Context: an optimization exercise on an open-source flow, tuned for small area. The choices shown serve that exercise and are no tape-out recipe.
In this exercise RTL edits were held to simulation tests only and were not proved equivalent to the original.
The series may have gaps, and a smaller design here may also do less where the tests do not look.
The clock cells of runs 7 and 8 come from the design's own scripts or RTL, not from TritonCTS.
The flow treats the clock pin as an ideal source. Dropping or thinning the clock tree relies on that and would not hold on a real chip.

Run 1, finished layout with every layer on:
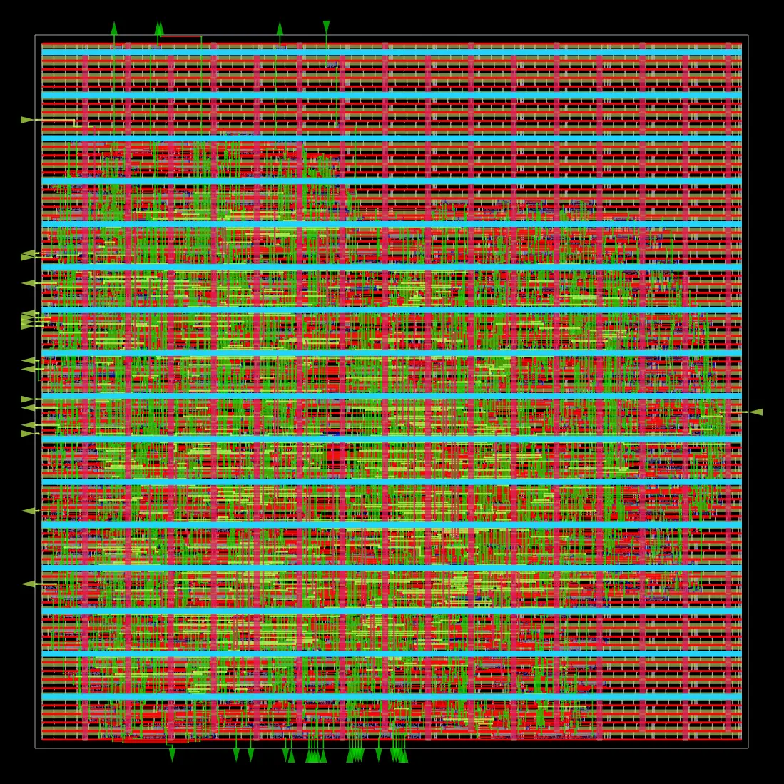
Run 1, register map, names as in the netlist:
Scale bar: 50 µm. Other sequential cells in the stronger grey, the rest of the logic in the fainter grey.
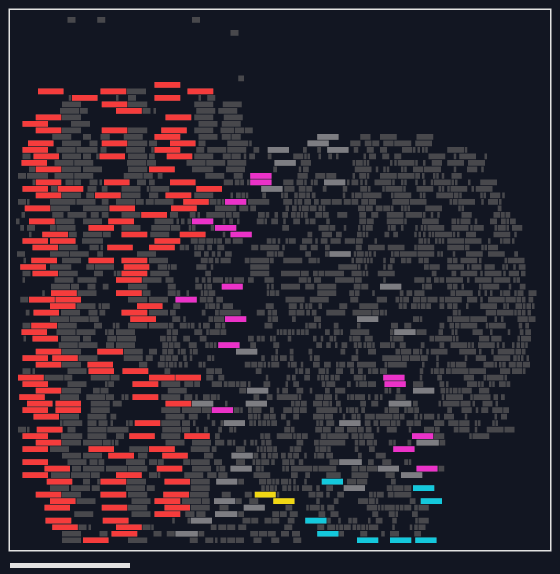
Run 1, a small window of the routed layout:
Scale bar: 10 µm. Region (100, 55) to (125, 80) µm. Cells in grey, sequential cells in the stronger grey; small squares are vias.
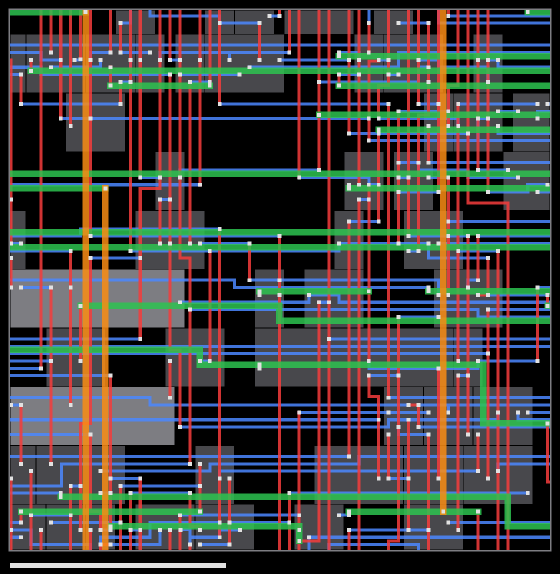
<file path="config.mk">
export PLATFORM = sky130hd
export DESIGN_NAME = TinyMIPS
export DESIGN_NICKNAME = TinyMIPS
export VERILOG_FILES = /design/flow/design.v
export SDC_FILE = /design/flow/constraint.sdc
export NUM_CORES = 8
export LEC_CHECK = 0
export CAP_MARGIN = 20
export CORE_MARGIN = 2
export CORE_UTILIZATION = 40
export SLEW_MARGIN = 20
</file>
<file path="constraint.sdc">
create_clock -name core_clock -period 10.0 [get_ports {clk}]
set_input_delay 2.0000 -clock core_clock [delete_from_list [all_inputs] [get_ports {clk}]]
set_output_delay 2.0000 -clock core_clock [all_outputs]
set_load 0.01 [all_outputs]
</file>
<file path="design.v">
module TinyMIPS(
    input wire clk,
    input wire rst,
    input wire [15:0] data_fromRAM,
    output reg wrEn,
    output reg [7:0] addr_toRAM,
    output reg [15:0] data_toRAM
);
    reg [2:0] st, stN;
    reg [7:0] PC, PCN;
    reg [15:0] IW, IWN;
    reg [15:0] T1, T1N, T2, T2N;
    reg [15:0] RF [7:0];
    reg rfWe;
    reg [2:0] rfWa;
    reg [15:0] rfWd;
    always @(posedge clk or posedge rst) begin
        if (rst) begin
            st <= 3'd0;
            PC <= 8'd0;
            IW <= 16'd0;
            T1 <= 16'd0;
            T2 <= 16'd0;
        end else begin
            st <= stN;
            PC <= PCN;
            IW <= IWN;
            T1 <= T1N;
            T2 <= T2N;
        end
    end
    always @(posedge clk) begin
        if (rfWe)
            RF[rfWa] <= rfWd;
    end
    always @* begin
        wrEn = 1'b0;
        PCN = PC;
        IWN = IW;
        stN = st;
        addr_toRAM = 8'd0;
        data_toRAM = 16'd0;
        T1N = T1;
        T2N = T2;
        rfWe = 1'b0;
        rfWa = 3'd0;
        rfWd = 16'd0;
        case (st)
            3'd0: begin  
                addr_toRAM = PC;
                stN = 3'd1;
            end
            3'd1: begin  
                IWN = data_fromRAM;
                case (data_fromRAM[15:12])
                    4'b0000: begin  
                        T1N = RF[data_fromRAM[8:6]];
                        stN = 3'd2;
                    end
                    4'b0001: begin  
                        T1N = RF[data_fromRAM[8:6]];
                        stN = 3'd2;
                    end
                    4'b0010: begin  
                        T1N = RF[data_fromRAM[8:6]];
                        stN = 3'd2;
                    end
                    4'b0011: begin  
                        T1N = RF[data_fromRAM[8:6]];
                        stN = 3'd2;
                    end
                    4'b0100: begin  
                        T1N = RF[data_fromRAM[8:6]];
                        stN = 3'd2;
                    end
                    4'b0101: begin  
                        T1N = RF[data_fromRAM[8:6]];
                        stN = 3'd2;
                    end
                    4'b0110: begin  
                        rfWe = 1'b1; rfWa = data_fromRAM[11:9]; rfWd = RF[data_fromRAM[8:6]];
                        PCN = PC + 8'd1;
                        stN = 3'd0;
                    end
                    4'b0111: begin  
                        rfWe = 1'b1; rfWa = data_fromRAM[11:9]; rfWd = {7'd0, data_fromRAM[8:0]};
                        PCN = PC + 8'd1;
                        stN = 3'd0;
                    end
                    4'b1000: begin  
                        T1N = RF[data_fromRAM[11:9]];
                        stN = 3'd2;
                    end
                    4'b1001: begin  
                        T1N = RF[data_fromRAM[11:9]];
                        stN = 3'd2;
                    end
                    4'b1010: begin  
                        T1N = RF[data_fromRAM[11:9]];
                        stN = 3'd2;
                    end
                    default: stN = 3'd0;
                endcase
            end
            3'd2: begin  
                case (IW[15:12])
                    4'b0000: begin  
                        T1N = T1;
                        T2N = RF[IW[5:3]];
                        stN = 3'd3;
                    end
                    4'b0001: begin  
                        rfWe = 1'b1; rfWa = IW[11:9]; rfWd = T1 + {{10{IW[5]}}, IW[5:0]};
                        PCN = PC + 8'd1;
                        stN = 3'd0;
                    end
                    4'b0010: begin  
                        T1N = T1;
                        T2N = RF[IW[5:3]];
                        stN = 3'd3;
                    end
                    4'b0011: begin  
                        T1N = T1;
                        T2N = RF[IW[5:3]];
                        stN = 3'd3;
                    end
                    4'b0100: begin  
                        addr_toRAM = T1 + IW[5:0];
                        stN = 3'd3;
                    end
                    4'b0101: begin  
                        addr_toRAM = T1 + IW[5:0];
                        data_toRAM = RF[IW[11:9]];
                        wrEn = 1'b1;
                        PCN = PC + 8'd1;
                        stN = 3'd0;
                    end
                    4'b1000: begin  
                        T2N = RF[IW[8:6]];
                        stN = 3'd3;
                    end
                    4'b1001: begin  
                        T2N = RF[IW[8:6]];
                        stN = 3'd3;
                    end
                    4'b1010: begin  
                        T2N = RF[IW[8:6]];
                        stN = 3'd3;
                    end
                    default: stN = 3'd0;
                endcase
            end
            3'd3: begin  
                case (IW[15:12])
                    4'b0000: begin  
                        rfWe = 1'b1; rfWa = IW[11:9]; rfWd = T1 + T2;
                        PCN = PC + 8'd1;
                        stN = 3'd0;
                    end
                    4'b0010: begin  
                        rfWe = 1'b1; rfWa = IW[11:9]; rfWd = T1 * T2;
                        PCN = PC + 8'd1;
                        stN = 3'd0;
                    end
                    4'b0011: begin  
                        rfWe = 1'b1; rfWa = IW[11:9]; rfWd = (T2 < 32) ? (T1 >> T2) : (T1 << (T2 - 32));
                        PCN = PC + 8'd1;
                        stN = 3'd0;
                    end
                    4'b0100: begin  
                        rfWe = 1'b1; rfWa = IW[11:9]; rfWd = data_fromRAM;
                        PCN = PC + 8'd1;
                        stN = 3'd0;
                    end
                    4'b1000: begin  
                        PCN = (T1 == T2) ? (PC + {{2{IW[5]}}, IW[5:0]}) : (PC + 8'd1);
                        stN = 3'd0;
                    end
                    4'b1001: begin  
                        PCN = (T1 < T2) ? (PC + {{2{IW[5]}}, IW[5:0]}) : (PC + 8'd1);
                        stN = 3'd0;
                    end
                    4'b1010: begin  
                        PCN = (T1 > T2) ? (PC + {{2{IW[5]}}, IW[5:0]}) : (PC + 8'd1);
                        stN = 3'd0;
                    end
                    default: stN = 3'd0;
                endcase
            end
            default: stN = 3'd0;
        endcase
    end
endmodule
</file>
<file path="run.sh">
#!/bin/bash
# synth_recipe.tcl (not shown) runs the flow's synth.tcl, then flattens the netlist and writes it again
# the make line also repeats each setting of config.mk as NAME=value (left out here)
make -C /OpenROAD-flow-scripts/flow DESIGN_CONFIG=/design/flow/config.mk WORK_HOME=/design/flow/orfs CLKGATE_MAP_FILE= SYNTH_SCRIPT=/design/flow/synth_recipe.tcl finish
</file>
==> results.txt, run 1 <==
* Status: complete, no violations
* I/O Pins at 43
* EDFF count, synth at 128
* H-tree depth at 4
* Mapped Area at 19670 µm²
* FF-to-FF path depth at 20
* Clk root buf: clkbuf_16
* Unique masters post-synth at 79
* DR WL/cell at 25.64 µm
* Tcrit/Tclk final at 0.7352
* WL final at 62460 µm
* Via/cell ratio at 6.238
* Critical Path Max Stage Delay at 0.91 ns
* CP top delay family: adder cells
* Compound-Gate Fraction of Synth Area at 0.1169
* Area delta synth->final at 8.198%
* Beginning of the worst hold path: IW[0]
* Drt pass-1 iters at 6
* Share of the synthesized area in the top cell type at 0.2072
* Starting Density at 0.4036
* Multiplexer share of the synthesized area at 0.2690
* Crit path required time at 10.16 ns
* Post-synthesis simple-gate area fraction at 0.1023
* Adder-cell share of the synthesized area at 0.1502
* Synthesis Warnings at 1
* Initial antenna violation count at 0
* Clock Latency Late Sink at 0.47 ns
* Global route overflow at 0
* All-Layer GR Usage at 0.2509
* Mapped Nets at 2002
* Area after DPL at 20650 µm²
* Clock tree from TritonCTS: built
* Max Root-Sink Buffers at 2
* ANT nets after route at 0
* Highest Clock Rate at 136.0 MHz
* Core area at 48750 µm²
* CTS clk-pin slew, worst paths at 0.08 ns
* Syn_area_per_cell at 10.95 µm²
* CTS Buf Count at 17
* Clk_skew at 0.02018 ns
* Largest family of logic cells by synthesized area: multiplexers
* Xor and xnor area share after synthesis at 0.03498
* CP Buf/Inv Count at 3
* Drt first-iter violations at 1791
* Final min period at 7.352 ns
* First-pass GRT wire length at 95590 µm
* Seq/Total Area, Yosys at 0.2691
* Max-slew violation count at 0
* Worst Path Max Fanout at 24
* Vias in the first global route at 15380
* Syn Inst Count at 1797
* Worst-Margin Slew at 1.140 ns
* Worst r2r src: T1[5]
* RR Endpoint: RF[7][14]
* Final #Nets at 1964
* RSZ-0062 raised after global routing: no
* CP arrival at 7.51 ns
* Final Util at 0.4367
* Port bufs at 42
* # setup viols final at 0
* Startpoint Class: flip-flop
* Setup TNS Final at 0 ns
* Detailed placement HPWL at 43210 µm
* CTS Sinks at 186
* HP Class: flip-flop to flip-flop
* Hold Path Depth at 1
* Residual DRC at 0
* Area leader, netlist: mux4_2
* Critical Path Most Common Cell: fa_1
* Top FF cell, synth: edfxtp_1
* Sequential cell area at 5301 µm²
* Crit. End Element: flip-flop
* N_diodes at 0
* Top cells by area, synth: mux4_2 (21%), edfxtp_1 (20%), fa_1 (8.3%)
* Hold buffers post-CTS at 0
* Resize count post-CTS at 0
* Post-Layout Inst Area at 21290 µm²
* Ys async rst share at 0.3118
* R2R Setup Slk at 2.65 ns
* Fill cells at 4514
* Final hold vios at 0
* Multi-input logic area at 13280 µm²
* Layout cells sized above 1 at 0.1868
* Slowest-stage cell, CP: dfrtp_1
* Cell chain of the critical path: ha_1 > xnor2_1 > ha_1 > a31oi_1 > fa_1 > fa_1 > fa_1 > inv_1 > fa_1 > inv_1 > fa_1 > inv_1 > ha_1 > and3_1 > a2111oi_0 > nand2_1 > o311a_1 > xor2_1 > a221oi_1 > o221ai_1
* Hold path endpoint: IW[0]
* Die Span X at 225.8 µm
* Via count at 15200
* Pin count of the biggest net entering global routing at 59
Back to the opening pictures, 'finished layout with every layer on':
Core Rows: 81
Die Y: 225.8 µm
full die area: 50970 µm²

Back to the opening pictures, 'register map, names as in the netlist':
colour	netlist name	placed flops
magenta	T1	16
cyan	PC	8
yellow	st	2
red	RF	128

Back to the opening pictures, 'a small window of the routed layout':
colour	layer
green	met3
red	met2
blue	met1
orange	met4
sequential cells in the window	2
netlist names of flops here include	IW (1), T2 (1)
most frequent	nand2_1 (7), buf_4 (5)
cells with their middle in the window	45

run 1: metal layers:
layer | vias to the layer above | part of all wire | track usage
li1 | 6608 | - | -
met4 | 0 | 0.030 | 0.08673
met1 | 7679 | 0.42 | 0.3479
met3 | 128 | 0.097 | 0.05178
met5 | - | 0 | 0
met2 | 780 | 0.46 | 0.3912
run 1: cell usage after synthesis, types with 6 or more instances:
cell and instances:
a22oi_1 15, inv_1 146, and3_1 6, a31oi_1 12, o21ai_0 97, and2_1 60, a221oi_1 9, o22a_1 8
or3_1 9, a22o_1 11, nand2_1 174, nor3_1 21, mux2_2 52, dfrtp_1 58, xnor2_1 56, nor2_1 83
o211ai_1 25, a21oi_1 56, fa_1 82, a21o_1 17, buf_1 14, a211oi_1 12, edfxtp_1 128, mux4_2 181
ha_1 105, a211o_1 10, mux2i_1 63, xor2_1 20, o22ai_1 12, nand3_1 14, clkbuf_1 97, nand2b_1 11
nand4_1 10, nor2b_1 8, buf_2 20, o21bai_1 9
run 1: worst max path at each step:
stage	startpoint	end	cells after the start
floorplan	T2[2]	RF[0][14]	22
global placement	T1[5]	RF[5][14]	21
detailed placement	T1[5]	RF[6][14]	20
CTS	T1[5]	RF[5][14]	20
global route	T1[5]	RF[3][14]	20
finish	T1[5]	RF[7][14]	20
run 1: sequential cells by signal (all words and copies together), names as in the netlist:
register and flops:
IW 16, PC 8, T1 16, T2 16
RF 128, st 2
run 1: logic make-up (layout without fill, tap and decap cells):
| group | Yosys count | in the layout |
|---|---|---|
| and+or+nand+nor | 424 | 424 |
| AOI/OAI and AO/OA | 342 | 342 |
| muxes | 296 | 296 |
| xor gates and xnor gates | 77 | 77 |
| buffers and inverters | 285 | 260 |
| DFF | 186 | 186 |
| adders and majority gates | 187 | 187 |
run 1: through the flow:
step	setup WS [ns]	hold WS, ns	std cells
floorplan	3.157	0.5116	1797
global placement	2.923	0.5553	2404
detailed placement	2.780	0.5504	2404
CTS	2.732	0.5693	2436
global route	2.324	0.6021	2436
finish	2.648	0.5665	2436
run 1: worst reg2reg max path, delay by kind of cell (launching register included):
family,cells,cell delay [ns]
flops,1,0.91
compound gates,5,1.89
buf+inv,3,0.14
fa+ha+maj,8,3.35
simple gates,2,0.28
xor+xnor,2,0.49
run 1: final cells by class:
type	instances	share of cell area
clock inverters	13	0.009052
well taps	664	0.03903
clock buffers	19	0.02081
flip-flops and latches	186	0.2490
inverters	149	0.02627
multi-input cells	1326	0.6239
repair buffers	79	0.03186
run 1: cells in the final DEF, fill, tap and decap left out, types with 10 or more instances in the layout:
cell	instances
fa_1	82
xor2_1	20
edfxtp_1	128
and2_1	59
a22o_1	11
ha_1	105
nor2_1	79
o22ai_1	12
mux2_2	52
a211o_1	10
mux4_2	181
inv_1	145
nand2b_1	11
a21o_1	17
buf_4	37
nor3_1	21
o211ai_1	25
a21oi_1	56
mux2i_1	63
a22oi_1	15
clkbuf_16	17
nand4_1	10
clkdlybuf4s50_1	38
xnor2_1	56
nand3_1	14
a211oi_1	11
dfrtp_1	53
a31oi_1	12
nand2_1	173
o21ai_0	97
Run 1, worst path highlighted:
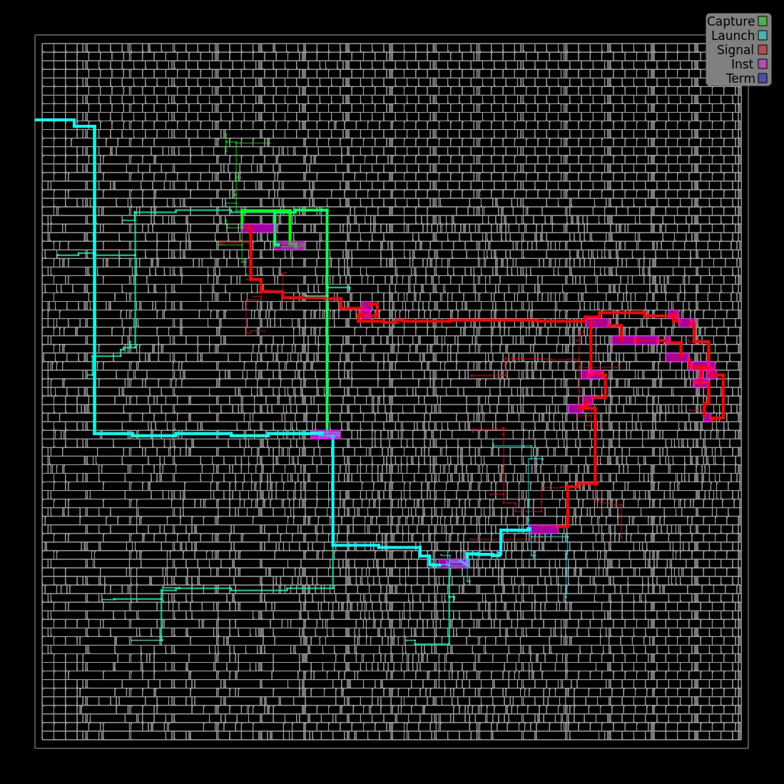

--- run 2 (changed files replaced; the others as in run 1) ---
==> design.v <==
module TinyMIPS(
    input wire clk,
    input wire rst,
    input wire [15:0] data_fromRAM,
    output wire wrEn,
    output wire [7:0] addr_toRAM,
    output wire [15:0] data_toRAM
);
    localparam S_WAIT = 3'd0, S_EX = 3'd1, S_PCUP = 3'd2, S_LDW = 3'd3,
               S_LDR = 3'd4, S_STW = 3'd5, S_LDX = 3'd6, S_STX = 3'd7;
    reg [3:0] ph;
    reg [2:0] st;
    reg [2:0] k;
    reg [7:0] AR;
    reg [15:0] T;
    reg [2:0] Ah;
    reg c1, c2, tdel, d0, d1;
    reg [3:0] n;
    reg zf, lf, neq, taken;
    reg [15:0] R [0:7];
    wire [15:0] I = data_fromRAM;
    wire [3:0] op = I[15:12];
    wire [2:0] fB = I[8:6];
    wire [2:0] fC = I[5:3];
    wire ex   = (st == S_EX);
    wire pcup = (st == S_PCUP);
    wire ldw  = (st == S_LDW);
    wire ldr  = (st == S_LDR);
    wire stw  = (st == S_STW);
    wire ldx  = (st == S_LDX);
    wire stx  = (st == S_STX);
    wire oADD = ex && op == 4'd0;
    wire oADDI= ex && op == 4'd1;
    wire oMUL = ex && op == 4'd2;
    wire oSRL = ex && op == 4'd3;
    wire oLD  = ex && op == 4'd4;
    wire oST  = ex && op == 4'd5;
    wire oCP  = ex && op == 4'd6;
    wire oCPI = ex && op == 4'd7;
    wire oBR  = ex && (op == 4'd8 || op == 4'd9 || op == 4'd10);
    wire oHLT = ex && op >= 4'd11;
    wire t0 = (ph == 4'd0);
    wire t15 = (ph == 4'd15);
    wire lo8 = ~ph[3];
    wire cA = (fC == Ah);
    wire bA = (fB == Ah);
    wire useA = oBR | oST | stx | stw | (oMUL & ((k != 3'd0) | cA));
    wire [2:0] selP = useA ? Ah : fB;
    wire useC = oADD | oSRL | (oMUL & ~cA);
    wire [2:0] selQ = useC ? fC : fB;
    wire P = R[selP][0];
    wire Q = R[selQ][0];
    wire dm = I[ph];
    wire sx6 = (ph >= 4'd5) ? I[5] : dm;
    wire zx6 = (ph < 4'd6) & dm;
    wire zx9 = (ph < 4'd9) & dm;
    wire mcopy = (oMUL | oSRL) & (k == 3'd0);
    wire ldst = oLD | oST;
    wire exch = ldx | stx;
    reg Tin;
    always @* begin
        if (mcopy) Tin = P;
        else if (ldst | exch) Tin = s1;
        else if (oBR) Tin = sx6;
        else Tin = T[0];
    end
    wire Tm = mcopy ? P : T[0];
    wire [3:0] s = oSRL ? (lf ? n : ~n) : {k, 1'b0};
    reg tap;
    always @* begin
        case (s)
            4'd0: tap = Tm;
            4'd1: tap = T[15];
            4'd2: tap = T[14];
            4'd3: tap = T[13];
            4'd4: tap = T[12];
            4'd5: tap = T[11];
            4'd6: tap = T[10];
            4'd7: tap = T[9];
            4'd8: tap = T[8];
            4'd9: tap = T[7];
            4'd10: tap = T[6];
            4'd11: tap = T[5];
            4'd12: tap = T[4];
            4'd13: tap = T[3];
            4'd14: tap = T[2];
            default: tap = T[1];
        endcase
    end
    wire D = (cA & bA) ? Tm : Q;
    wire kmatch = (ph[3:1] == k);
    wire d0n = (kmatch & ~ph[0]) ? D : (t0 ? 1'b0 : d0);
    wire d1n = (kmatch &  ph[0]) ? D : (t0 ? 1'b0 : d1);
    wire term0 = d0n & tap;
    wire term1 = d1n & tdel;
    reg a1, b1, ci1;
    always @* begin
        a1 = P; b1 = Q;
        if (oADDI) b1 = sx6;
        if (oBR) b1 = ~Q;
        if (ldst) begin a1 = Q; b1 = zx6; end
        if (exch | pcup) begin a1 = AR[0]; b1 = pcup & taken & T[0]; end
        if (oMUL) begin a1 = (k != 3'd0) & P; b1 = term0; end
        if (t0) ci1 = oBR | (pcup & ~taken);
        else if (exch & (ph == 4'd8)) ci1 = 1'b1;
        else ci1 = c1;
    end
    wire s1 = a1 ^ b1 ^ ci1;
    wire co1 = (a1 & b1) | (ci1 & (a1 ^ b1));
    wire ci2 = t0 ? 1'b0 : c2;
    wire s2 = s1 ^ term1 ^ ci2;
    wire co2 = (s1 & term1) | (ci2 & (s1 ^ term1));
    wire [4:0] tn = {1'b0, ph} + {1'b0, n};
    wire srl_bit = zf ? 1'b0 : (lf ? ((ph >= n) & tap) : (~tn[4] & tdel));
    wire swap = oST | stx | stw;
    reg wen, wdat;
    always @* begin
        wen = 1'b0; wdat = s1;
        if (oADD | oADDI) wen = 1'b1;
        if (oCP) begin wen = 1'b1; wdat = P; end
        if (oCPI) begin wen = 1'b1; wdat = zx9; end
        if (oMUL) begin wen = 1'b1; wdat = s2; end
        if (oSRL & (k == 3'd1)) begin wen = 1'b1; wdat = srl_bit; end
        if ((ldw & ~t0) | (ldr & t0)) begin wen = 1'b1; wdat = dm; end
        if (swap) begin wen = 1'b1; wdat = R[0][0]; end
    end
    integer i;
    always @(posedge clk) begin
        for (i = 0; i < 8; i = i + 1) begin
            if (i == 0)
                R[0] <= {swap ? P : (wen & (Ah == 3'd0)) ? wdat : R[0][0], R[0][15:1]};
            else
                R[i] <= {(wen & (Ah == i)) ? wdat : R[i][0], R[i][15:1]};
        end
        T <= {Tin, T[15:1]};
        c1 <= co1;
        c2 <= co2;
        tdel <= tap;
        d0 <= d0n;
        d1 <= d1n;
        if (oSRL & (k == 3'd0)) begin
            if (ph < 4'd4) n <= {Q, n[3:1]};
            if (ph == 4'd4) zf <= Q;
            else if (ph >= 4'd6) zf <= zf | Q;
            if (ph == 4'd5) lf <= Q;
        end
        if (oBR) neq <= (t0 ? 1'b0 : neq) | (P ^ Q);
    end
    wire arsh = ((pcup | ldr | stw) & lo8) | exch;
    wire arin = pcup ? s1 : T[8];
    wire ne_all = neq | (P ^ Q);
    wire cond = (op == 4'd8) ? ~ne_all : (op == 4'd9) ? ~co1 : (co1 & ne_all);
    always @(posedge clk or posedge rst) begin
        if (rst) begin
            ph <= 4'd14;
            st <= S_WAIT;
            k <= 3'd0;
            AR <= 8'd0;
            Ah <= 3'd0;
            taken <= 1'b0;
        end else begin
            ph <= ph + 4'd1;
            if (arsh) AR <= {arin, AR[7:1]};
            if (ph == 4'd7 && oLD) st <= S_LDX;
            if (ph == 4'd7 && oST) st <= S_STX;
            if (t15) begin
                if (st != S_EX && st != S_LDW && st != S_LDX && st != S_STX) Ah <= I[11:9];
                taken <= oBR & cond;
                case (st)
                    S_EX: begin
                        if ((oMUL & (k != 3'd7)) | (oSRL & (k == 3'd0))) k <= k + 3'd1;
                        else if (oHLT) k <= 3'd0;
                        else begin
                            k <= 3'd0;
                            st <= S_PCUP;
                        end
                    end
                    S_LDX: st <= S_LDW;
                    S_STX: st <= S_STW;
                    S_LDW: st <= S_LDR;
                    default: st <= S_EX;
                endcase
            end
        end
    end
    assign addr_toRAM = AR;
    assign wrEn = stw & t0;
    assign data_toRAM = R[0];
endmodule
==> config.mk <==
export PLATFORM = sky130hd
export DESIGN_NAME = TinyMIPS
export DESIGN_NICKNAME = TinyMIPS
export VERILOG_FILES = /design/flow/design.v
export SDC_FILE = /design/flow/constraint.sdc
export NUM_CORES = 8
export LEC_CHECK = 0
export CAP_MARGIN = 20
export CORE_MARGIN = 2
export CORE_UTILIZATION = 40
export CTS_BUF_LIST = sky130_fd_sc_hd__clkbuf_8
export SLEW_MARGIN = 20
Run 2, worst path highlighted:
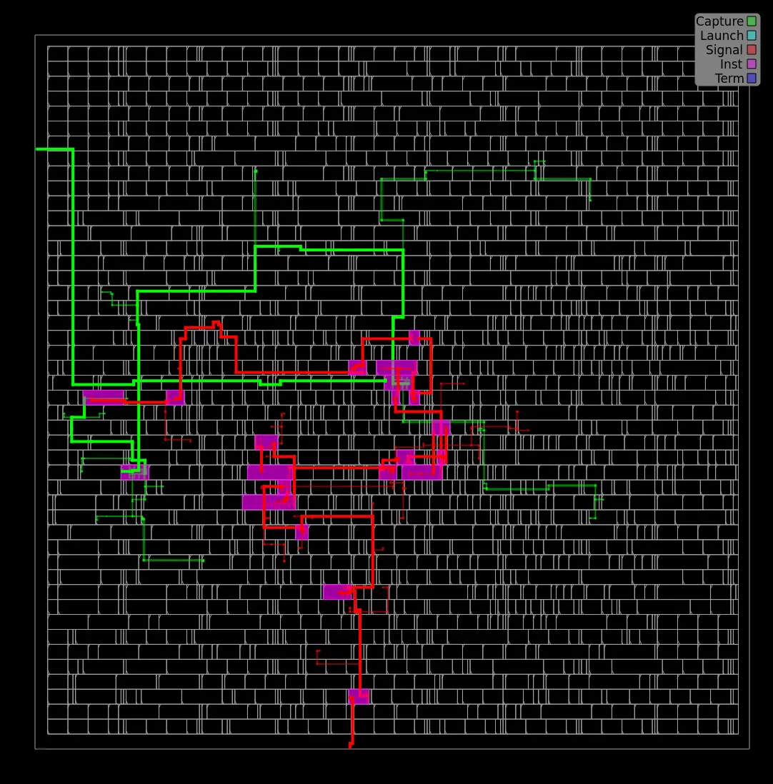
setup ws final: 2.228 ns
final cell count without fillers: 829
Final Util: 0.4678
Final min period: 7.772 ns

Run 2, selected gate families:
Scale bar: 50 µm.
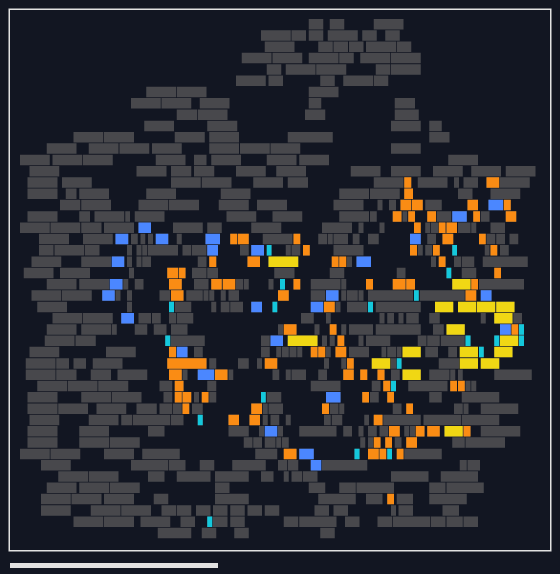
colour	family	cells
orange	inverting AOI/OAI gates	88
cyan	inverters	21
yellow	adder and majority cells	18
blue	AND-OR and OR-AND gates	26
fraction of area in multi-input gates: 0.3277
commonest non-fill, non-tap cell in the layout: dfxtp_1

==> run 2 against run 1 <==
Core utilization up 3.1 points. Maximum frequency down 5.4%. Final area down 65%. First-iteration DRC count down 81%. Routed wire length down 79%. Count of clock-buffer cells in the layout down 1. Largest cell class is now flip-flops and latches. Sequential share of layout area up 26 points. Register-to-register slack better by 1.1 ns. Non-clock buffer count down 36.
==> results.txt, run 2 <==
* Final hold vios at 0 (unchanged)
* EDFF count, synth at 7 (-95%)
* Mapped Area at 6340 µm² (-68%)
* Status: complete, no violations
* Starting Density at 0.4035 (about the same)
* RSZ-0062 raised after global routing: no
* Seq/Total Area, Yosys at 0.5911 (+0.3219)
* DR WL/cell at 16.03 µm (-37%)
* Top cells by area, synth: dfxtp_1 (47%), dfrtp_1 (7.5%), edfxtp_1 (3.3%)
* Pin count of the biggest net entering global routing at 23 (-61%)
* Syn_area_per_cell at 11.30 µm² (+3.2%)
* RR Endpoint: R[7][15]
* Top-count cell post-synth: dfxtp_1
* Setup TNS Final at 0 ns (unchanged)
* CTS Buf Count at 17 (unchanged)
* Max Root-Sink Buffers at 2 (unchanged)
* H-tree depth at 4 (unchanged)
* Clock tree from TritonCTS: built
* CTS clk-pin slew, worst paths at 0.09 ns (about the same)
* Port bufs at 42 (unchanged)
* Commonest non-fill, non-tap cells in the layout: dfxtp_1 (149), nand2_1 (52), clkdlybuf4s50_1 (42)
* Detailed placement HPWL at 9593 µm (-78%)
* ANT nets after route at 0 (unchanged)
* Worst-Margin Slew at 0.9604 ns (-0.1799 ns)
* First-pass GRT wire length at 21980 µm (-77%)
* Layout cells sized above 1 at 0.1011 (-0.08565)
* Worst Path Max Fanout at 10 (-58%)
* Clock Latency Late Sink at 0.44 ns (-0.03 ns)
* Via/cell ratio at 5.129 (-18%)
* Core area at 15710 µm² (-68%)
* Highest Clock Rate at 128.7 MHz (-5.4%)
* N_diodes at 0 (unchanged)
* Hold buffers post-CTS at 0 (unchanged)
* Crit path required time at 10.39 ns (+0.23 ns)
* Max reg flops at 128 (unchanged)
* Startpoint Class: input port
* Area delta synth->final at 15.95%
* Hold path endpoint: R[7][3]
* Top FF cell, synth: dfxtp_1
* Clk_skew at 0.01043 ns (-0.009751 ns)
* Via count at 4252 (-72%)
* Biggest register: R
* Area after DPL at 6933 µm² (-66%)
* Residual DRC at 0 (unchanged)
* Crit. End Element: flip-flop
* CTS Sinks at 178 (-4.3%)
* Syn Inst Count at 561 (-69%)
* Worst r2r src: st[1]
* Global route overflow at 0 (unchanged)
* Hold Path Depth at 0 (-1)
* Unique masters post-synth at 72 (-8.9%)
* CP arrival at 8.16 ns (+0.65 ns)
* Tcrit/Tclk final at 0.7772 (+0.04204)
* Clk root buf: clkbuf_8
* Beginning of the worst hold path: R[7][4]
* All-Layer GR Usage at 0.1692 (-0.08176)
* Mapped Nets at 597 (-70%)
* Final #Nets at 636 (-68%)
* Worst slack, placed at 1.822 ns (-0.9585 ns)
* Drt first-iter violations at 332 (-81%)
* Drt pass-1 iters at 4 (-2)
* Max-slew violation count at 0 (unchanged)
* Ys async rst share at 0.1236 (-0.1882)
* FF-to-FF path depth at 17 (-15%)
* R2R Setup Slk at 3.71 ns (+1.06 ns)
* Synth top cells by count: dfxtp_1 (149), nand2_1 (52), a21oi_1 (29), nor2_1 (29), inv_1 (21)
* Largest registers: R: 128 flops, T: 16 flops, AR: 8 flops
* Resize count post-CTS at 0 (unchanged)
Run 2, finished layout with every layer on:
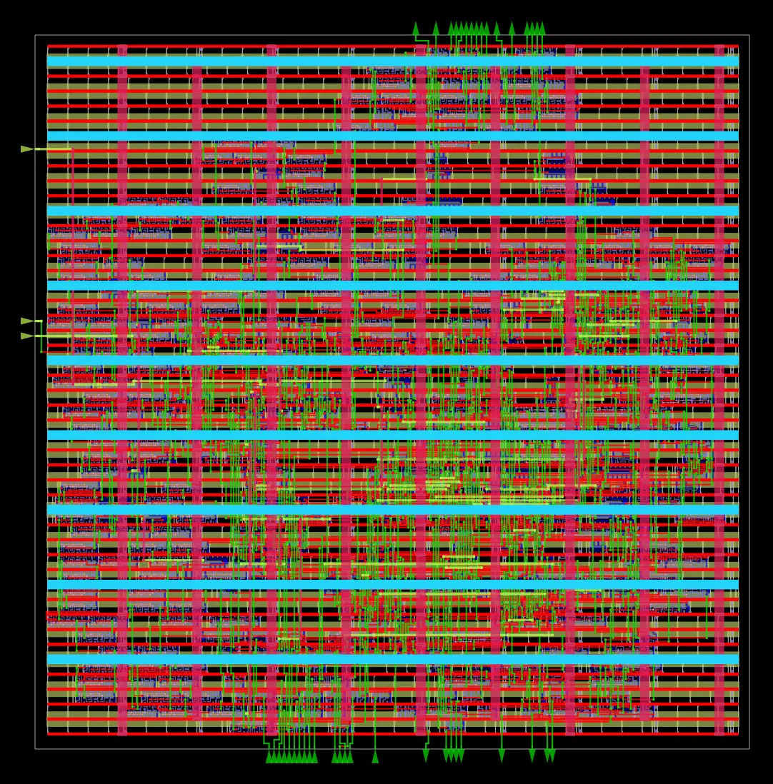
I/O Pins: 43
Die Span X: 129.9 µm
Core Rows: 46
Post-Layout Inst Area: 7351 µm²
WL final: 13290 µm

Run 2, a small window of the routed layout:
Scale bar: 10 µm. Region (52, 26) to (77, 51) µm. Cells in grey, sequential cells in the stronger grey; small squares are vias.
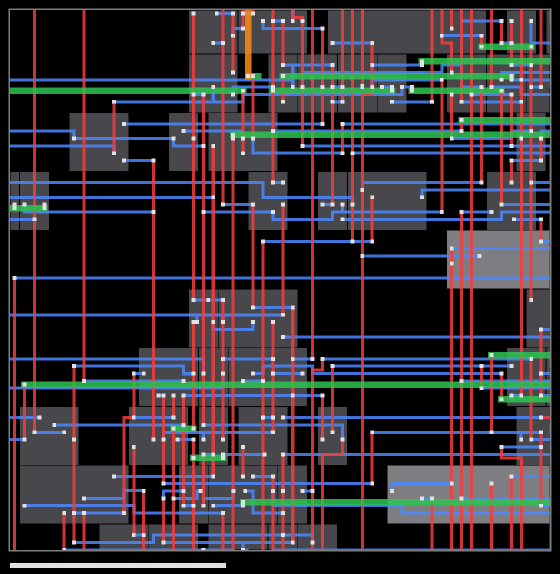
colour	layer
red	met2
orange	met4
green	met3
blue	met1
netlist names of flops here include	c1 (1), taken (1)
most frequent	nor2_1 (7), nand2_1 (6), nand3_1 (4)
sequential cells in the window	2
cells with their middle in the window	39

==> run 2: cell types whose count changed in the layout (fill, tap and decap cells not counted), moves of 58 or more <==
cell / change
fa_1: -80
and2_1: -58
nand2_1: -121
inv_1: -124
o21ai_0: -79
edfxtp_1: -121
mux4_2: -175
dfxtp_1: +149
ha_1: -89
==> run 2: cells by family (layout without fill, tap and decap cells) <==
kind of cell | after synthesis | count (layout) | synth area share
compound gates | 114 | 114 | 0.1255
xor+xnor | 14 | 14 | 0.01934
flops | 178 | 178 | 0.5911
simple gates | 158 | 158 | 0.1271
fa+ha+maj | 18 | 18 | 0.03789
buf+inv | 44 | 96 | 0.02901
mux | 35 | 35 | 0.07006
==> run 2: how the worst max path moves through the flow <==
| stage | endpoint | slack [ns] | depth (start not counted) |
|---|---|---|---|
| after global routing | R[7][15] | 1.70 | 18 |
| after detailed placement | R[7][15] | 1.82 | 18 |
| after floorplan | R[1][15] | 2.98 | 18 |
| final | R[7][15] | 2.23 | 18 |
| after global placement | R[6][15] | 2.00 | 18 |
| after CTS | R[7][15] | 2.29 | 18 |
==> run 2: per-layer routing <==
layer  wire [µm]  track usage  vias up
li1            -            -     2060
met2        6109       0.2578      103
met3         620      0.04469       27
met5           0            0        -
met1        6285       0.2278     2062
met4         276      0.07337        0
==> run 2: layout make-up <==
cell class | count | area [µm²]
Fill cell | 1447 | 8362
Sequential cell | 178 | 3747
Multi-Input combinational cell | 339 | 2409
Timing Repair Buffer | 43 | 427.9
Tap cell | 216 | 270.3
Clock buffer | 18 | 247.7
Clock inverter | 14 | 170.2
Inverter | 21 | 78.83
==> run 2: critical path, stage by stage <==
cell and delay, ns:
clkdlybuf4s50_1 0.52, or4b_4 0.64, nor2_2 0.34, nand4_1 0.20
o311ai_4 0.15, mux2_1 0.35, mux4_2 0.57, a211o_1 0.30
a311oi_1 0.28, nor2_1 0.08, a31o_1 0.21, fa_1 0.58
inv_1 0.08, fa_1 0.47, a21oi_1 0.16, a21oi_1 0.11
o311ai_1 0.86, o22a_1 0.22
==> run 2: stage by stage <==
stage / util / hold WS, ns
after floorplan: - / 0.3096
after global placement: 0.4412 / 0.3128
after detailed placement: 0.4412 / 0.3121
after CTS: 0.4678 / 0.3273
after global routing: 0.4678 / 0.3240
final: 0.4678 / 0.3260
Run 2, cell sizes after repair:
Scale bar: 50 µm.
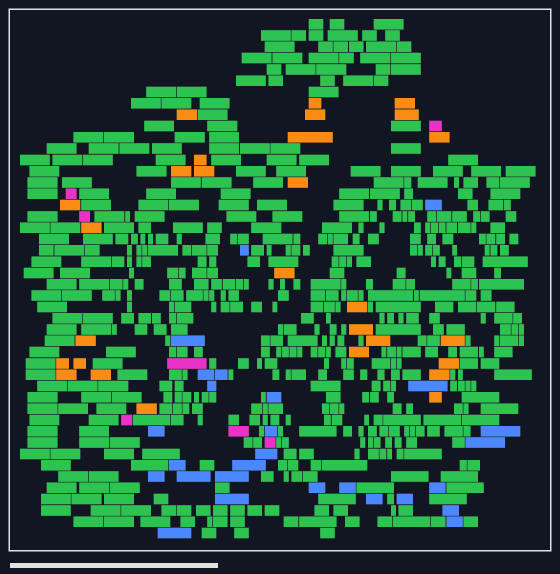

==> run 3, diff against run 2 <==
--- a/config.mk
+++ b/config.mk
@@ -8,5 +8,4 @@
 export CAP_MARGIN = 20
 export CORE_MARGIN = 2
 export CORE_UTILIZATION = 40
-export CTS_BUF_LIST = sky130_fd_sc_hd__clkbuf_8
 export SLEW_MARGIN = 20
Run 3, cell sizes after repair:
Scale bar: 50 µm.
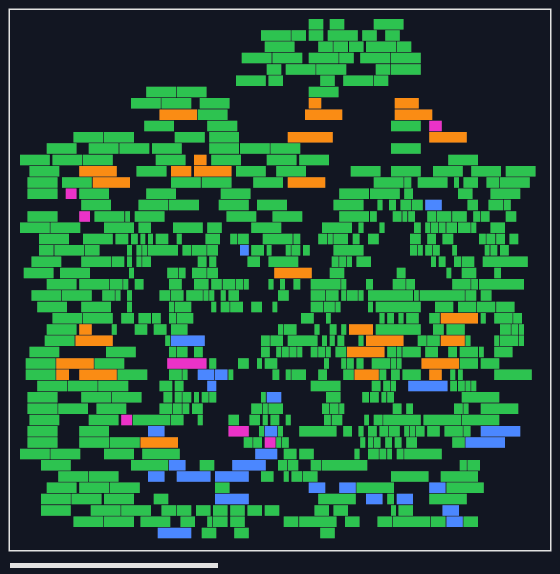
colour	size	cells	share	most used
orange	drive 6 and up	28	4.6%	clkbuf_16
blue	drive 2	27	4.4%	mux2_2
magenta	drive 3 to 4	7	1.1%	clkinvlp_4
green	drive 1 or less	551	90%	dfxtp_1
setup ws final: 2.217 ns
area delta synth->final: 18.97%

Run 3, register map, names as in the netlist:
Scale bar: 50 µm. Other sequential cells in the stronger grey, the rest of the logic in the fainter grey.
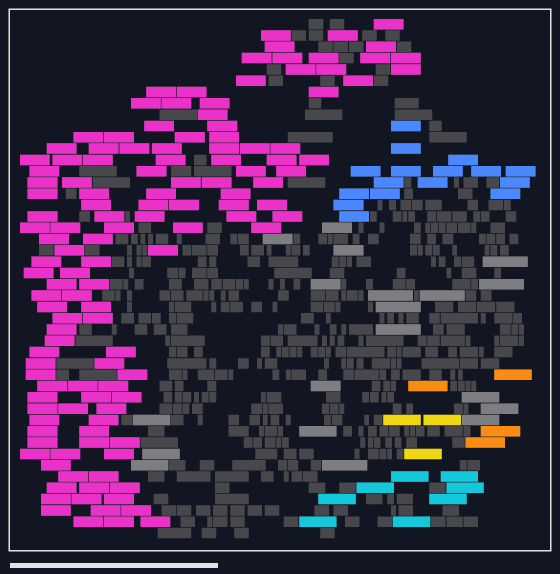
colour	netlist name	placed flops
orange	ph	4
magenta	R	128
yellow	st	3
blue	T	16
cyan	AR	8
not coloured	19
sequential cell area: 3747 µm²
Seq area share: 0.4968
Final Util: 0.4800

Run 3, worst path highlighted:
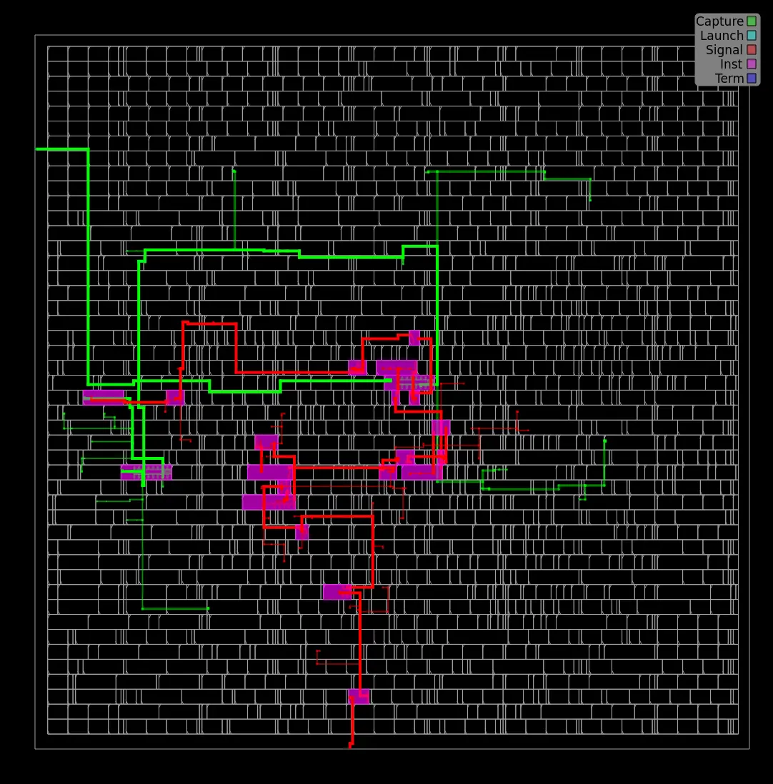
Final min period: 7.783 ns
Setup TNS Final: 0 ns

Run 3, finished layout with every layer on:
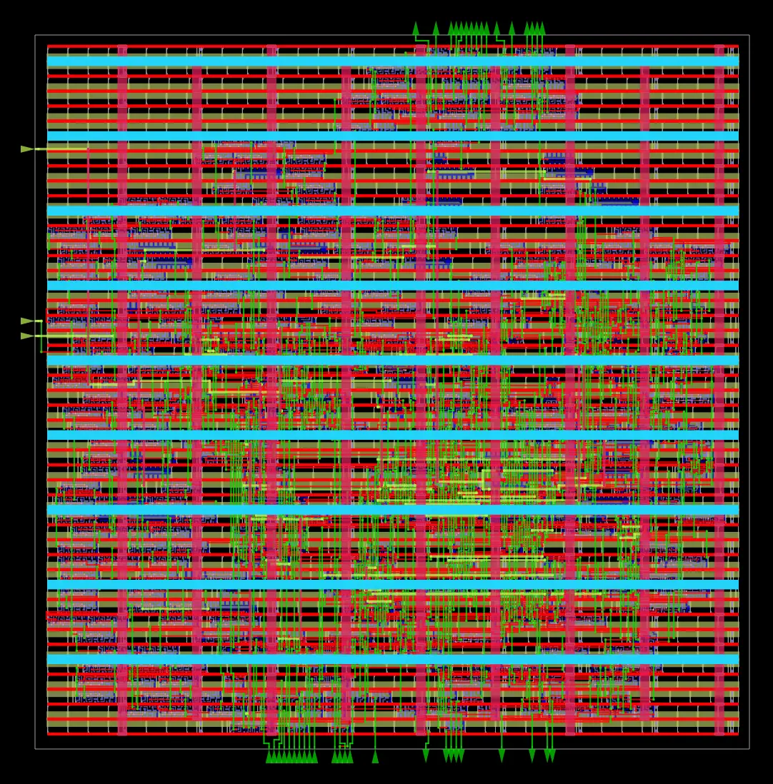
Post-Layout Inst Area: 7542 µm²
full die area: 16870 µm²
WL final: 13370 µm
Die Y: 129.9 µm

==> run 3 against run 2 <==
Clock skew down 0.0021 ns. Core utilization is 1.2 points higher. Largest cell class unchanged. Maximum frequency shrank 0.14%. Final area up 2.6%. Synthesized area unchanged.
==> results.txt, run 3 <==
* Max-slew violation count at 0 (unchanged)
* Synthesis Warnings at 2
* Worst r2r src: st[1]
* Worst Path Max Fanout at 10 (unchanged)
* Startpoint Class: input port
* N_diodes at 0 (unchanged)
* EDFF count, synth at 7 (unchanged)
* Via/cell ratio at 5.175 (+0.89%)
* Clk_skew at 0.008353 ns (-0.002080 ns)
* Drt pass-1 iters at 6 (+2)
* CTS clk-pin slew, worst paths at 0.07 ns (-0.02 ns)
* Crit path required time at 10.36 ns (-0.03 ns)
* Starting Density at 0.4035 (unchanged)
* Via count at 4290 (+0.89%)
* CP arrival at 8.14 ns (-0.02 ns)
* Worst-Margin Slew at 0.9376 ns (-0.02279 ns)
* First-pass GRT wire length at 22140 µm (+0.76%)
* RSZ-0062 raised after global routing: no
* Die Span X at 129.9 µm (unchanged)
* Mapped Area at 6340 µm² (unchanged)
* DR WL/cell at 16.13 µm (+0.59%)
* Setup Crit Path Kind: input port to flip-flop
* Clk root buf: clkbuf_16
* Port bufs at 42 (unchanged)
* Status: complete, no violations
* # setup viols final at 0
* Final #Nets at 636 (unchanged)
* Placer congestion estimate at 0.9342
* Multi-input logic area at 2409 µm² (unchanged)
* Tcrit/Tclk final at 0.7783 (+0.001105)
* Initial antenna violation count at 0
* Mapped Nets at 597 (unchanged)
* All-Layer GR Usage at 0.1716 (+0.002418)
* ANT nets after route at 0 (unchanged)
* Top FF cell, synth: dfxtp_1
* Seq/Total Area, Yosys at 0.5911 (unchanged)
* Biggest register: R
* Ys async rst share at 0.1236 (unchanged)
* Crit path from: data_fromRAM[15]
* Area leader, netlist: dfxtp_1
* Top-count cell post-synth: dfxtp_1
* Hold buffers post-CTS at 0 (unchanged)
* Drt first-iter violations at 351 (+5.7%)
* I/O Pins at 43 (unchanged)
* Final cell count without fillers at 829 (unchanged)
* Vias in the first global route at 4180
* Crit. End Element: flip-flop
* Dpl cells at 797
* Share of the synthesized area in the top cell type at 0.4705
* HP Class: flip-flop to flip-flop
* Maxcap violations at 0
* Post-CTS setup buffers at 0
* Unique masters post-synth at 72 (unchanged)
* Syn_area_per_cell at 11.30 µm² (unchanged)
* Pin count of the biggest net entering global routing at 23 (unchanged)
* Layout cells sized above 1 at 0.1011 (unchanged)
* Clock tree from TritonCTS: built
* Clock Latency Late Sink at 0.42 ns (-0.02 ns)
* H-tree depth at 4 (unchanged)
* Synthesis-stage register bit count at 178
* Fill cells at 1409 (-2.6%)
* CTS Buf Count at 17 (unchanged)
* Area after DPL at 6933 µm² (unchanged)
* Resize count post-CTS at 0 (unchanged)
* Final hold vios at 0 (unchanged)
* Commonest non-fill, non-tap cells in the layout: dfxtp_1 (149), nand2_1 (52), clkdlybuf4s50_1 (42)
* Relative slew margins at 0.3651
* Global route overflow at 0 (unchanged)
* Core Rows at 46 (unchanged)
* Highest Clock Rate at 128.5 MHz (-0.14%)
* Core area at 15710 µm² (unchanged)
* Syn Inst Count at 561 (unchanged)
* CTS Sinks at 178 (unchanged)
* Max Root-Sink Buffers at 2 (unchanged)
* Top cells by area, synth: dfxtp_1 (47%), dfrtp_1 (7.5%), edfxtp_1 (3.3%)
* Beginning of the worst hold path: R[7][4]
* Commonest non-fill, non-tap cell in the layout: dfxtp_1
* Residual DRC at 0 (unchanged)
* Max reg flops at 128 (unchanged)
* Largest registers: R: 128 flops, T: 16 flops, AR: 8 flops
* Synth top cells by count: dfxtp_1 (149), nand2_1 (52), a21oi_1 (29), nor2_1 (29), inv_1 (21)
* Detailed placement HPWL at 9593 µm (unchanged)
## run 3: cell counts after synthesis
No cell type changed its count.
## run 3: area by class of cell
| type | count | area share |
|---|---|---|
| clock buffers | 18 | 0.05823 |
| clock inverters | 14 | 0.02256 |
| inverters | 21 | 0.01045 |
| multi-input cells | 339 | 0.3193 |
| flip-flops and latches | 178 | 0.4968 |
| well taps | 216 | 0.03583 |
| repair buffers | 43 | 0.05674 |
## run 3: cell families (layout without fill, tap and decap cells)
logic type | Yosys count | count (layout) | synth area share
AO/OA/AOI/OAI | 114 | 114 | 0.1255
XOR/XNOR | 14 | 14 | 0.01934
adder cells (fa/ha/maj) | 18 | 18 | 0.03789
buffers and inverters | 44 | 96 | 0.02901
flip-flops | 178 | 178 | 0.5911
multiplexers | 35 | 35 | 0.07006
AND/OR/NAND/NOR | 158 | 158 | 0.1271
## run 3: worst max-delay path, stage by stage
cell and delay [ns]:
clkdlybuf4s50_1 0.52, or4b_4 0.64, nor2_2 0.33, nand4_1 0.20
o311ai_4 0.15, mux2_1 0.35, mux4_2 0.58, a211o_1 0.30
a311oi_1 0.28, nor2_1 0.08, a31o_1 0.21, fa_1 0.58
inv_1 0.08, fa_1 0.47, a21oi_1 0.16, a21oi_1 0.11
o311ai_1 0.84, o22a_1 0.22
## run 3: per-stage QoR
step	hold slack [ns]	setup WS [ns]
2_1_floorplan	0.3096	2.982
6_report	0.3229	2.217
5_1_grt	0.3236	1.659
3_5_place_dp	0.3121	1.822
3_3_place_gp	0.3128	2.002
4_1_cts	0.3240	2.247
## run 3: final timing paths
| kind | end | slack [ns] | cells after the start |
|---|---|---|---|
| setup / recovery | R[7][15] | 2.22 | 18 |
| hold / removal | R[7][3] | 0.32 | 0 |
| setup reg to reg | R[7][15] | 3.74 | 17 |
| hold reg to reg | R[7][3] | 0.32 | 0 |
| max in group asynchronous | ph[0] | 7.38 | 2 |
| min in group asynchronous | Ah[0] | 2.07 | 2 |
## run 3: routing by layer
| layer | vias up | track usage | wire (µm) |
|---|---|---|---|
| met4 | 0 | 0.07906 | 338 |
| met5 | - | 0 | 0 |
| met2 | 106 | 0.2599 | 6202 |
| li1 | 2060 | - | - |
| met1 | 2094 | 0.2293 | 6236 |
| met3 | 30 | 0.04715 | 595 |
Run 3, a small window of the routed layout:
Scale bar: 10 µm. Region (52, 26) to (77, 51) µm. Cells in grey, sequential cells in the stronger grey; small squares are vias.
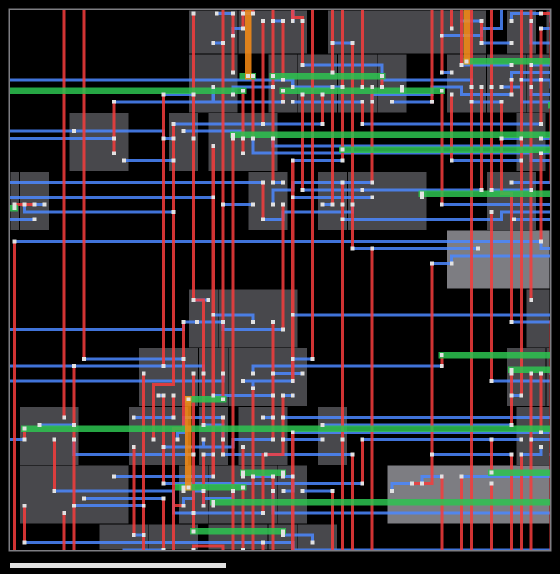

==> run 4, diff against run 3 <==
==> flow/run.sh (new file) <==
#!/bin/bash
# Standard ORFS layout with two changes: ports are buffered with the smallest
# buffer, and the clock tree is built from clkbuf_8 cells without dummy loads.
set -euo pipefail
export BUFFER_PORTS_ARGS="-buffer_cell sky130_fd_sc_hd__buf_1"
export CTS_ARGS="-sink_clustering_enable -repair_clock_nets -dont_use_dummy_load -buf_list sky130_fd_sc_hd__clkbuf_8"
bash standard.sh > standard_sh.log 2>&1
==> standard.sh (new file) <==
#!/bin/bash
# synth_recipe.tcl (not shown) runs the flow's synth.tcl, then flattens the netlist and writes it again
# the make line also repeats each setting of config.mk as NAME=value (left out here)
make -C /OpenROAD-flow-scripts/flow DESIGN_CONFIG=/design/flow/config.mk WORK_HOME=/design/flow/orfs CLKGATE_MAP_FILE= SYNTH_SCRIPT=/design/flow/synth_recipe.tcl "${@:-finish}"
removed: run.sh
Run 4, a small window of the routed layout:
Scale bar: 10 µm. Region (52, 26) to (77, 51) µm. Cells in grey, sequential cells in the stronger grey; small squares are vias.
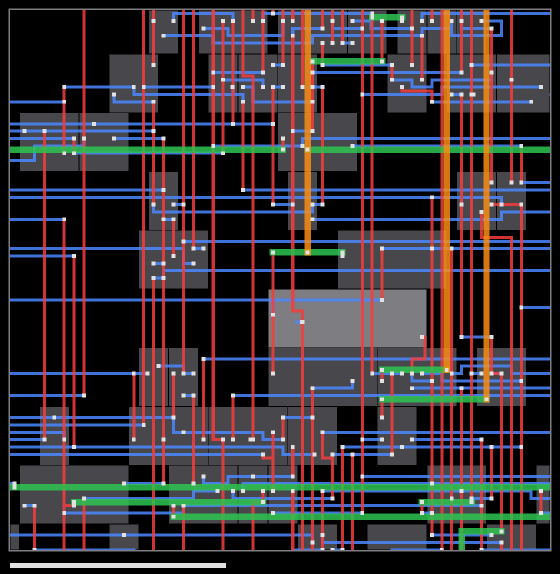
colour	layer
blue	met1
red	met2
orange	met4
green	met3
cells with their middle in the window	39
netlist names of flops here include	c1 (1)
sequential cells in the window	1
most frequent	nand2_1 (6), nor2_1 (6), nand3_1 (3)

Run 4, register map, names as in the netlist:
Scale bar: 50 µm. Other sequential cells in the stronger grey, the rest of the logic in the fainter grey.
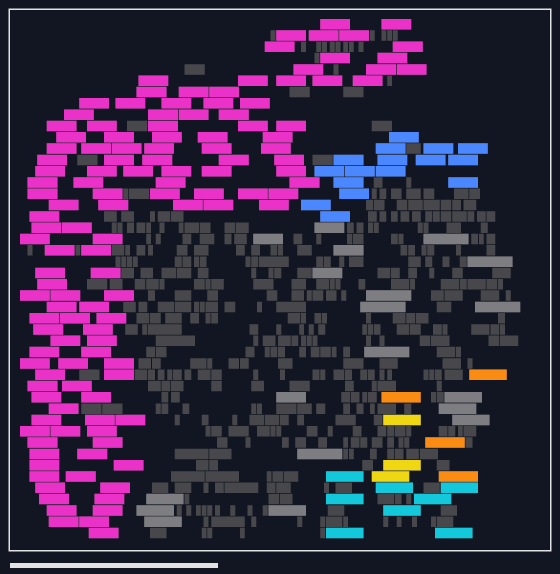
colour	netlist name	placed flops
cyan	AR	8
blue	T	16
magenta	R	128
orange	ph	4
yellow	st	3
not coloured	19

==> run 4 against run 3 <==
Core utilization is 4.1 points lower. Setup slack better by 0.34 ns. Final area is 8.5% lower. Synthesized cell count stayed put. Critical path depth stayed put. Largest cell class unchanged. Critical path type unchanged.
==> results.txt, run 4 <==
* Residual DRC at 0 (unchanged)
* Drt pass-1 iters at 5 (-1)
* Worst Path Max Fanout at 16 (+6)
* Commonest non-fill, non-tap cell in the layout: dfxtp_1
* Clock Latency Late Sink at 0.44 ns (+0.02 ns)
* Core area at 15710 µm² (unchanged)
* Synthesis-stage register bit count at 178 (unchanged)
* RSZ-0062 raised after global routing: no
* Global route overflow at 0 (unchanged)
* Detailed placement HPWL at 9778 µm (+1.9%)
* Port bufs at 42 (unchanged)
* H-tree depth at 4 (unchanged)
* Final #Nets at 636 (unchanged)
* Worst-Margin Slew at 0.9168 ns (-0.02083 ns)
* Full die area at 16870 µm² (unchanged)
* Via/cell ratio at 5.210 (+0.68%)
* Startpoint Class: input port
* Relative slew margins at 0.3792 (+0.01411)
* All-Layer GR Usage at 0.1698 (-0.001746)
* Synth top cells by count: dfxtp_1 (149), nand2_1 (52), a21oi_1 (29), nor2_1 (29), inv_1 (21)
* Seq/Total Area, Yosys at 0.5911 (unchanged)
* Max Root-Sink Buffers at 2 (unchanged)
* Initial antenna violation count at 0 (unchanged)
* Top-count cell post-synth: dfxtp_1
* Clk_skew at 0.02726 ns (+0.01891 ns)
* Resize count post-CTS at 0 (unchanged)
* Tcrit/Tclk final at 0.7446 (-0.03373)
* Via count at 4241 (-1.1%)
* EDFF count, synth at 7 (unchanged)
* Starting Density at 0.4035 (unchanged)
* Ys async rst share at 0.1236 (unchanged)
* HP Class: flip-flop to flip-flop
* Placer congestion estimate at 0.9048 (-3.1%)
* Mapped Nets at 597 (unchanged)
* I/O Pins at 43 (unchanged)
* Crit. End Element: flip-flop
* Area after DPL at 6670 µm² (-3.8%)
* Max-slew violation count at 0 (unchanged)
* Drt first-iter violations at 289 (-18%)
* Area delta synth->final at 8.901%
* First-pass GRT wire length at 21870 µm (-1.2%)
* Cell chain of the critical path: buf_1 > nand2_1 > a22oi_1 > o31ai_1 > nor2_1 > mux2i_1 > mux2i_1 > a221o_1 > o31ai_1 > a211o_1 > a31o_1 > fa_1 > inv_1 > fa_1 > a21oi_1 > a21oi_1 > o311ai_1 > o22a_1
* Largest registers: R: 128 flops, T: 16 flops, AR: 8 flops
* Top cells by area, synth: dfxtp_1 (47%), dfrtp_1 (7.5%), edfxtp_1 (3.3%)
* Maxcap violations at 0 (unchanged)
* Top FF cell, synth: dfxtp_1
* Die Span X at 129.9 µm (unchanged)
* Biggest register: R
* CTS Sinks at 178 (unchanged)
* Dpl cells at 797 (unchanged)
* Crit path required time at 10.37 ns (about the same)
* Hold buffers post-CTS at 0 (unchanged)
* Clock tree from TritonCTS: built
* CTS clk-pin slew, worst paths at 0.09 ns (+0.02 ns)
* ANT nets after route at 0 (unchanged)
* DR WL/cell at 16.60 µm (+2.9%)
* Die Y at 129.9 µm (unchanged)
* Commonest non-fill, non-tap cells in the layout: dfxtp_1 (149), nand2_1 (52), buf_1 (42)
* Layout cells sized above 1 at 0.07860 (-0.02255)
* Final hold vios at 0 (unchanged)
* Share of the synthesized area in the top cell type at 0.4705 (unchanged)
* Clk root buf: clkbuf_8
* Pin count of the biggest net entering global routing at 23 (unchanged)
* Syn Inst Count at 561 (unchanged)
* Max reg flops at 128 (unchanged)
* Synthesis Warnings at 2 (unchanged)
* Highest Clock Rate at 134.3 MHz (+4.5%)
* Area leader, netlist: dfxtp_1
* Post-CTS setup buffers at 0 (unchanged)
* Setup TNS Final at 0 ns (unchanged)
* Status: complete, no violations
* Setup Crit Path Kind: input port to flip-flop
* CTS Buf Count at 17 (unchanged)
* Critical Path Max Stage Delay at 0.82 ns (-0.02 ns)
* Slowest-stage cell, CP: o311ai_1
* Core Rows at 46 (unchanged)
* Syn_area_per_cell at 11.30 µm² (unchanged)
* Unique masters post-synth at 72 (unchanged)
* # setup viols final at 0 (unchanged)
* Vias in the first global route at 4227 (+1.1%)
* CP arrival at 7.82 ns (-0.32 ns)
* Mapped Area at 6340 µm² (unchanged)
* N_diodes at 0 (unchanged)
Run 4, worst path highlighted:
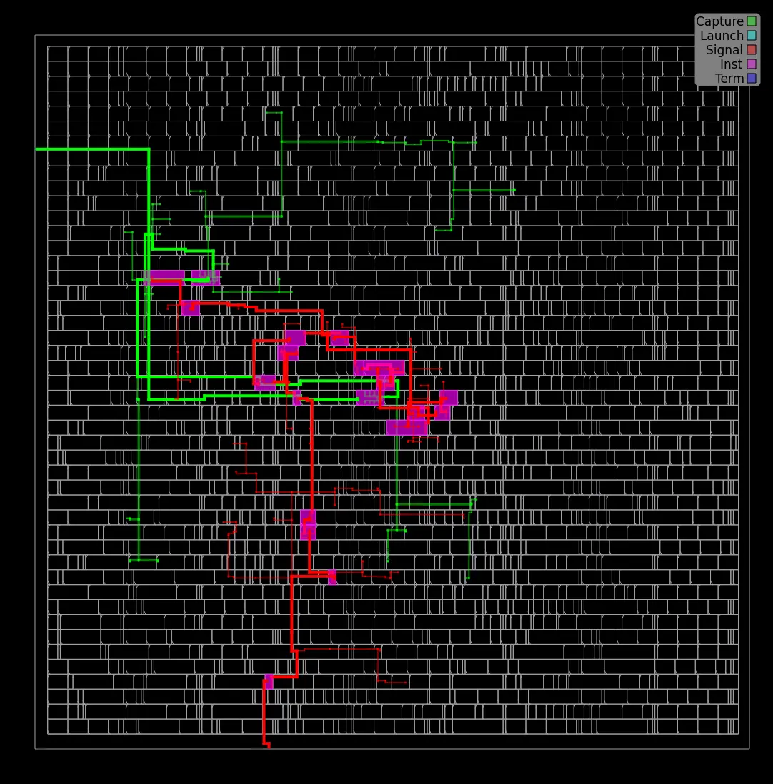
final cell count without fillers: 814
Final min period: 7.446 ns
Final Util: 0.4394
setup ws final: 2.554 ns

Run 4, finished layout with every layer on:
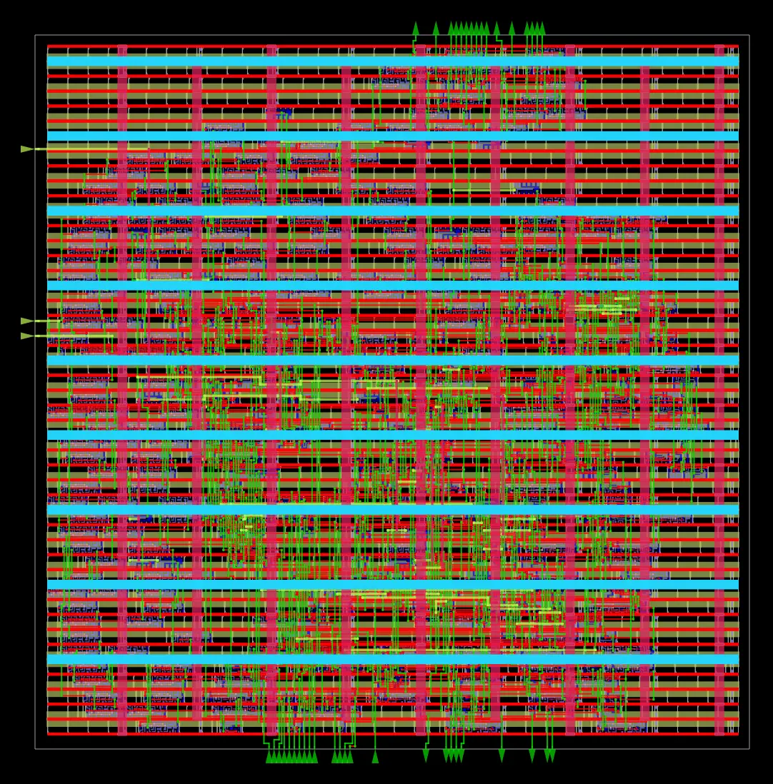
WL final: 13510 µm
Post-Layout Inst Area: 6904 µm²

## run 4: cell counts after synthesis
Identical to the previous run, type by type.
## run 4: path summary, 6_finish.rpt
kind | startpoint | end | slack [ns] | cells past startpoint
min in group asynchronous | rst | Ah[0] | 1.68 | 2
max reg2reg | st[1] | R[1][15] | 3.70 | 17
max | data_fromRAM[12] | R[1][15] | 2.55 | 18
min | R[6][7] | R[6][6] | 0.30 | 0
min reg2reg | R[6][7] | R[6][6] | 0.30 | 0
max in group asynchronous | rst | k[2] | 7.78 | 2
## run 4: cell type report
type / instances / area [µm²]
clock buffers: 17 / 234.0
fillers: 1501 / 8808
inverters: 21 / 78.83
multi-input cells: 339 / 2409
flip-flops and latches: 178 / 3747
well taps: 216 / 270.3
repair buffers: 43 / 165.2
## run 4: kinds of logic after synthesis
group / share of synthesized area
DFF: 0.5911
and+or+nand+nor: 0.1271
AOI/OAI and AO/OA: 0.1255
buffers and inverters: 0.02901
muxes: 0.07006
adders and majority gates: 0.03789
xor gates and xnor gates: 0.01934
## run 4: stage by stage
| stage | setup slack (ns) | hold slack [ns] |
|---|---|---|
| after floorplan | 2.982 | 0.3096 |
| after global placement | 2.375 | 0.3124 |
| after detailed placement | 2.203 | 0.3121 |
| after CTS | 2.684 | 0.3046 |
| after global routing | 2.104 | 0.3091 |
| final | 2.554 | 0.2994 |
## run 4: worst max-delay path: cells and delay by family
family / cells / cell delay, ns
adders and majority gates: 2 / 1.05
muxes: 2 / 0.67
buffers and inverters: 2 / 0.69
and+or+nand+nor: 2 / 0.68
AOI/OAI and AO/OA: 10 / 2.71
## run 4: routing by layer
| metal | vias to the layer above | global-route usage | part of all wire | wire (µm) |
|---|---|---|---|---|
| li1 | 2039 | - | - | - |
| met1 | 2093 | 0.2249 | 0.47 | 6349 |
| met2 | 91 | 0.2695 | 0.48 | 6443 |
| met3 | 18 | 0.04264 | 0.038 | 510 |
| met4 | 0 | 0.06452 | 0.015 | 207 |
| met5 | - | 0 | 0 | 0 |
Run 4, selected gate families:
Scale bar: 50 µm.
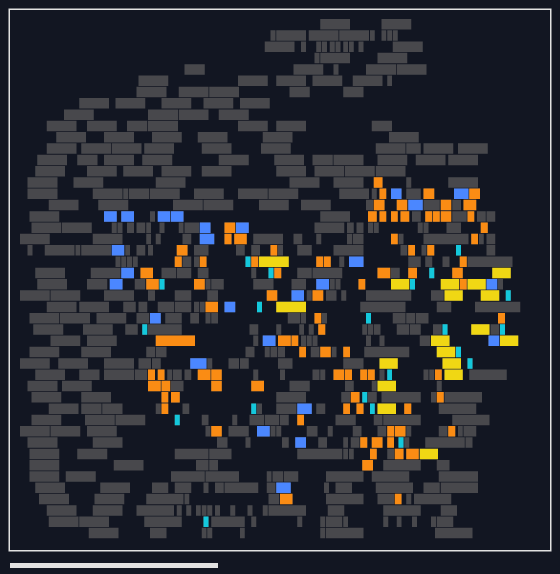

--- run 5 (changed files replaced; the others as in run 4) ---
==> design.v <==
module TinyMIPS(
    input wire clk,
    input wire rst,
    input wire [15:0] data_fromRAM,
    output wire wrEn,
    output wire [7:0] addr_toRAM,
    output wire [15:0] data_toRAM
);
    localparam S_WAIT = 3'd0, S_PCUP = 3'd1, S_LDR = 3'd2, S_STW = 3'd3,
               S_EX = 3'd4, S_LDW = 3'd5, S_LDX = 3'd6, S_STX = 3'd7;
    reg [3:0] ph;       
    reg [2:0] st;
    reg [2:0] k;        
    reg [7:0] AR;       
    reg [15:0] T;       
    reg [2:0] Ah;       
    reg c1, c2;         
    reg tdel;           
    reg d0, d1;         
    reg [3:0] n;        
    reg fz;             
    reg fl;             
    reg sp;             
    reg [15:0] R [0:7];
    wire [15:0] I = data_fromRAM;
    wire [3:0] op = I[15:12];
    wire [2:0] fB = I[8:6];
    wire [2:0] fC = I[5:3];
    wire g1   = ~st[2];
    wire ex   = (st == S_EX);
    wire pcup = (st == S_PCUP);
    wire wait0= (st == S_WAIT);
    wire ldw  = (st == S_LDW);
    wire ldr  = (st == S_LDR);
    wire stw  = (st == S_STW);
    wire exch = st[2] & st[1];
    wire swst = st[1] & st[0];
    wire oADD = ex & (op == 4'd0);
    wire oADDI= ex & (op == 4'd1);
    wire oMUL = ex & (op == 4'd2);
    wire oSRL = ex & (op == 4'd3);
    wire oLD  = ex & (op == 4'd4);
    wire oST  = ex & (op == 4'd5);
    wire oCP  = ex & (op == 4'd6);
    wire oCPI = ex & (op == 4'd7);
    wire oBR  = ex & (op[3:2] == 2'b10) & (op[1:0] != 2'b11);
    wire oHLT = ex & ((op[3:2] == 2'b11) | (op == 4'd11));
    wire t0 = (ph == 4'd0);
    wire t15 = (ph == 4'd15);
    wire k0 = (k == 3'd0);
    wire cA = (fC == Ah);
    wire bA = (fB == Ah);
    wire useA = oBR | oST | swst | (oMUL & (~k0 | cA));
    wire [2:0] selP = useA ? Ah : fB;
    wire useC = oADD | oSRL | (oMUL & ~cA);
    wire [2:0] selQ = useC ? fC : fB;
    wire P = R[selP][0];
    wire Q = R[selQ][0];
    wire dm = I[ph];
    wire sx6 = (ph >= 4'd5) ? I[5] : dm;
    wire zx6 = (ph < 4'd6) & dm;
    wire zx9 = (ph < 4'd9) & dm;
    wire mcopy = (oMUL & k0) | (oSRL & ~sp);
    wire Tm = mcopy ? P : T[0];
    reg tap;
    always @* begin
        case (k)
            3'd0: tap = Tm;
            3'd1: tap = T[14];
            3'd2: tap = T[12];
            3'd3: tap = T[10];
            3'd4: tap = T[8];
            3'd5: tap = T[6];
            3'd6: tap = T[4];
            default: tap = T[2];
        endcase
    end
    wire D = (cA & bA) ? Tm : Q;
    wire nz = (n == 4'd0);
    wire lft = fl | nz;
    wire sv = ~fz & oSRL;
    wire cap0v = oMUL ? D : (sv & lft & ~n[0]);
    wire cap1v = oMUL ? D : (sv & lft &  n[0]);
    wire pre0 = sv & ~lft & ~n[0];
    wire pre1 = sv & ~lft &  n[0];
    wire kmatch = (oMUL | oSRL) & (ph[3:1] == k);
    wire d0n = (kmatch & ~ph[0]) ? cap0v : t0 ? pre0 : d0;
    wire d1n = (kmatch &  ph[0]) ? cap1v : t0 ? pre1 : d1;
    wire term0 = d0n & tap;
    wire term1 = d1n & tdel;
    wire ldst = oLD | oST;
    wire a1 = ((oADD | oADDI | oBR | oCP | (oMUL & ~k0)) & P) | (ldst & Q) | ((exch | pcup) & AR[0]);
    wire b1 = (oADD & Q) | (oBR & ~Q) | (oADDI & sx6) | (ldst & zx6) | (oCPI & zx9) |
              ((ldw | ldr) & dm) | ((oMUL | oSRL) & term0) | (pcup & fl & T[0]);
    wire ci1 = t0 ? (oBR | (pcup & ~fl)) : ((exch & (ph == 4'd8)) | c1);
    wire s1 = a1 ^ b1 ^ ci1;
    wire co1 = (a1 & b1) | (ci1 & (a1 ^ b1));
    wire ci2 = ~t0 & c2;
    wire s2 = s1 ^ term1 ^ ci2;
    wire co2 = (s1 & term1) | (ci2 & (s1 ^ term1));
    wire Tin = mcopy ? P : (ldst | exch) ? s1 : oBR ? sx6 : T[0];
    wire swap = oST | swst;
    wire wen = oADD | oADDI | oCP | oCPI | oMUL | (oSRL & sp) | (ldw & ~t0) | (ldr & t0);
    wire wdat = swap ? R[0][0] : s2;
    integer i;
    always @(posedge clk) begin
        R[0] <= {swap ? P : (wen & (Ah == 3'd0)) ? wdat : R[0][0], R[0][15:1]};
        for (i = 1; i < 8; i = i + 1)
            R[i] <= {((wen | swap) & (Ah == i[2:0])) ? wdat : R[i][0], R[i][15:1]};
        T <= {Tin, T[15:1]};
        c1 <= co1;
        c2 <= co2;
        tdel <= tap;
        d0 <= d0n;
        d1 <= d1n;
        if (oSRL & ~sp) begin
            if (ph < 4'd4) n <= {Q, n[3:1]};
            if (ph == 4'd4) fz <= Q;
            else if (ph >= 4'd6) fz <= fz | Q;
            if (ph == 4'd5) fl <= Q;
        end
        if (oBR) fz <= ~t0 & fz | (P ^ Q);
        if (ex & t15 & ~(oSRL & ~sp)) fl <= oBR & cond;
        if (ex & t15) sp <= oSRL & ~sp;
        if (t15 & g1) Ah <= I[11:9];
        if (arsh) AR <= {arin, AR[7:1]};
        if (oSRL & ~sp & ph[3]) k <= lft ? n[3:1] : (~n[3:1] + {2'b00, ~n[0]});
        else if (ex & t15) begin
            if (oMUL & (k != 3'd7)) k <= k + 3'd1;
            else k <= 3'd0;
        end
    end
    wire ne_all = fz | (P ^ Q);
    wire cond = (op[1:0] == 2'd0) ? ~ne_all : (op[1:0] == 2'd1) ? ~co1 : (co1 & ne_all);
    wire arsh = (g1 & ~ph[3]) | exch;
    wire arin = pcup ? s1 : ~wait0 & T[8];
    always @(posedge clk or posedge rst) begin
        if (rst) begin
            ph <= 4'd0;
            st <= S_WAIT;
        end else begin
            ph <= ph + 4'd1;
            if (ph == 4'd7 && oLD) st <= S_LDX;
            if (ph == 4'd7 && oST) st <= S_STX;
            if (t15) begin
                case (st)
                    S_EX: if (~oHLT & ~(oMUL & (k != 3'd7)) & ~(oSRL & ~sp)) st <= S_PCUP;
                    S_LDX: st <= S_LDW;
                    S_STX: st <= S_STW;
                    S_LDW: st <= S_LDR;
                    default: st <= S_EX;
                endcase
            end
        end
    end
    assign addr_toRAM = AR;
    assign wrEn = stw & t0;
    assign data_toRAM = R[0];
endmodule
Run 5, selected gate families:
Scale bar: 50 µm.
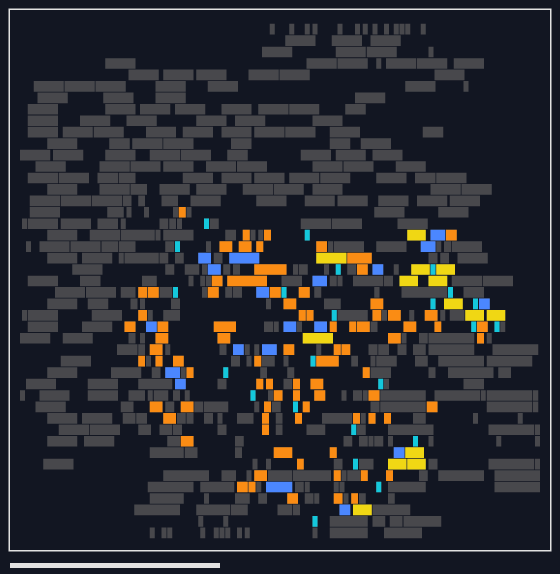
colour	family	cells
orange	inverting AOI/OAI gates	83
yellow	adder and majority cells	14
cyan	inverters	23
blue	AND-OR and OR-AND gates	19

Run 5, finished layout with every layer on:
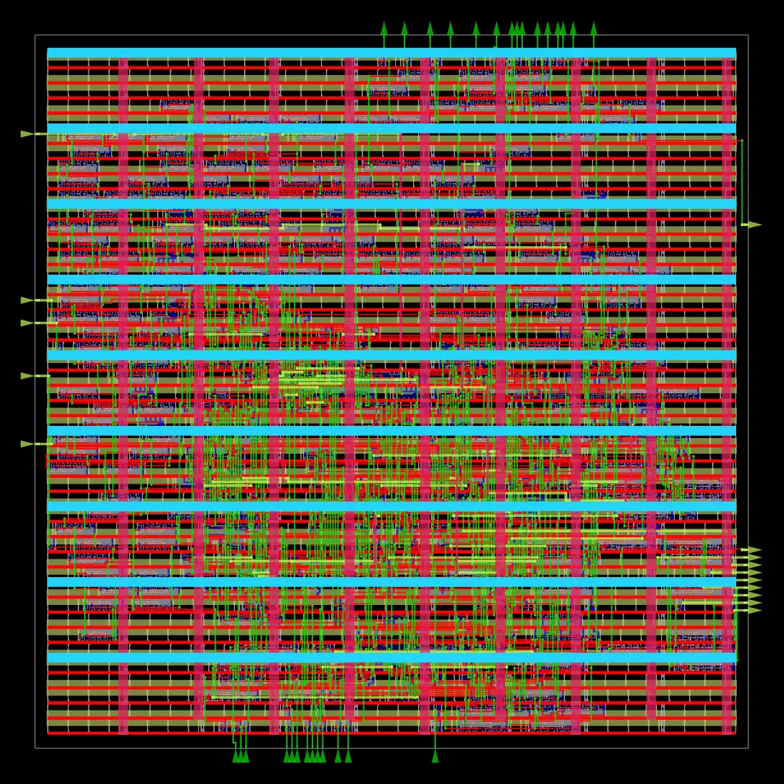
final cell count without fillers: 745
full die area: 16460 µm²

Run 5, cell sizes after repair:
Scale bar: 50 µm.
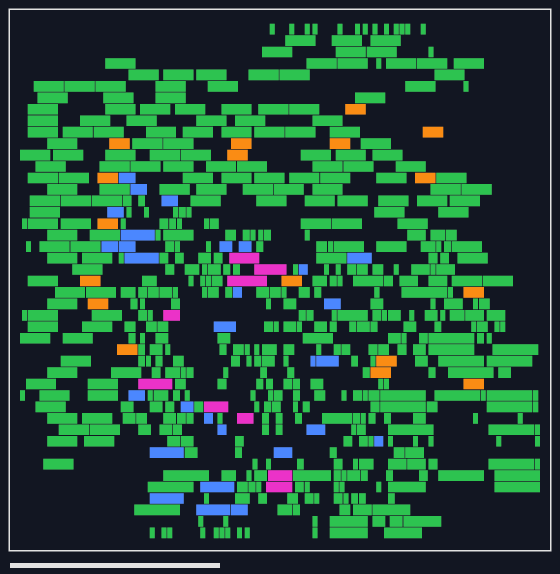
colour	size	cells	share	most used
orange	drive 6 and up	17	3.1%	clkbuf_8
green	drive 1 or less	502	90%	dfxtp_1
magenta	drive 3 to 4	9	1.6%	nor3_4
blue	drive 2	29	5.2%	mux2_2

Run 5, register map, names as in the netlist:
Scale bar: 50 µm. Other sequential cells in the stronger grey, the rest of the logic in the fainter grey.
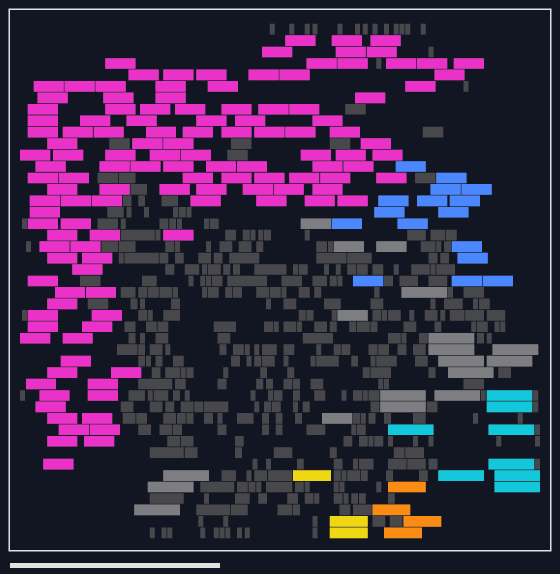
colour	netlist name	placed flops
blue	T	16
cyan	AR	8
magenta	R	128
orange	ph	4
yellow	st	3
not coloured	18

==> run 5 against run 4 <==
Still clean on timing, DRC and antenna. Sequential share of layout area is 2.3 points higher. First-iteration DRC count is 11% lower. Die area is 2.4% lower. Worst hold slack better by 0.0071 ns. Cell count is 8.5% lower. Maximum frequency is 17% higher. Count of clock-buffer cells in the layout stayed put.
==> results.txt, run 5 <==
* Commonest non-fill, non-tap cell in the layout: dfxtp_1
* Largest registers: R: 128 flops, T: 16 flops, AR: 8 flops
* Setup TNS Final at 0 ns (unchanged)
* Drt first-iter violations at 256 (-11%)
* Share of the synthesized area in the top cell type at 0.4826 (+0.01210)
* Max reg flops at 128 (unchanged)
* Detailed placement HPWL at 9474 µm (-3.1%)
* Multiplexer share of the synthesized area at 0.05486 (-0.01520)
* Worst Path Max Fanout at 17 (+1)
* Adder-cell share of the synthesized area at 0.03077 (-0.007123)
* Commonest non-fill, non-tap cells in the layout: dfxtp_1 (149), buf_1 (42), nand2_1 (33), nor2_1 (33), inv_1 (22)
* Die Span X at 128.3 µm (-1.2%)
* ANT nets after route at 0 (unchanged)
* CTS Sinks at 177 (-0.56%)
* Initial antenna violation count at 0 (unchanged)
* Crit. End Element: flip-flop
* CTS Buf Count at 17 (unchanged)
* Syn Inst Count at 520 (-7.3%)
* Largest family of logic cells by synthesized area: compound AO/OA/AOI/OAI gates
* H-tree depth at 4 (unchanged)
* Final min period at 6.382 ns (-1.064 ns)
* WL final at 12780 µm (-5.4%)
* Ys async rst share at 0.03955 (-0.08405)
* Drt pass-1 iters at 5 (unchanged)
* Port bufs at 42 (unchanged)
* Xor and xnor area share after synthesis at 0.01700 (-0.002337)
* Highest Clock Rate at 156.7 MHz (+17%)
* R2R Setup Slk at 4.69 ns (+0.99 ns)
* Resize count post-CTS at 0 (unchanged)
* Setup Crit Path Kind: input port to flip-flop
* Final hold vios at 0 (unchanged)
* HP Class: flip-flop to flip-flop
* Layout cells sized above 1 at 0.09874 (+0.02015)
* Global route overflow at 0 (unchanged)
* Mapped Area at 6181 µm² (-2.5%)
* Setup ws final at 3.618 ns (+1.064 ns)
* Placer congestion estimate at 0.8990 (-0.64%)
* Synthesis Warnings at 2 (unchanged)
* Die Y at 128.3 µm (-1.2%)
* Top-count cell post-synth: dfxtp_1
* Core area at 15150 µm² (-3.6%)
* Relative slew margins at 0.4212 (+0.04203)
* Startpoint Class: input port
* Clk root buf: clkbuf_8
* Vias in the first global route at 3836 (-9.3%)
* Post-synthesis simple-gate area fraction at 0.1243 (-0.002805)
* Top cells by area, synth: dfxtp_1 (48%), edfxtp_1 (10%), dfrtp_1 (2.8%)
* Status: complete, no violations
* Unique masters post-synth at 80 (+11%)
* Mapped Nets at 552 (-7.5%)
* Post-CTS setup buffers at 0 (unchanged)
* Area leader, netlist: dfxtp_1
* Top FF cell, synth: dfxtp_1
* Tcrit/Tclk final at 0.6382 (-0.1064)
* Core Rows at 45 (-2.2%)
* EDFF count, synth at 21 (+14)
* RSZ-0062 raised after global routing: no
* # setup viols final at 0 (unchanged)
* CP arrival at 6.73 ns (-1.09 ns)
* Worst-Margin Slew at 0.8441 ns (-0.07270 ns)
* Synthesis-stage register bit count at 177 (-0.56%)
* Via/cell ratio at 5.328 (+2.3%)
* Max-slew violation count at 0 (unchanged)
* Worst slack, placed at 3.285 ns (+1.082 ns)
* Via count at 3969 (-6.4%)
* Pin count of the biggest net entering global routing at 20 (-13%)
* Area delta synth->final at 8.401%
* Clock tree from TritonCTS: built
* N_diodes at 0 (unchanged)
* CTS clk-pin slew, worst paths at 0.10 ns (about the same)
* Synth top cells by count: dfxtp_1 (149), nand2_1 (33), nor2_1 (33)
## run 5: changes by cell type in the layout (fill, tap and decap cells not counted), sizes merged, moves of 7 or more
cell and change:
dfrtp -12, nand2 -17, a21oi -11, edfxtp +14, o22a -7
## run 5: final timing paths
check                                 startpoint  cells after the start       end
worst max register to register             st[1]                     13  R[4][15]
worst min register to register           R[5][6]                      0   R[5][5]
worst max-delay path            data_fromRAM[12]                     14  R[4][15]
worst min-delay path                     R[5][6]                      0   R[5][5]
min in group asynchronous                    rst                      2     st[2]
max in group asynchronous                    rst                      2     ph[1]
## run 5: layout make-up
| class | instances | area, µm² | share of cell area |
|---|---|---|---|
| flip-flops and latches | 177 | 3789 | 0.5655 |
| multi-input cells | 298 | 2198 | 0.3281 |
| well taps | 188 | 235.2 | 0.03511 |
| clock buffers | 17 | 234.0 | 0.03492 |
| repair buffers | 42 | 157.7 | 0.02353 |
| inverters | 23 | 86.33 | 0.01289 |
## run 5: worst max-delay path: stages
cell and delay (ns):
buf_1 0.56, nor2b_1 0.15, nand3_1 0.26, a2bb2oi_1 0.41, nand3_1 0.23, a221oi_4 0.34, a22oi_4 0.12, a211oi_1 0.23
o21ai_1 0.12, o31a_1 0.26, fa_1 0.54, fa_1 0.55, o21ai_0 0.66, mux2_2 0.29
## run 5: cell families (layout without fill, tap and decap cells)
logic type	after synthesis	in the layout
DFF	177	177
AOI/OAI and AO/OA	102	102
muxes	24	24
adders and majority gates	14	14
and+or+nand+nor	146	146
xor gates and xnor gates	12	12
buffers and inverters	45	82
## run 5: metrics by stage
stage                 util  hold WS [ns]  cell area, µm²  std cells
detailed placement  0.4269        0.3121            6466        728
global placement    0.4269        0.3109            6466        728
floorplan                -        0.3096            6181        520
global route        0.4424        0.3101            6700        745
CTS                 0.4424        0.3036            6700        745
finish              0.4424        0.3065            6700        745
## run 5: per-layer routing
metal | global-route usage | vias to the layer above | part of all wire
li1 | - | 1922 | -
met1 | 0.2269 | 1932 | 0.46
met2 | 0.2519 | 99 | 0.47
met3 | 0.03923 | 16 | 0.061
met4 | 0.06658 | 0 | 0.012
met5 | 0 | - | 0
Run 5, worst path highlighted:
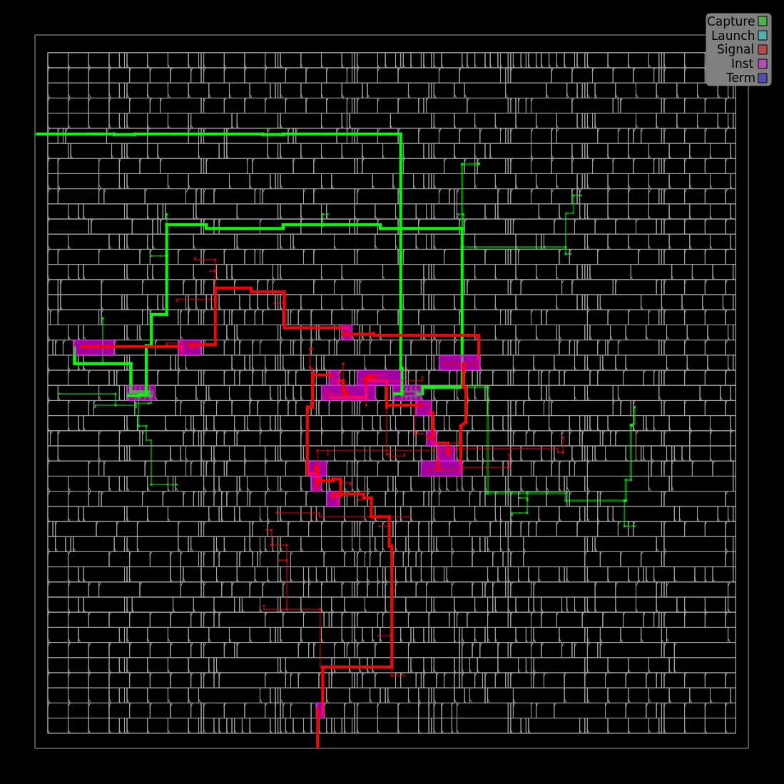

==> run 6, diff against run 5 <==
--- a/config.mk
+++ b/config.mk
@@ -5,6 +5,7 @@
 export SDC_FILE = /design/flow/constraint.sdc
 export NUM_CORES = 8
 export LEC_CHECK = 0
+export ABC_AREA = 1
 export CAP_MARGIN = 20
 export CORE_MARGIN = 2
 export CORE_UTILIZATION = 40
Run 6, worst path highlighted:
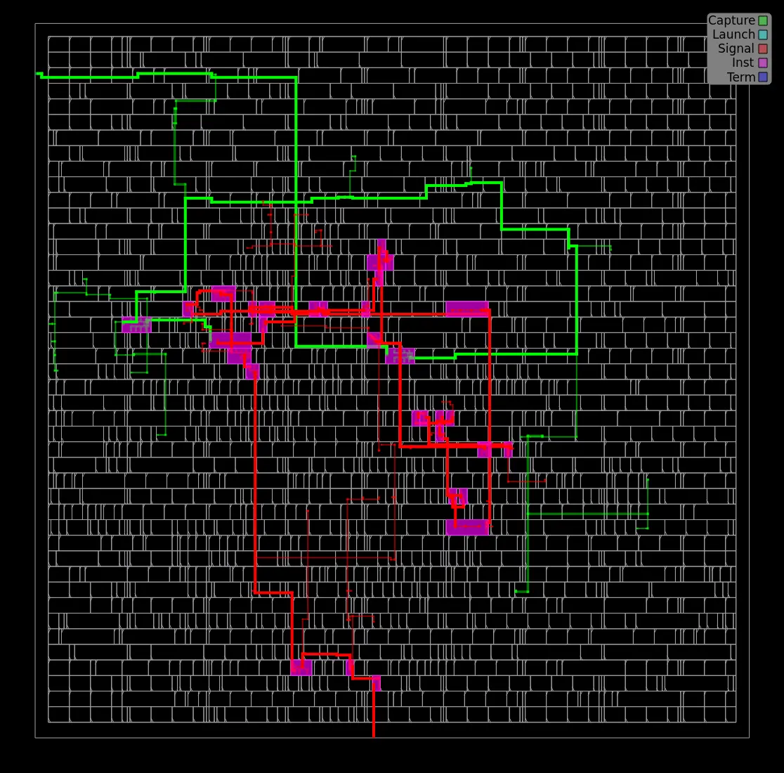
Final min period: 5.810 ns
final cell count without fillers: 794
Final Util: 0.4464
setup ws final: 4.190 ns

Run 6, selected gate families:
Scale bar: 20 µm.
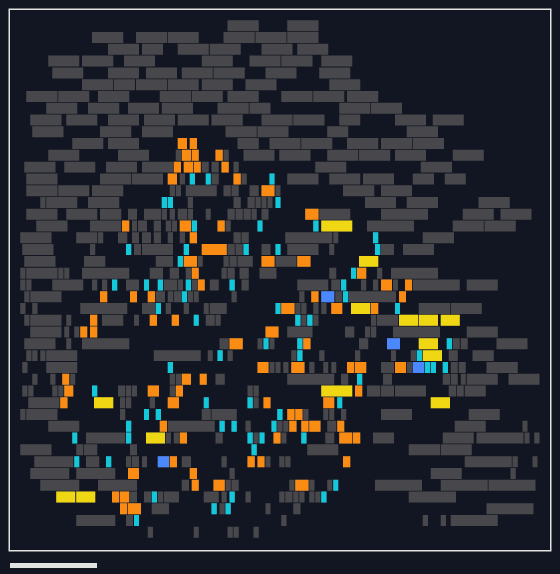
colour	family	cells
orange	inverting AOI/OAI gates	82
cyan	inverters	68
blue	AND-OR and OR-AND gates	4
yellow	adder and majority cells	14
fraction of area in multi-input gates: 0.2727

==> run 6 against run 5 <==
Global-route usage is 0.19 points higher. Critical path depth rose by 15. Count of clock-buffer cells in the layout stayed put. Routed wire length decreased by 4.0%. Clock skew rose by 0.0028 ns. Maximum frequency is 9.8% higher. Critical endpoint is now R[0][15].
==> results.txt, run 6 <==
* Hold Slack at 0.2988 ns (-0.007721 ns)
* Worst Path Max Fanout at 8 (-9)
* FF-to-FF path depth at 30 (+17)
* Mapped Area at 5826 µm² (-5.7%)
* WL final at 12260 µm (-4.0%)
* Hold buffers post-CTS at 0
* Via count at 3830 (-3.5%)
* Final #Nets at 644
* Hold Path Depth at 0 (unchanged)
* EDFF count, synth at 21 (unchanged)
* First-pass GRT wire length at 20100 µm
* Core Rows at 44 (-2.2%)
* Area after DPL at 6181 µm² (-4.4%)
* Max reg flops at 128 (unchanged)
* Port bufs at 42 (unchanged)
* Relative slew margins at 0.4578 (+0.03660)
* Vias in the first global route at 3897 (+1.6%)
* Clock tree from TritonCTS: built
* Clock Latency Late Sink at 0.45 ns
* Max Root-Sink Buffers at 2
* Top cells by area, synth: dfxtp_1 (51%), edfxtp_1 (11%), nand2_1 (5.0%)
* N_diodes at 0 (unchanged)
* Residual DRC at 0
* H-tree depth at 4 (unchanged)
* Syn_area_per_cell at 10.42 µm²
* Die Y at 124.7 µm (-2.8%)
* Post-Layout Inst Area at 6415 µm² (-4.3%)
* Global route overflow at 0 (unchanged)
* Critical Path Max Stage Delay at 0.60 ns (-0.06 ns)
* Crit path required time at 10.31 ns
* Highest Clock Rate at 172.1 MHz (+9.8%)
* CTS Sinks at 177 (unchanged)
* Top FF cell, synth: dfxtp_1
* CTS Buf Count at 17 (unchanged)
* Commonest non-fill, non-tap cell in the layout: dfxtp_1
* Initial antenna violation count at 0 (unchanged)
* Synthesis Warnings at 2 (unchanged)
* Synth top cells by count: dfxtp_1 (149), nand2_1 (78), inv_1 (65)
* ANT nets after route at 0 (unchanged)
* Crit. End Element: flip-flop
* CP arrival at 6.12 ns (-0.61 ns)
* Mapped Nets at 591 (+7.1%)
* Critical Path Most Common Cell: nand2_1
* Final hold vios at 0 (unchanged)
* Synthesis-stage register bit count at 177 (unchanged)
* Status: complete, no violations
* Placer congestion estimate at 0.9162 (+1.9%)
* Area delta synth->final at 10.12%
* Share of the synthesized area in the top cell type at 0.5120 (+0.02944)
* Fill cells at 1395
* Layout cells sized above 1 at 0.08525 (-0.01350)
* Crit path from: data_fromRAM[12]
* Die Span X at 124.7 µm (-2.8%)
* All-Layer GR Usage at 0.1670
* Clk root buf: clkbuf_8
* Top-count cell post-synth: dfxtp_1
* Resize count post-CTS at 0 (unchanged)
* Tcrit/Tclk final at 0.5810 (-0.05717)
* Via/cell ratio at 4.824 (-9.5%)
* Seq/Total Area, Yosys at 0.6503
* Startpoint Class: input port
* Area leader, netlist: dfxtp_1
* Clk_skew at 0.04081 ns
* RSZ-0062 raised after global routing: no
* Max Used Layer: met4
* Largest registers: R: 128 flops, T: 16 flops, AR: 8 flops
* Worst r2r src: k[0]
* Post-CTS setup buffers at 0 (unchanged)
* Core area at 14370 µm² (-5.1%)
* Drt pass-1 iters at 5 (unchanged)
* Met2 Wirelength at 5319 µm (-11%)
* Starting Density at 0.4054
* Max-slew violation count at 0 (unchanged)
* Worst-Margin Slew at 0.7928 ns (-0.05126 ns)
* Pin count of the biggest net entering global routing at 19 (-5.0%)
* HP Class: flip-flop to flip-flop
* Commonest non-fill, non-tap cells in the layout: dfxtp_1 (149), nand2_1 (78), inv_1 (65)
* Setup TNS Final at 0 ns (unchanged)
* Ys async rst share at 0.03955 (unchanged)
* Routed wl met3 at 594 µm (-23%)
* Unique masters post-synth at 45 (-44%)
* Biggest register: R
* Beginning of the worst hold path: R[2][9]
* CTS clk-pin slew, worst paths at 0.10 ns (about the same)
* I/O Pins at 43
* Setup Crit Path Kind: input port to flip-flop
* # setup viols final at 0 (unchanged)
* Drt first-iter violations at 236 (-7.8%)
* DR WL/cell at 15.44 µm
* Detailed placement HPWL at 9106 µm (-3.9%)
* Maxcap violations at 0
* Full die area at 15550 µm² (-5.6%)
* Syn Inst Count at 559 (+7.5%)
* WL met1 at 6233 µm (+6.3%)
* Slowest-stage cell, CP: fa_1
Run 6, a small window of the routed layout:
Scale bar: 10 µm. Region (50, 25) to (75, 50) µm. Cells in grey, sequential cells in the stronger grey; small squares are vias.
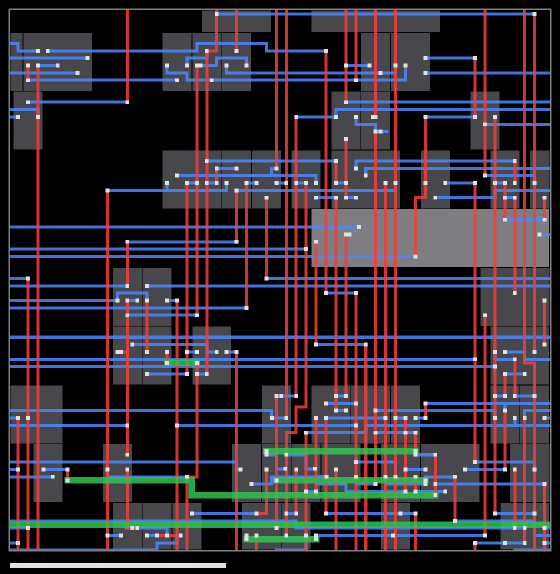
colour	layer
blue	met1
red	met2
green	met3
sequential cells in the window	1
cells with their middle in the window	47
most frequent	nand2_1 (11), nor2_1 (11), inv_1 (10)
netlist names of flops here include	fl (1)

Run 6, register map, names as in the netlist:
Scale bar: 20 µm. Other sequential cells in the stronger grey, the rest of the logic in the fainter grey.
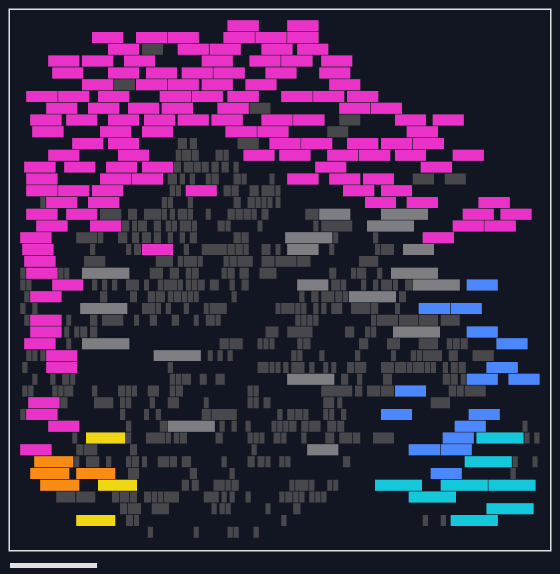
colour	netlist name	placed flops
cyan	AR	8
blue	T	16
magenta	R	128
yellow	st	3
orange	ph	4

run 6: cells by family after synthesis:
family                   Yosys count  share of synthesized area
AO/OA/AOI/OAI                     86                    0.09257
XOR/XNOR                          11                    0.01783
adder cells (fa/ha/maj)           14                    0.03265
buffers and inverters             76                    0.04940
flip-flops                       177                     0.6503
AND/OR/NAND/NOR                  195                     0.1572
run 6: final timing paths:
kind | end | slack [ns]
max | R[0][15] | 4.19
min | R[2][8] | 0.30
max reg2reg | R[0][15] | 5.27
min reg2reg | R[2][8] | 0.30
max in group asynchronous | st[2] | 8.33
min in group asynchronous | st[0] | 1.44
run 6: layout make-up:
cell class                      count  area [µm²]  share of cell area
Inverter                           68       255.2             0.03979
Multi-Input combinational cell    306        1749              0.2727
Sequential cell                   177        3789              0.5906
Clock buffer                       17       234.0             0.03647
Timing Repair Buffer               42       157.7             0.02458
Tap cell                          184       230.2             0.03589
run 6: stage by stage:
stage / cells / utilization / setup slack [ns]
3_3_place_gp: 777 / 0.4302 / 3.788
3_5_place_dp: 777 / 0.4302 / 3.793
4_1_cts: 794 / 0.4464 / 4.244
2_1_floorplan: 559 / - / 4.680
6_report: 794 / 0.4464 / 4.190
5_1_grt: 794 / 0.4464 / 3.743
run 6: worst max-delay path, delay by kind of cell:
| family | cells | cell delay, ns |
|---|---|---|
| fa+ha+maj | 2 | 1.14 |
| buf+inv | 3 | 0.33 |
| simple gates | 20 | 1.93 |
| compound gates | 4 | 0.73 |
run 6: routing by layer:
layer | track usage | vias up
li1 | - | 1927
met1 | 0.2313 | 1796
met2 | 0.2568 | 97
met3 | 0.03952 | 10
met4 | 0.05816 | 0
met5 | 0 | -
Run 6, finished layout with every layer on:
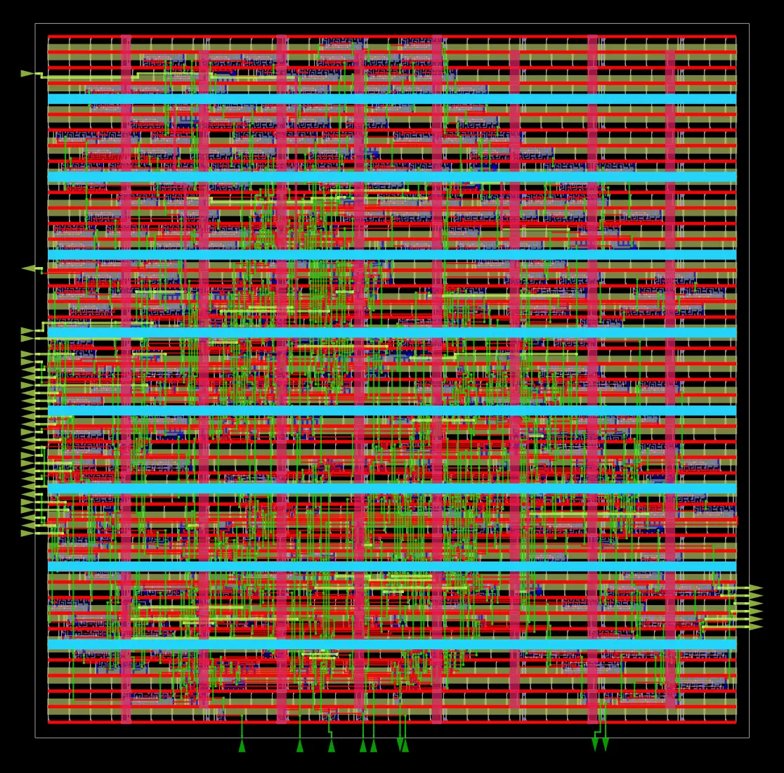

==> run 7, diff against run 6 <==
==> flow/run.sh (replaced) <==
#!/bin/bash
# Standard ORFS layout (standard.sh) with two changes:
#  - ports are buffered with the smallest buffer (buf_1);
#  - the clock tree is a small two-level inverter tree built by
#    flow/cts_manual.tcl in place of TritonCTS (sourced through PRE_CTS_TCL,
#    so the rest of ORFS's CTS step - legalisation, timing repair - still runs).
set -euo pipefail
here=$(pwd)
export BUFFER_PORTS_ARGS="-buffer_cell sky130_fd_sc_hd__buf_1"
export PRE_CTS_TCL="$here/flow/cts_manual.tcl"
bash standard.sh > standard_sh.log 2>&1
==> flow/cts_manual.tcl (new file) <==
# Sourced by ORFS's cts.tcl before CTS (PRE_CTS_TCL).  Replaces TritonCTS with a
# small two-level inverter tree: the clock port drives NROOT root inverters, each
# root drives NLEAF/NROOT leaf inverters, and each leaf drives one compact group
# of flip-flops.  Two inversions keep the clock polarity.
rename clock_tree_synthesis tritoncts_unused
proc clock_tree_synthesis {args} {
  set nroot 2
  set nleaf 8
  set root_cell sky130_fd_sc_hd__inv_12
  set leaf_cell sky130_fd_sc_hd__inv_8
  set db [ord::get_db]
  set block [ord::get_db_block]
  set clk_port_net [$block findNet clk]
  set sinks {}
  foreach it [$clk_port_net getITerms] {
    set inst [$it getInst]
    set xy [$inst getLocation]
    lappend sinks [list [lindex $xy 0] [lindex $xy 1] $it]
  }
  set n [llength $sinks]
  puts "manual CTS: $n sinks, $nroot roots, $nleaf leaves"
  # split by x into nroot columns, then each column by y into leaves
  set sinks [lsort -integer -index 0 $sinks]
  set per_root [expr {$nleaf / $nroot}]
  set groups {}
  for {set r 0} {$r < $nroot} {incr r} {
    set lo [expr {($r * $n) / $nroot}]
    set hi [expr {(($r + 1) * $n) / $nroot - 1}]
    set col [lsort -integer -index 1 [lrange $sinks $lo $hi]]
    set m [llength $col]
    set leaves {}
    for {set l 0} {$l < $per_root} {incr l} {
      set a [expr {($l * $m) / $per_root}]
      set b [expr {(($l + 1) * $m) / $per_root - 1}]
      lappend leaves [lrange $col $a $b]
    }
    lappend groups $leaves
  }
  set rm [$db findMaster $root_cell]
  set lm [$db findMaster $leaf_cell]
  for {set r 0} {$r < $nroot} {incr r} {
    set rnet [odb::dbNet_create $block "clknet_root_$r"]
    $rnet setSigType CLOCK
    set rinst [odb::dbInst_create $block $rm "clkinv_root_$r"]
    [$rinst findITerm A] connect $clk_port_net
    [$rinst findITerm Y] connect $rnet
    set rx 0; set ry 0; set rc 0
    set l 0
    foreach grp [lindex $groups $r] {
      set lnet [odb::dbNet_create $block "clknet_leaf_${r}_$l"]
      $lnet setSigType CLOCK
      set linst [odb::dbInst_create $block $lm "clkinv_leaf_${r}_$l"]
      [$linst findITerm A] connect $rnet
      [$linst findITerm Y] connect $lnet
      set sx 0; set sy 0
      foreach s $grp {
        set it [lindex $s 2]
        $it disconnect
        $it connect $lnet
        incr sx [lindex $s 0]; incr sy [lindex $s 1]
      }
      set k [llength $grp]
      set cx [expr {$sx / $k}]; set cy [expr {$sy / $k}]
      $linst setLocation $cx $cy
      $linst setPlacementStatus PLACED
      incr rx $cx; incr ry $cy; incr rc
      puts "  leaf ${r}_$l: $k sinks at $cx $cy"
      incr l
    }
    $rinst setLocation [expr {$rx / $rc}] [expr {$ry / $rc}]
    $rinst setPlacementStatus PLACED
  }
  set_propagated_clock [all_clocks]
}
Run 7, finished layout with every layer on:
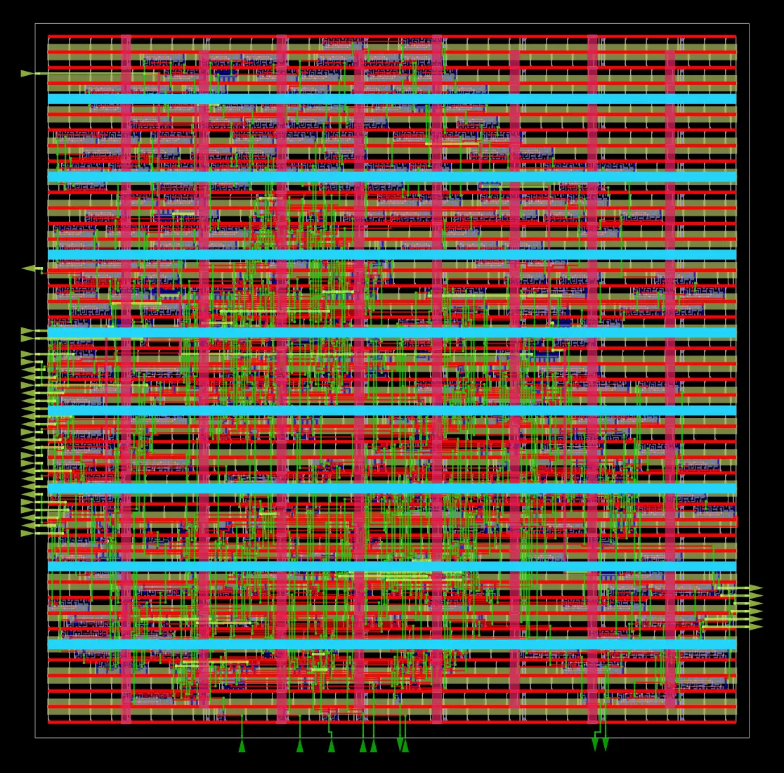
Post-Layout Inst Area: 6304 µm²
full die area: 15550 µm²

Run 7, selected gate families:
Scale bar: 20 µm.
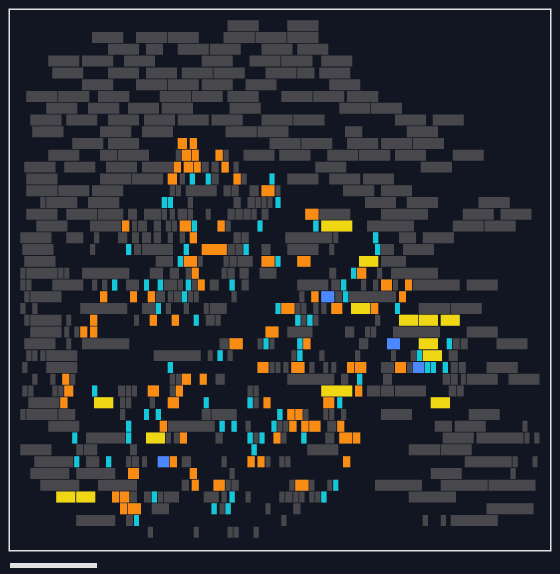
colour	family	cells
orange	inverting AOI/OAI gates	82
cyan	inverters	68
blue	AND-OR and OR-AND gates	4
yellow	adder and majority cells	14
fraction of area in multi-input gates: 0.2775
final cell count without fillers: 787

Run 7, a small window of the routed layout:
Scale bar: 10 µm. Region (50, 25) to (75, 50) µm. Cells in grey, sequential cells in the stronger grey; small squares are vias.
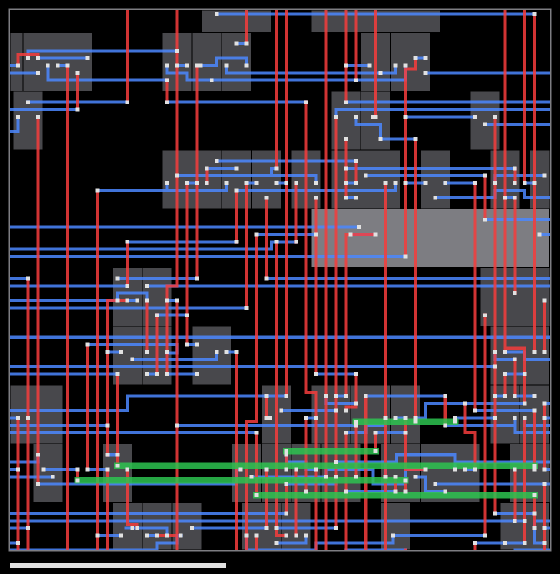
colour	layer
red	met2
green	met3
blue	met1
netlist names of flops here include	fl (1)
most frequent	nand2_1 (11), nor2_1 (11), inv_1 (10)
sequential cells in the window	1
cells with their middle in the window	47

Run 7, worst path highlighted:
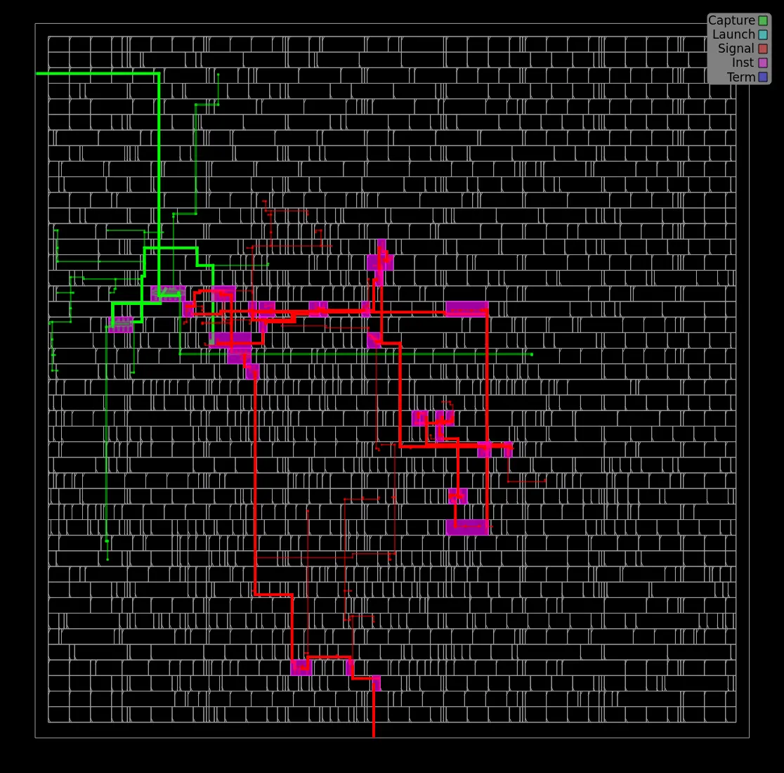
Final min period: 6.096 ns
Final Util: 0.4387
setup ws final: 3.904 ns

==> run 7 against run 6 <==
Critical path depth unchanged. First-iteration DRC count is 0.42% lower. Setup slack got worse by 0.29 ns. Clock skew decreased by 0.026 ns. Synthesized area unchanged. Flip-flop and latch count unchanged. Die area stayed put. Maximum frequency fell by 4.7%.
==> results.txt, run 7 <==
* Status: complete, no violations
* Placer congestion estimate at 0.9162 (unchanged)
* Slowest-stage cell, CP: fa_1
* Pin count of the biggest net entering global routing at 24 (+5)
* Crit path required time at 10.03 ns (-0.28 ns)
* Startpoint Class: input port
* Syn_area_per_cell at 10.42 µm² (unchanged)
* Seq/Total Area, Yosys at 0.6503 (unchanged)
* Area after DPL at 6181 µm² (unchanged)
* Setup TNS Final at 0 ns (unchanged)
* Worst-Margin Slew at 0.7931 ns (+0.0002910 ns)
* Max reg flops at 128 (unchanged)
* Highest Clock Rate at 164.0 MHz (-4.7%)
* Unique masters post-synth at 45 (unchanged)
* Mapped Nets at 591 (unchanged)
* Top FF cell, synth: dfxtp_1
* WL final at 12040 µm (-1.8%)
* Maxcap violations at 0 (unchanged)
* Commonest non-fill, non-tap cells in the layout: dfxtp_1 (149), nand2_1 (78), inv_1 (65)
* Top cells by area, synth: dfxtp_1 (51%), edfxtp_1 (11%), nand2_1 (5.0%)
* Resize count post-CTS at 0 (unchanged)
* Die Span X at 124.7 µm (unchanged)
* Syn Inst Count at 559 (unchanged)
* CP Buf/Inv Count at 3 (unchanged)
* Relative slew margins at 0.4576 (about the same)
* DR WL/cell at 15.30 µm (-0.92%)
* CP arrival at 6.13 ns (about the same)
* Synth top cells by count: dfxtp_1 (149), nand2_1 (78), inv_1 (65)
* # setup viols final at 0 (unchanged)
* EDFF count, synth at 21 (unchanged)
* Max-slew violation count at 0 (unchanged)
* Initial antenna violation count at 0 (unchanged)
* Final hold vios at 0 (unchanged)
* Die Y at 124.7 µm (unchanged)
* Drt pass-1 iters at 5 (unchanged)
* Share of the synthesized area in the top cell type at 0.5120 (unchanged)
* Critical Path Most Common Cell: nand2_1
* Top-count cell post-synth: dfxtp_1
* Residual DRC at 0 (unchanged)
* Critical Path Max Stage Delay at 0.59 ns (about the same)
* Tcrit/Tclk final at 0.6096 (+0.02857)
* All-Layer GR Usage at 0.1543 (-0.01269)
* Clock Latency Late Sink at 0.15 ns (-0.30 ns)
* Mapped Area at 5826 µm² (unchanged)
* Clk_skew at 0.01466 ns (-0.02615 ns)
* Worst slack, placed at 3.793 ns (unchanged)
* Biggest register: R
* ANT nets after route at 0 (unchanged)
* Via/cell ratio at 4.809 (-0.30%)
* Area delta synth->final at 8.205%
* I/O Pins at 43 (unchanged)
* Synthesis-stage register bit count at 177 (unchanged)
* Post-CTS setup buffers at 0 (unchanged)
* Largest registers: R: 128 flops, T: 16 flops, AR: 8 flops
* Starting Density at 0.4054 (unchanged)
* CTS clk-pin slew, worst paths at 0.10 ns (about the same)
* Port bufs at 42 (unchanged)
* Via count at 3785 (-1.2%)
* Core Rows at 44 (unchanged)
* RSZ-0062 raised after global routing: no
* Worst Path Max Fanout at 8 (unchanged)
* Ys async rst share at 0.03955 (unchanged)
* Area leader, netlist: dfxtp_1
* Final #Nets at 637 (-1.1%)
* Crit. End Element: flip-flop
* Global route overflow at 0 (unchanged)
* Vias in the first global route at 3808 (-2.3%)
* First-pass GRT wire length at 19780 µm (-1.6%)
* Layout cells sized above 1 at 0.07463 (-0.01062)
* Hold buffers post-CTS at 0 (unchanged)
* CP top delay family: simple AND/OR/NAND/NOR gates
* Hold Slack at 0.3246 ns (+0.02582 ns)
* Detailed placement HPWL at 9106 µm (unchanged)
* N_diodes at 0 (unchanged)
* HP Class: flip-flop to flip-flop
* Commonest non-fill, non-tap cell in the layout: dfxtp_1
* Drt first-iter violations at 235 (-0.42%)
* Core area at 14370 µm² (unchanged)
* Dpl cells at 777 (unchanged)
* Synthesis Warnings at 2 (unchanged)
* Setup Crit Path Kind: input port to flip-flop
==> run 7: worst paths after layout <==
check                                 start        to  slack (ns)  cells after the start
max                        data_fromRAM[12]  R[0][15]        3.90                     29
min                                R[1][15]  R[1][14]        0.32                      0
min reg2reg                        R[1][15]  R[1][14]        0.32                      0
max reg2reg                            k[0]  R[0][15]        5.23                     30
max in group asynchronous               rst     st[2]        8.05                      2
min in group asynchronous               rst     ph[1]        1.74                      2
==> run 7: worst reg2reg max path: cells and delay by family (launching register included) <==
family | cells | cell delay (ns)
AND/OR/NAND/NOR | 19 | 1.78
adder cells (fa/ha/maj) | 3 | 1.33
AO/OA/AOI/OAI | 4 | 0.73
flip-flops | 1 | 0.50
buffers and inverters | 4 | 0.30
==> run 7: per-layer routing <==
metal,part of all wire,up-vias,GRT usage
met5,0,-,0
met4,0.015,0,0.02115
met3,0.037,14,0.01203
met2,0.43,83,0.2488
met1,0.52,1768,0.2333
li1,-,1920,-
==> run 7: cell type report <==
| cell class | instances | area, µm² |
|---|---|---|
| tap | 184 | 230.2 |
| fill | 1402 | 8065 |
| inverter | 78 | 377.9 |
| multi-input combinational | 306 | 1749 |
| sequential | 177 | 3789 |
| timing repair buffer | 42 | 157.7 |
==> run 7: cell families after synthesis <==
kind of cell | synth area share
fa+ha+maj | 0.03265
flops | 0.6503
buf+inv | 0.04940
xor+xnor | 0.01783
simple gates | 0.1572
compound gates | 0.09257
Run 7, register map, names as in the netlist:
Scale bar: 20 µm. Other sequential cells in the stronger grey, the rest of the logic in the fainter grey.
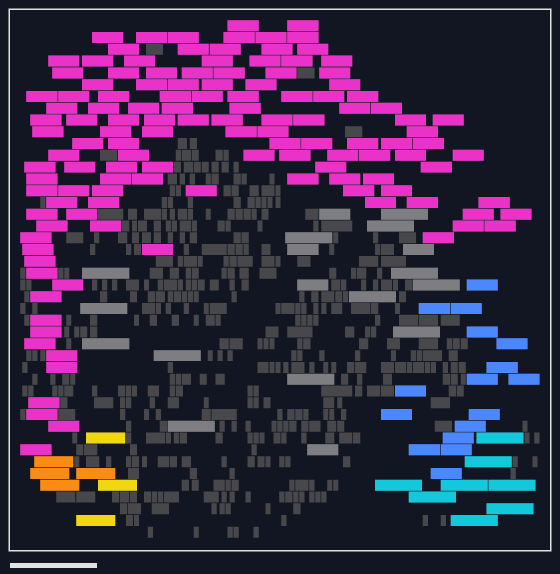

==> run 8, diff against run 7 <==
--- a/design.v
+++ b/design.v
@@ -17,7 +17,7 @@
     reg c1, c2;         
     reg tdel;           
     reg d0, d1;         
-    reg [3:0] n;        
+    reg n0;             
     reg fz;             
     reg fl;             
     reg sp;             
@@ -76,13 +76,12 @@
         endcase
     end
     wire D = (cA & bA) ? Tm : Q;
-    wire nz = (n == 4'd0);
-    wire lft = fl | nz;
+    wire nz = (k == 3'd0) & ~n0;
     wire sv = ~fz & oSRL;
-    wire cap0v = oMUL ? D : (sv & lft & ~n[0]);
-    wire cap1v = oMUL ? D : (sv & lft &  n[0]);
-    wire pre0 = sv & ~lft & ~n[0];
-    wire pre1 = sv & ~lft &  n[0];
+    wire cap0v = oMUL ? D : (sv & fl & ~n0);
+    wire cap1v = oMUL ? D : (sv & fl &  n0);
+    wire pre0 = sv & ~fl & ~n0;
+    wire pre1 = sv & ~fl &  n0;
     wire kmatch = (oMUL | oSRL) & (ph[3:1] == k);
     wire d0n = (kmatch & ~ph[0]) ? cap0v : t0 ? pre0 : d0;
     wire d1n = (kmatch &  ph[0]) ? cap1v : t0 ? pre1 : d1;
@@ -114,18 +113,19 @@
         d0 <= d0n;
         d1 <= d1n;
         if (oSRL & ~sp) begin
-            if (ph < 4'd4) n <= {Q, n[3:1]};
             if (ph == 4'd4) fz <= Q;
             else if (ph >= 4'd6) fz <= fz | Q;
             if (ph == 4'd5) fl <= Q;
+            if (ph == 4'd14) fl <= fl | nz;
         end
         if (oBR) fz <= ~t0 & fz | (P ^ Q);
         if (ex & t15 & ~(oSRL & ~sp)) fl <= oBR & cond;
         if (ex & t15) sp <= oSRL & ~sp;
         if (t15 & g1) Ah <= I[11:9];
         if (arsh) AR <= {arin, AR[7:1]};
-        if (oSRL & ~sp & ph[3]) k <= lft ? n[3:1] : (~n[3:1] + {2'b00, ~n[0]});
-        else if (ex & t15) begin
+        if (oSRL & ~sp & (ph < 4'd4)) {k, n0} <= {Q, k, n0} >> 1;
+        else if (oSRL & ~sp & (ph == 4'd14)) k <= (fl | nz) ? k : (~k + {2'b00, ~n0});
+        else if (ex & t15 & ~(oSRL & ~sp)) begin
             if (oMUL & (k != 3'd7)) k <= k + 3'd1;
             else k <= 3'd0;
         end
==> flow/run.sh (replaced) <==
#!/bin/bash
# The standard ORFS layout (standard.sh) with three changes:
#  - synthesis maps logic with an area-oriented ABC script (flow/synth_area.tcl,
#    flow/area.abc); registers are mapped before ABC, exactly as in the
#    standard synthesis;
#  - ports are buffered with the smallest buffer (buf_1);
#  - the clock tree is a small two-level inverter tree built by
#    flow/cts_manual.tcl in place of TritonCTS (sourced through PRE_CTS_TCL,
#    so the rest of ORFS's CTS step - legalisation, timing repair - still runs).
# Each make step's full output is in orfs/logs; make's own output is in
# standard_sh.log.
set -euo pipefail
here=$(pwd)
export FLOW_SYNTH_TCL="$here/synth_recipe.tcl"
export AREA_ABC_SCRIPT="$here/flow/area.abc"
export BUFFER_PORTS_ARGS="-buffer_cell sky130_fd_sc_hd__buf_1"
export PRE_CTS_TCL="$here/flow/cts_manual.tcl"
sed "s#SYNTH_SCRIPT=[^ ]*#SYNTH_SCRIPT=$here/flow/synth_area.tcl#" standard.sh > standard_area.sh
grep -q "SYNTH_SCRIPT=$here/flow/synth_area.tcl" standard_area.sh
bash standard_area.sh > standard_sh.log 2>&1
==> flow/area.abc (new file) <==
&get -n
&st
&syn2
&dch -f
&nf -R 1000 -p
&put
==> flow/synth_area.tcl (new file) <==
# The standard synthesis (synth_recipe.tcl, which runs ORFS's synth.tcl), with
# one change: ABC maps the logic with flow/area.abc, an area-oriented script,
# instead of ORFS's delay-oriented one.  Flip-flops are mapped before ABC runs,
# so the registers (names, count, cell types) are the standard synthesis's.
proc abc {args} {
  set i [lsearch -exact $args -script]
  if {$i >= 0} {
    set args [lreplace $args $i [expr {$i + 1}] -script $::env(AREA_ABC_SCRIPT)]
  }
  yosys abc {*}$args
}
source $::env(FLOW_SYNTH_TCL)
--- a/config.mk
+++ b/config.mk
@@ -5,7 +5,6 @@
 export SDC_FILE = /design/flow/constraint.sdc
 export NUM_CORES = 8
 export LEC_CHECK = 0
-export ABC_AREA = 1
 export CAP_MARGIN = 20
 export CORE_MARGIN = 2
 export CORE_UTILIZATION = 40
Run 8, register map, names as in the netlist:
Scale bar: 20 µm. Other sequential cells in the stronger grey, the rest of the logic in the fainter grey.
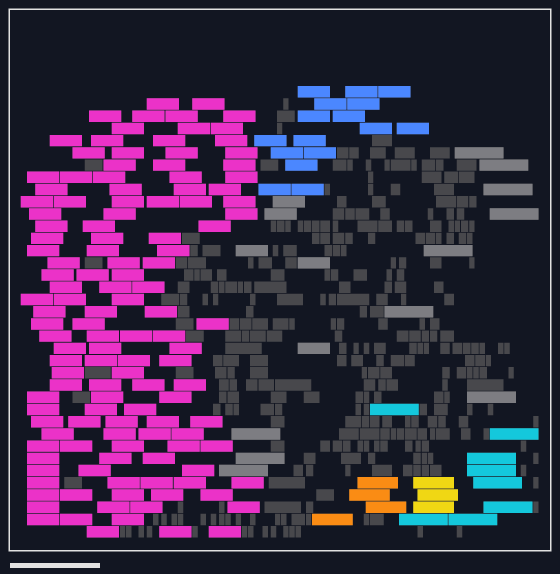
colour	netlist name	placed flops
orange	ph	4
magenta	R	128
cyan	AR	8
yellow	st	3
blue	T	16
not coloured	15

Run 8, cell sizes after repair:
Scale bar: 20 µm.
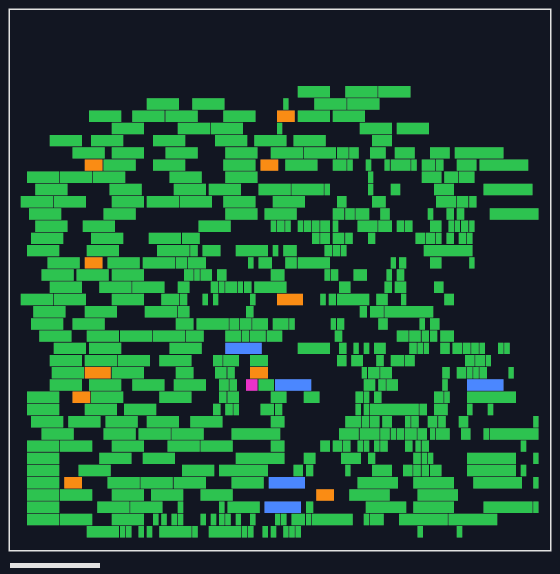
colour	size	cells	share	most used
blue	drive 2	5	1.0%	mux4_2
orange	drive 6 and up	10	2.1%	inv_8
green	drive 1 or less	463	97%	dfxtp_1
magenta	drive 3 to 4	1	0.21%	buf_4
Post-Layout Inst Area: 5909 µm²
area delta synth->final: 9.405%

Run 8, selected gate families:
Scale bar: 20 µm.
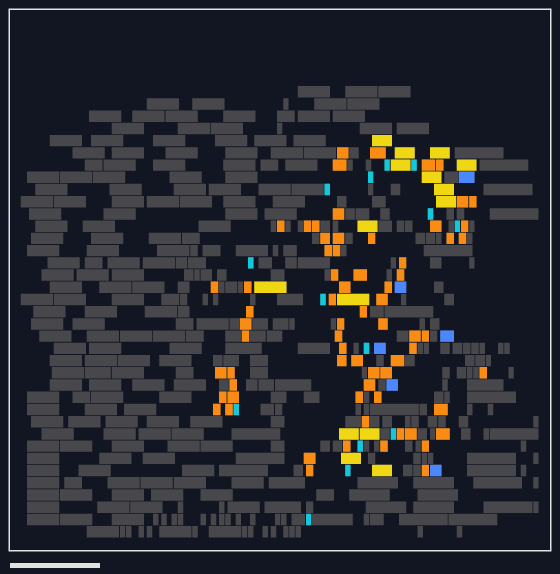
colour	family	cells
blue	AND-OR and OR-AND gates	6
orange	inverting AOI/OAI gates	68
cyan	inverters	14
yellow	adder and majority cells	15
fraction of area in multi-input gates: 0.2793
final cell count without fillers: 655

Run 8, finished layout with every layer on:
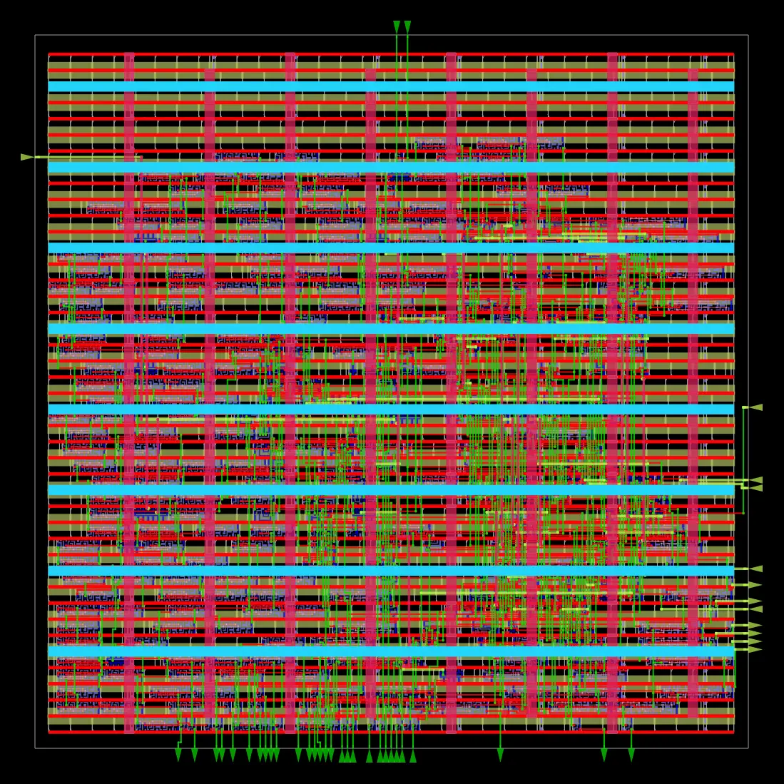
Core Rows: 42
WL final: 10180 µm
Die Span X: 120.2 µm
full die area: 14450 µm²

==> run 8 against run 7 <==
Setup slack got worse by 1.2 ns. Flip-flop and latch count is 3 lower. Core utilization up 0.93 points. Routed wire length is 15% lower.
==> results.txt, run 8 <==
* Status: complete, no violations
* N_diodes at 0 (unchanged)
* Final min period at 7.269 ns (+1.173 ns)
* Hold buffers post-CTS at 0 (unchanged)
* Unique masters post-synth at 44 (-2.2%)
* Relative slew margins at 0.4780 (+0.02042)
* Critical Path Most Common Cell: a21oi_1
* Mapped Nets at 459 (-22%)
* Detailed placement HPWL at 7394 µm (-19%)
* Seq/Total Area, Yosys at 0.6847 (+0.03439)
* I/O Pins at 43 (unchanged)
* All-Layer GR Usage at 0.1397 (-0.01461)
* Final #Nets at 514 (-19%)
* Area after DPL at 5787 µm² (-6.4%)
* Setup TNS Final at 0 ns (unchanged)
* Highest Clock Rate at 137.6 MHz (-16%)
* EDFF count, synth at 18 (-14%)
* RSZ-0062 raised after global routing: no
* Fill cells at 1250 (-11%)
* Slowest-stage cell, CP: fa_1
* Initial antenna violation count at 0 (unchanged)
* Dpl cells at 645 (-17%)
* Synth top cells by count: dfxtp_1 (149), nand2_1 (28), o21ai_0 (21)
* Biggest register: R
* Layout cells sized above 1 at 0.03340 (-0.04122)
* Setup Crit Path Kind: input port to flip-flop
* HP Class: flip-flop to flip-flop
* Resize count post-CTS at 0 (unchanged)
* Compound-Gate Fraction of Synth Area at 0.08571 (-0.006861)
* CP arrival at 7.29 ns (+1.16 ns)
* # setup viols final at 0 (unchanged)
* Crit path required time at 10.03 ns (about the same)
* Post-CTS setup buffers at 0 (unchanged)
* Max-slew violation count at 0 (unchanged)
* Multiplexer share of the synthesized area at 0.05606 (+0.05606)
* Top FF cell, synth: dfxtp_1
* Starting Density at 0.4095 (+0.004071)
* Worst Path Max Fanout at 16 (+8)
* Xor and xnor area share after synthesis at 0.02108 (+0.003253)
* Startpoint Class: input port
* Top cells by area, synth: dfxtp_1 (55%), edfxtp_1 (10%), dfrtp_1 (3.2%)
* Synthesis Warnings at 2 (unchanged)
* Placer congestion estimate at 0.8799 (-4.0%)
* Maxcap violations at 0 (unchanged)
* Synthesis-stage register bit count at 174 (-1.7%)
* Via count at 3249 (-14%)
* Clock Latency Late Sink at 0.16 ns (about the same)
* ANT nets after route at 0 (unchanged)
* Ys async rst share at 0.04023 (+0.0006819)
==> run 8: cell count changes after synthesis, sizes merged, moves of 10 or more <==
cell / previous run / this run
nand2: 92 / 28
o21ai: 39 / 21
clkinv: 0 / 14
nor2: 45 / 20
mux2i: 0 / 10
nand2b: 0 / 10
nand3: 38 / 10
inv: 68 / 0
==> run 8: final timing paths <==
check,start,to,slack (ns),cells after the start
worst max-delay path,data_fromRAM[13],R[7][15],2.73,17
worst min-delay path,R[2][2],R[2][1],0.30,0
worst max register to register,st[2],R[7][15],3.83,18
worst min register to register,R[2][2],R[2][1],0.30,0
max in group asynchronous,rst,ph[1],8.14,2
min in group asynchronous,rst,st[1],1.70,2
==> run 8: cells by family (layout without fill, tap and decap cells) <==
group,after synthesis,in the layout
mux,23,23
simple gates,113,113
compound gates,74,74
flops,174,174
xor+xnor,13,13
fa+ha+maj,15,15
buf+inv,14,67
==> run 8: worst max-delay path, delay by kind of cell <==
family                   cells  cell delay, ns
AO/OA/AOI/OAI                6            1.24
adder cells (fa/ha/maj)      2            1.14
buffers and inverters        1            0.46
multiplexers                 4            1.69
AND/OR/NAND/NOR              4            0.77
==> run 8: cell type report <==
cell class / count / area, µm² / area share
Inverter: 24 / 175.2 / 0.02964
Sequential cell: 174 / 3699 / 0.6259
Timing Repair Buffer: 43 / 165.2 / 0.02795
Tap cell: 176 / 220.2 / 0.03726
Multi-Input combinational cell: 238 / 1650 / 0.2793
==> run 8: stage by stage <==
step,hold WS [ns],setup WS (ns)
after floorplan,0.3096,3.543
after global placement,0.3104,2.777
after detailed placement,0.3121,2.586
after CTS,0.2985,2.733
after global routing,0.3076,2.223
final,0.3031,2.731
==> run 8: routing by layer <==
layer,track usage,vias up
li1,-,1615
met3,0.008962,30
met1,0.1894,1511
met4,0.05662,0
met5,0,-
met2,0.2340,93

[port drivers added, routing unchanged]
Ports are ideal in the flow. The routed layouts listed here were re-timed in OpenROAD. Step 1 (the two cells are an assumption about what drives the block):
set clk [get_ports {clk}]
set_driving_cell -lib_cell sky130_fd_sc_hd__clkbuf_16 $clk
set_driving_cell -lib_cell sky130_fd_sc_hd__buf_2 [delete_from_list [all_inputs] $clk]
Step 2, shift: input delay + t, output delay - t, t = (earliest + latest rising clock arrival at the registers) / 2. This alone moves slack from input paths to output paths. Three values: ideal ports, drivers, drivers and shift; two values: the first two.
run	shift t [ns]	slack for setup (ns)	clock arrival spread, ns	worst data-port slew with drivers (ns)
run 1	0.520	2.648 / 2.648 / 2.648	0.020 / 0.020	0.05
run 2	0.474	2.228 / 2.240 / 1.766	0.010 / 0.010	0.04
run 3	0.457	2.217 / 2.234 / 1.778	0.010 / 0.011	0.04
run 4	0.464	2.554 / 2.557 / 2.093	0.029 / 0.030	0.04
run 5	0.457	3.618 / 3.625 / 3.169	0.039 / 0.039	0.04
run 6	0.469	4.190 / 4.203 / 3.734	0.041 / 0.041	0.04
run 7	0.235	3.904 / 3.976 / 3.741	0.016 / 0.016	0.04
run 8	0.238	2.731 / 2.793 / 2.555	0.027 / 0.028	0.04
After both steps setup and hold are still met in every run listed. The setup slack of run 2, which loses most, moves by +0.012 ns with the drivers and by -0.462 ns with both steps.
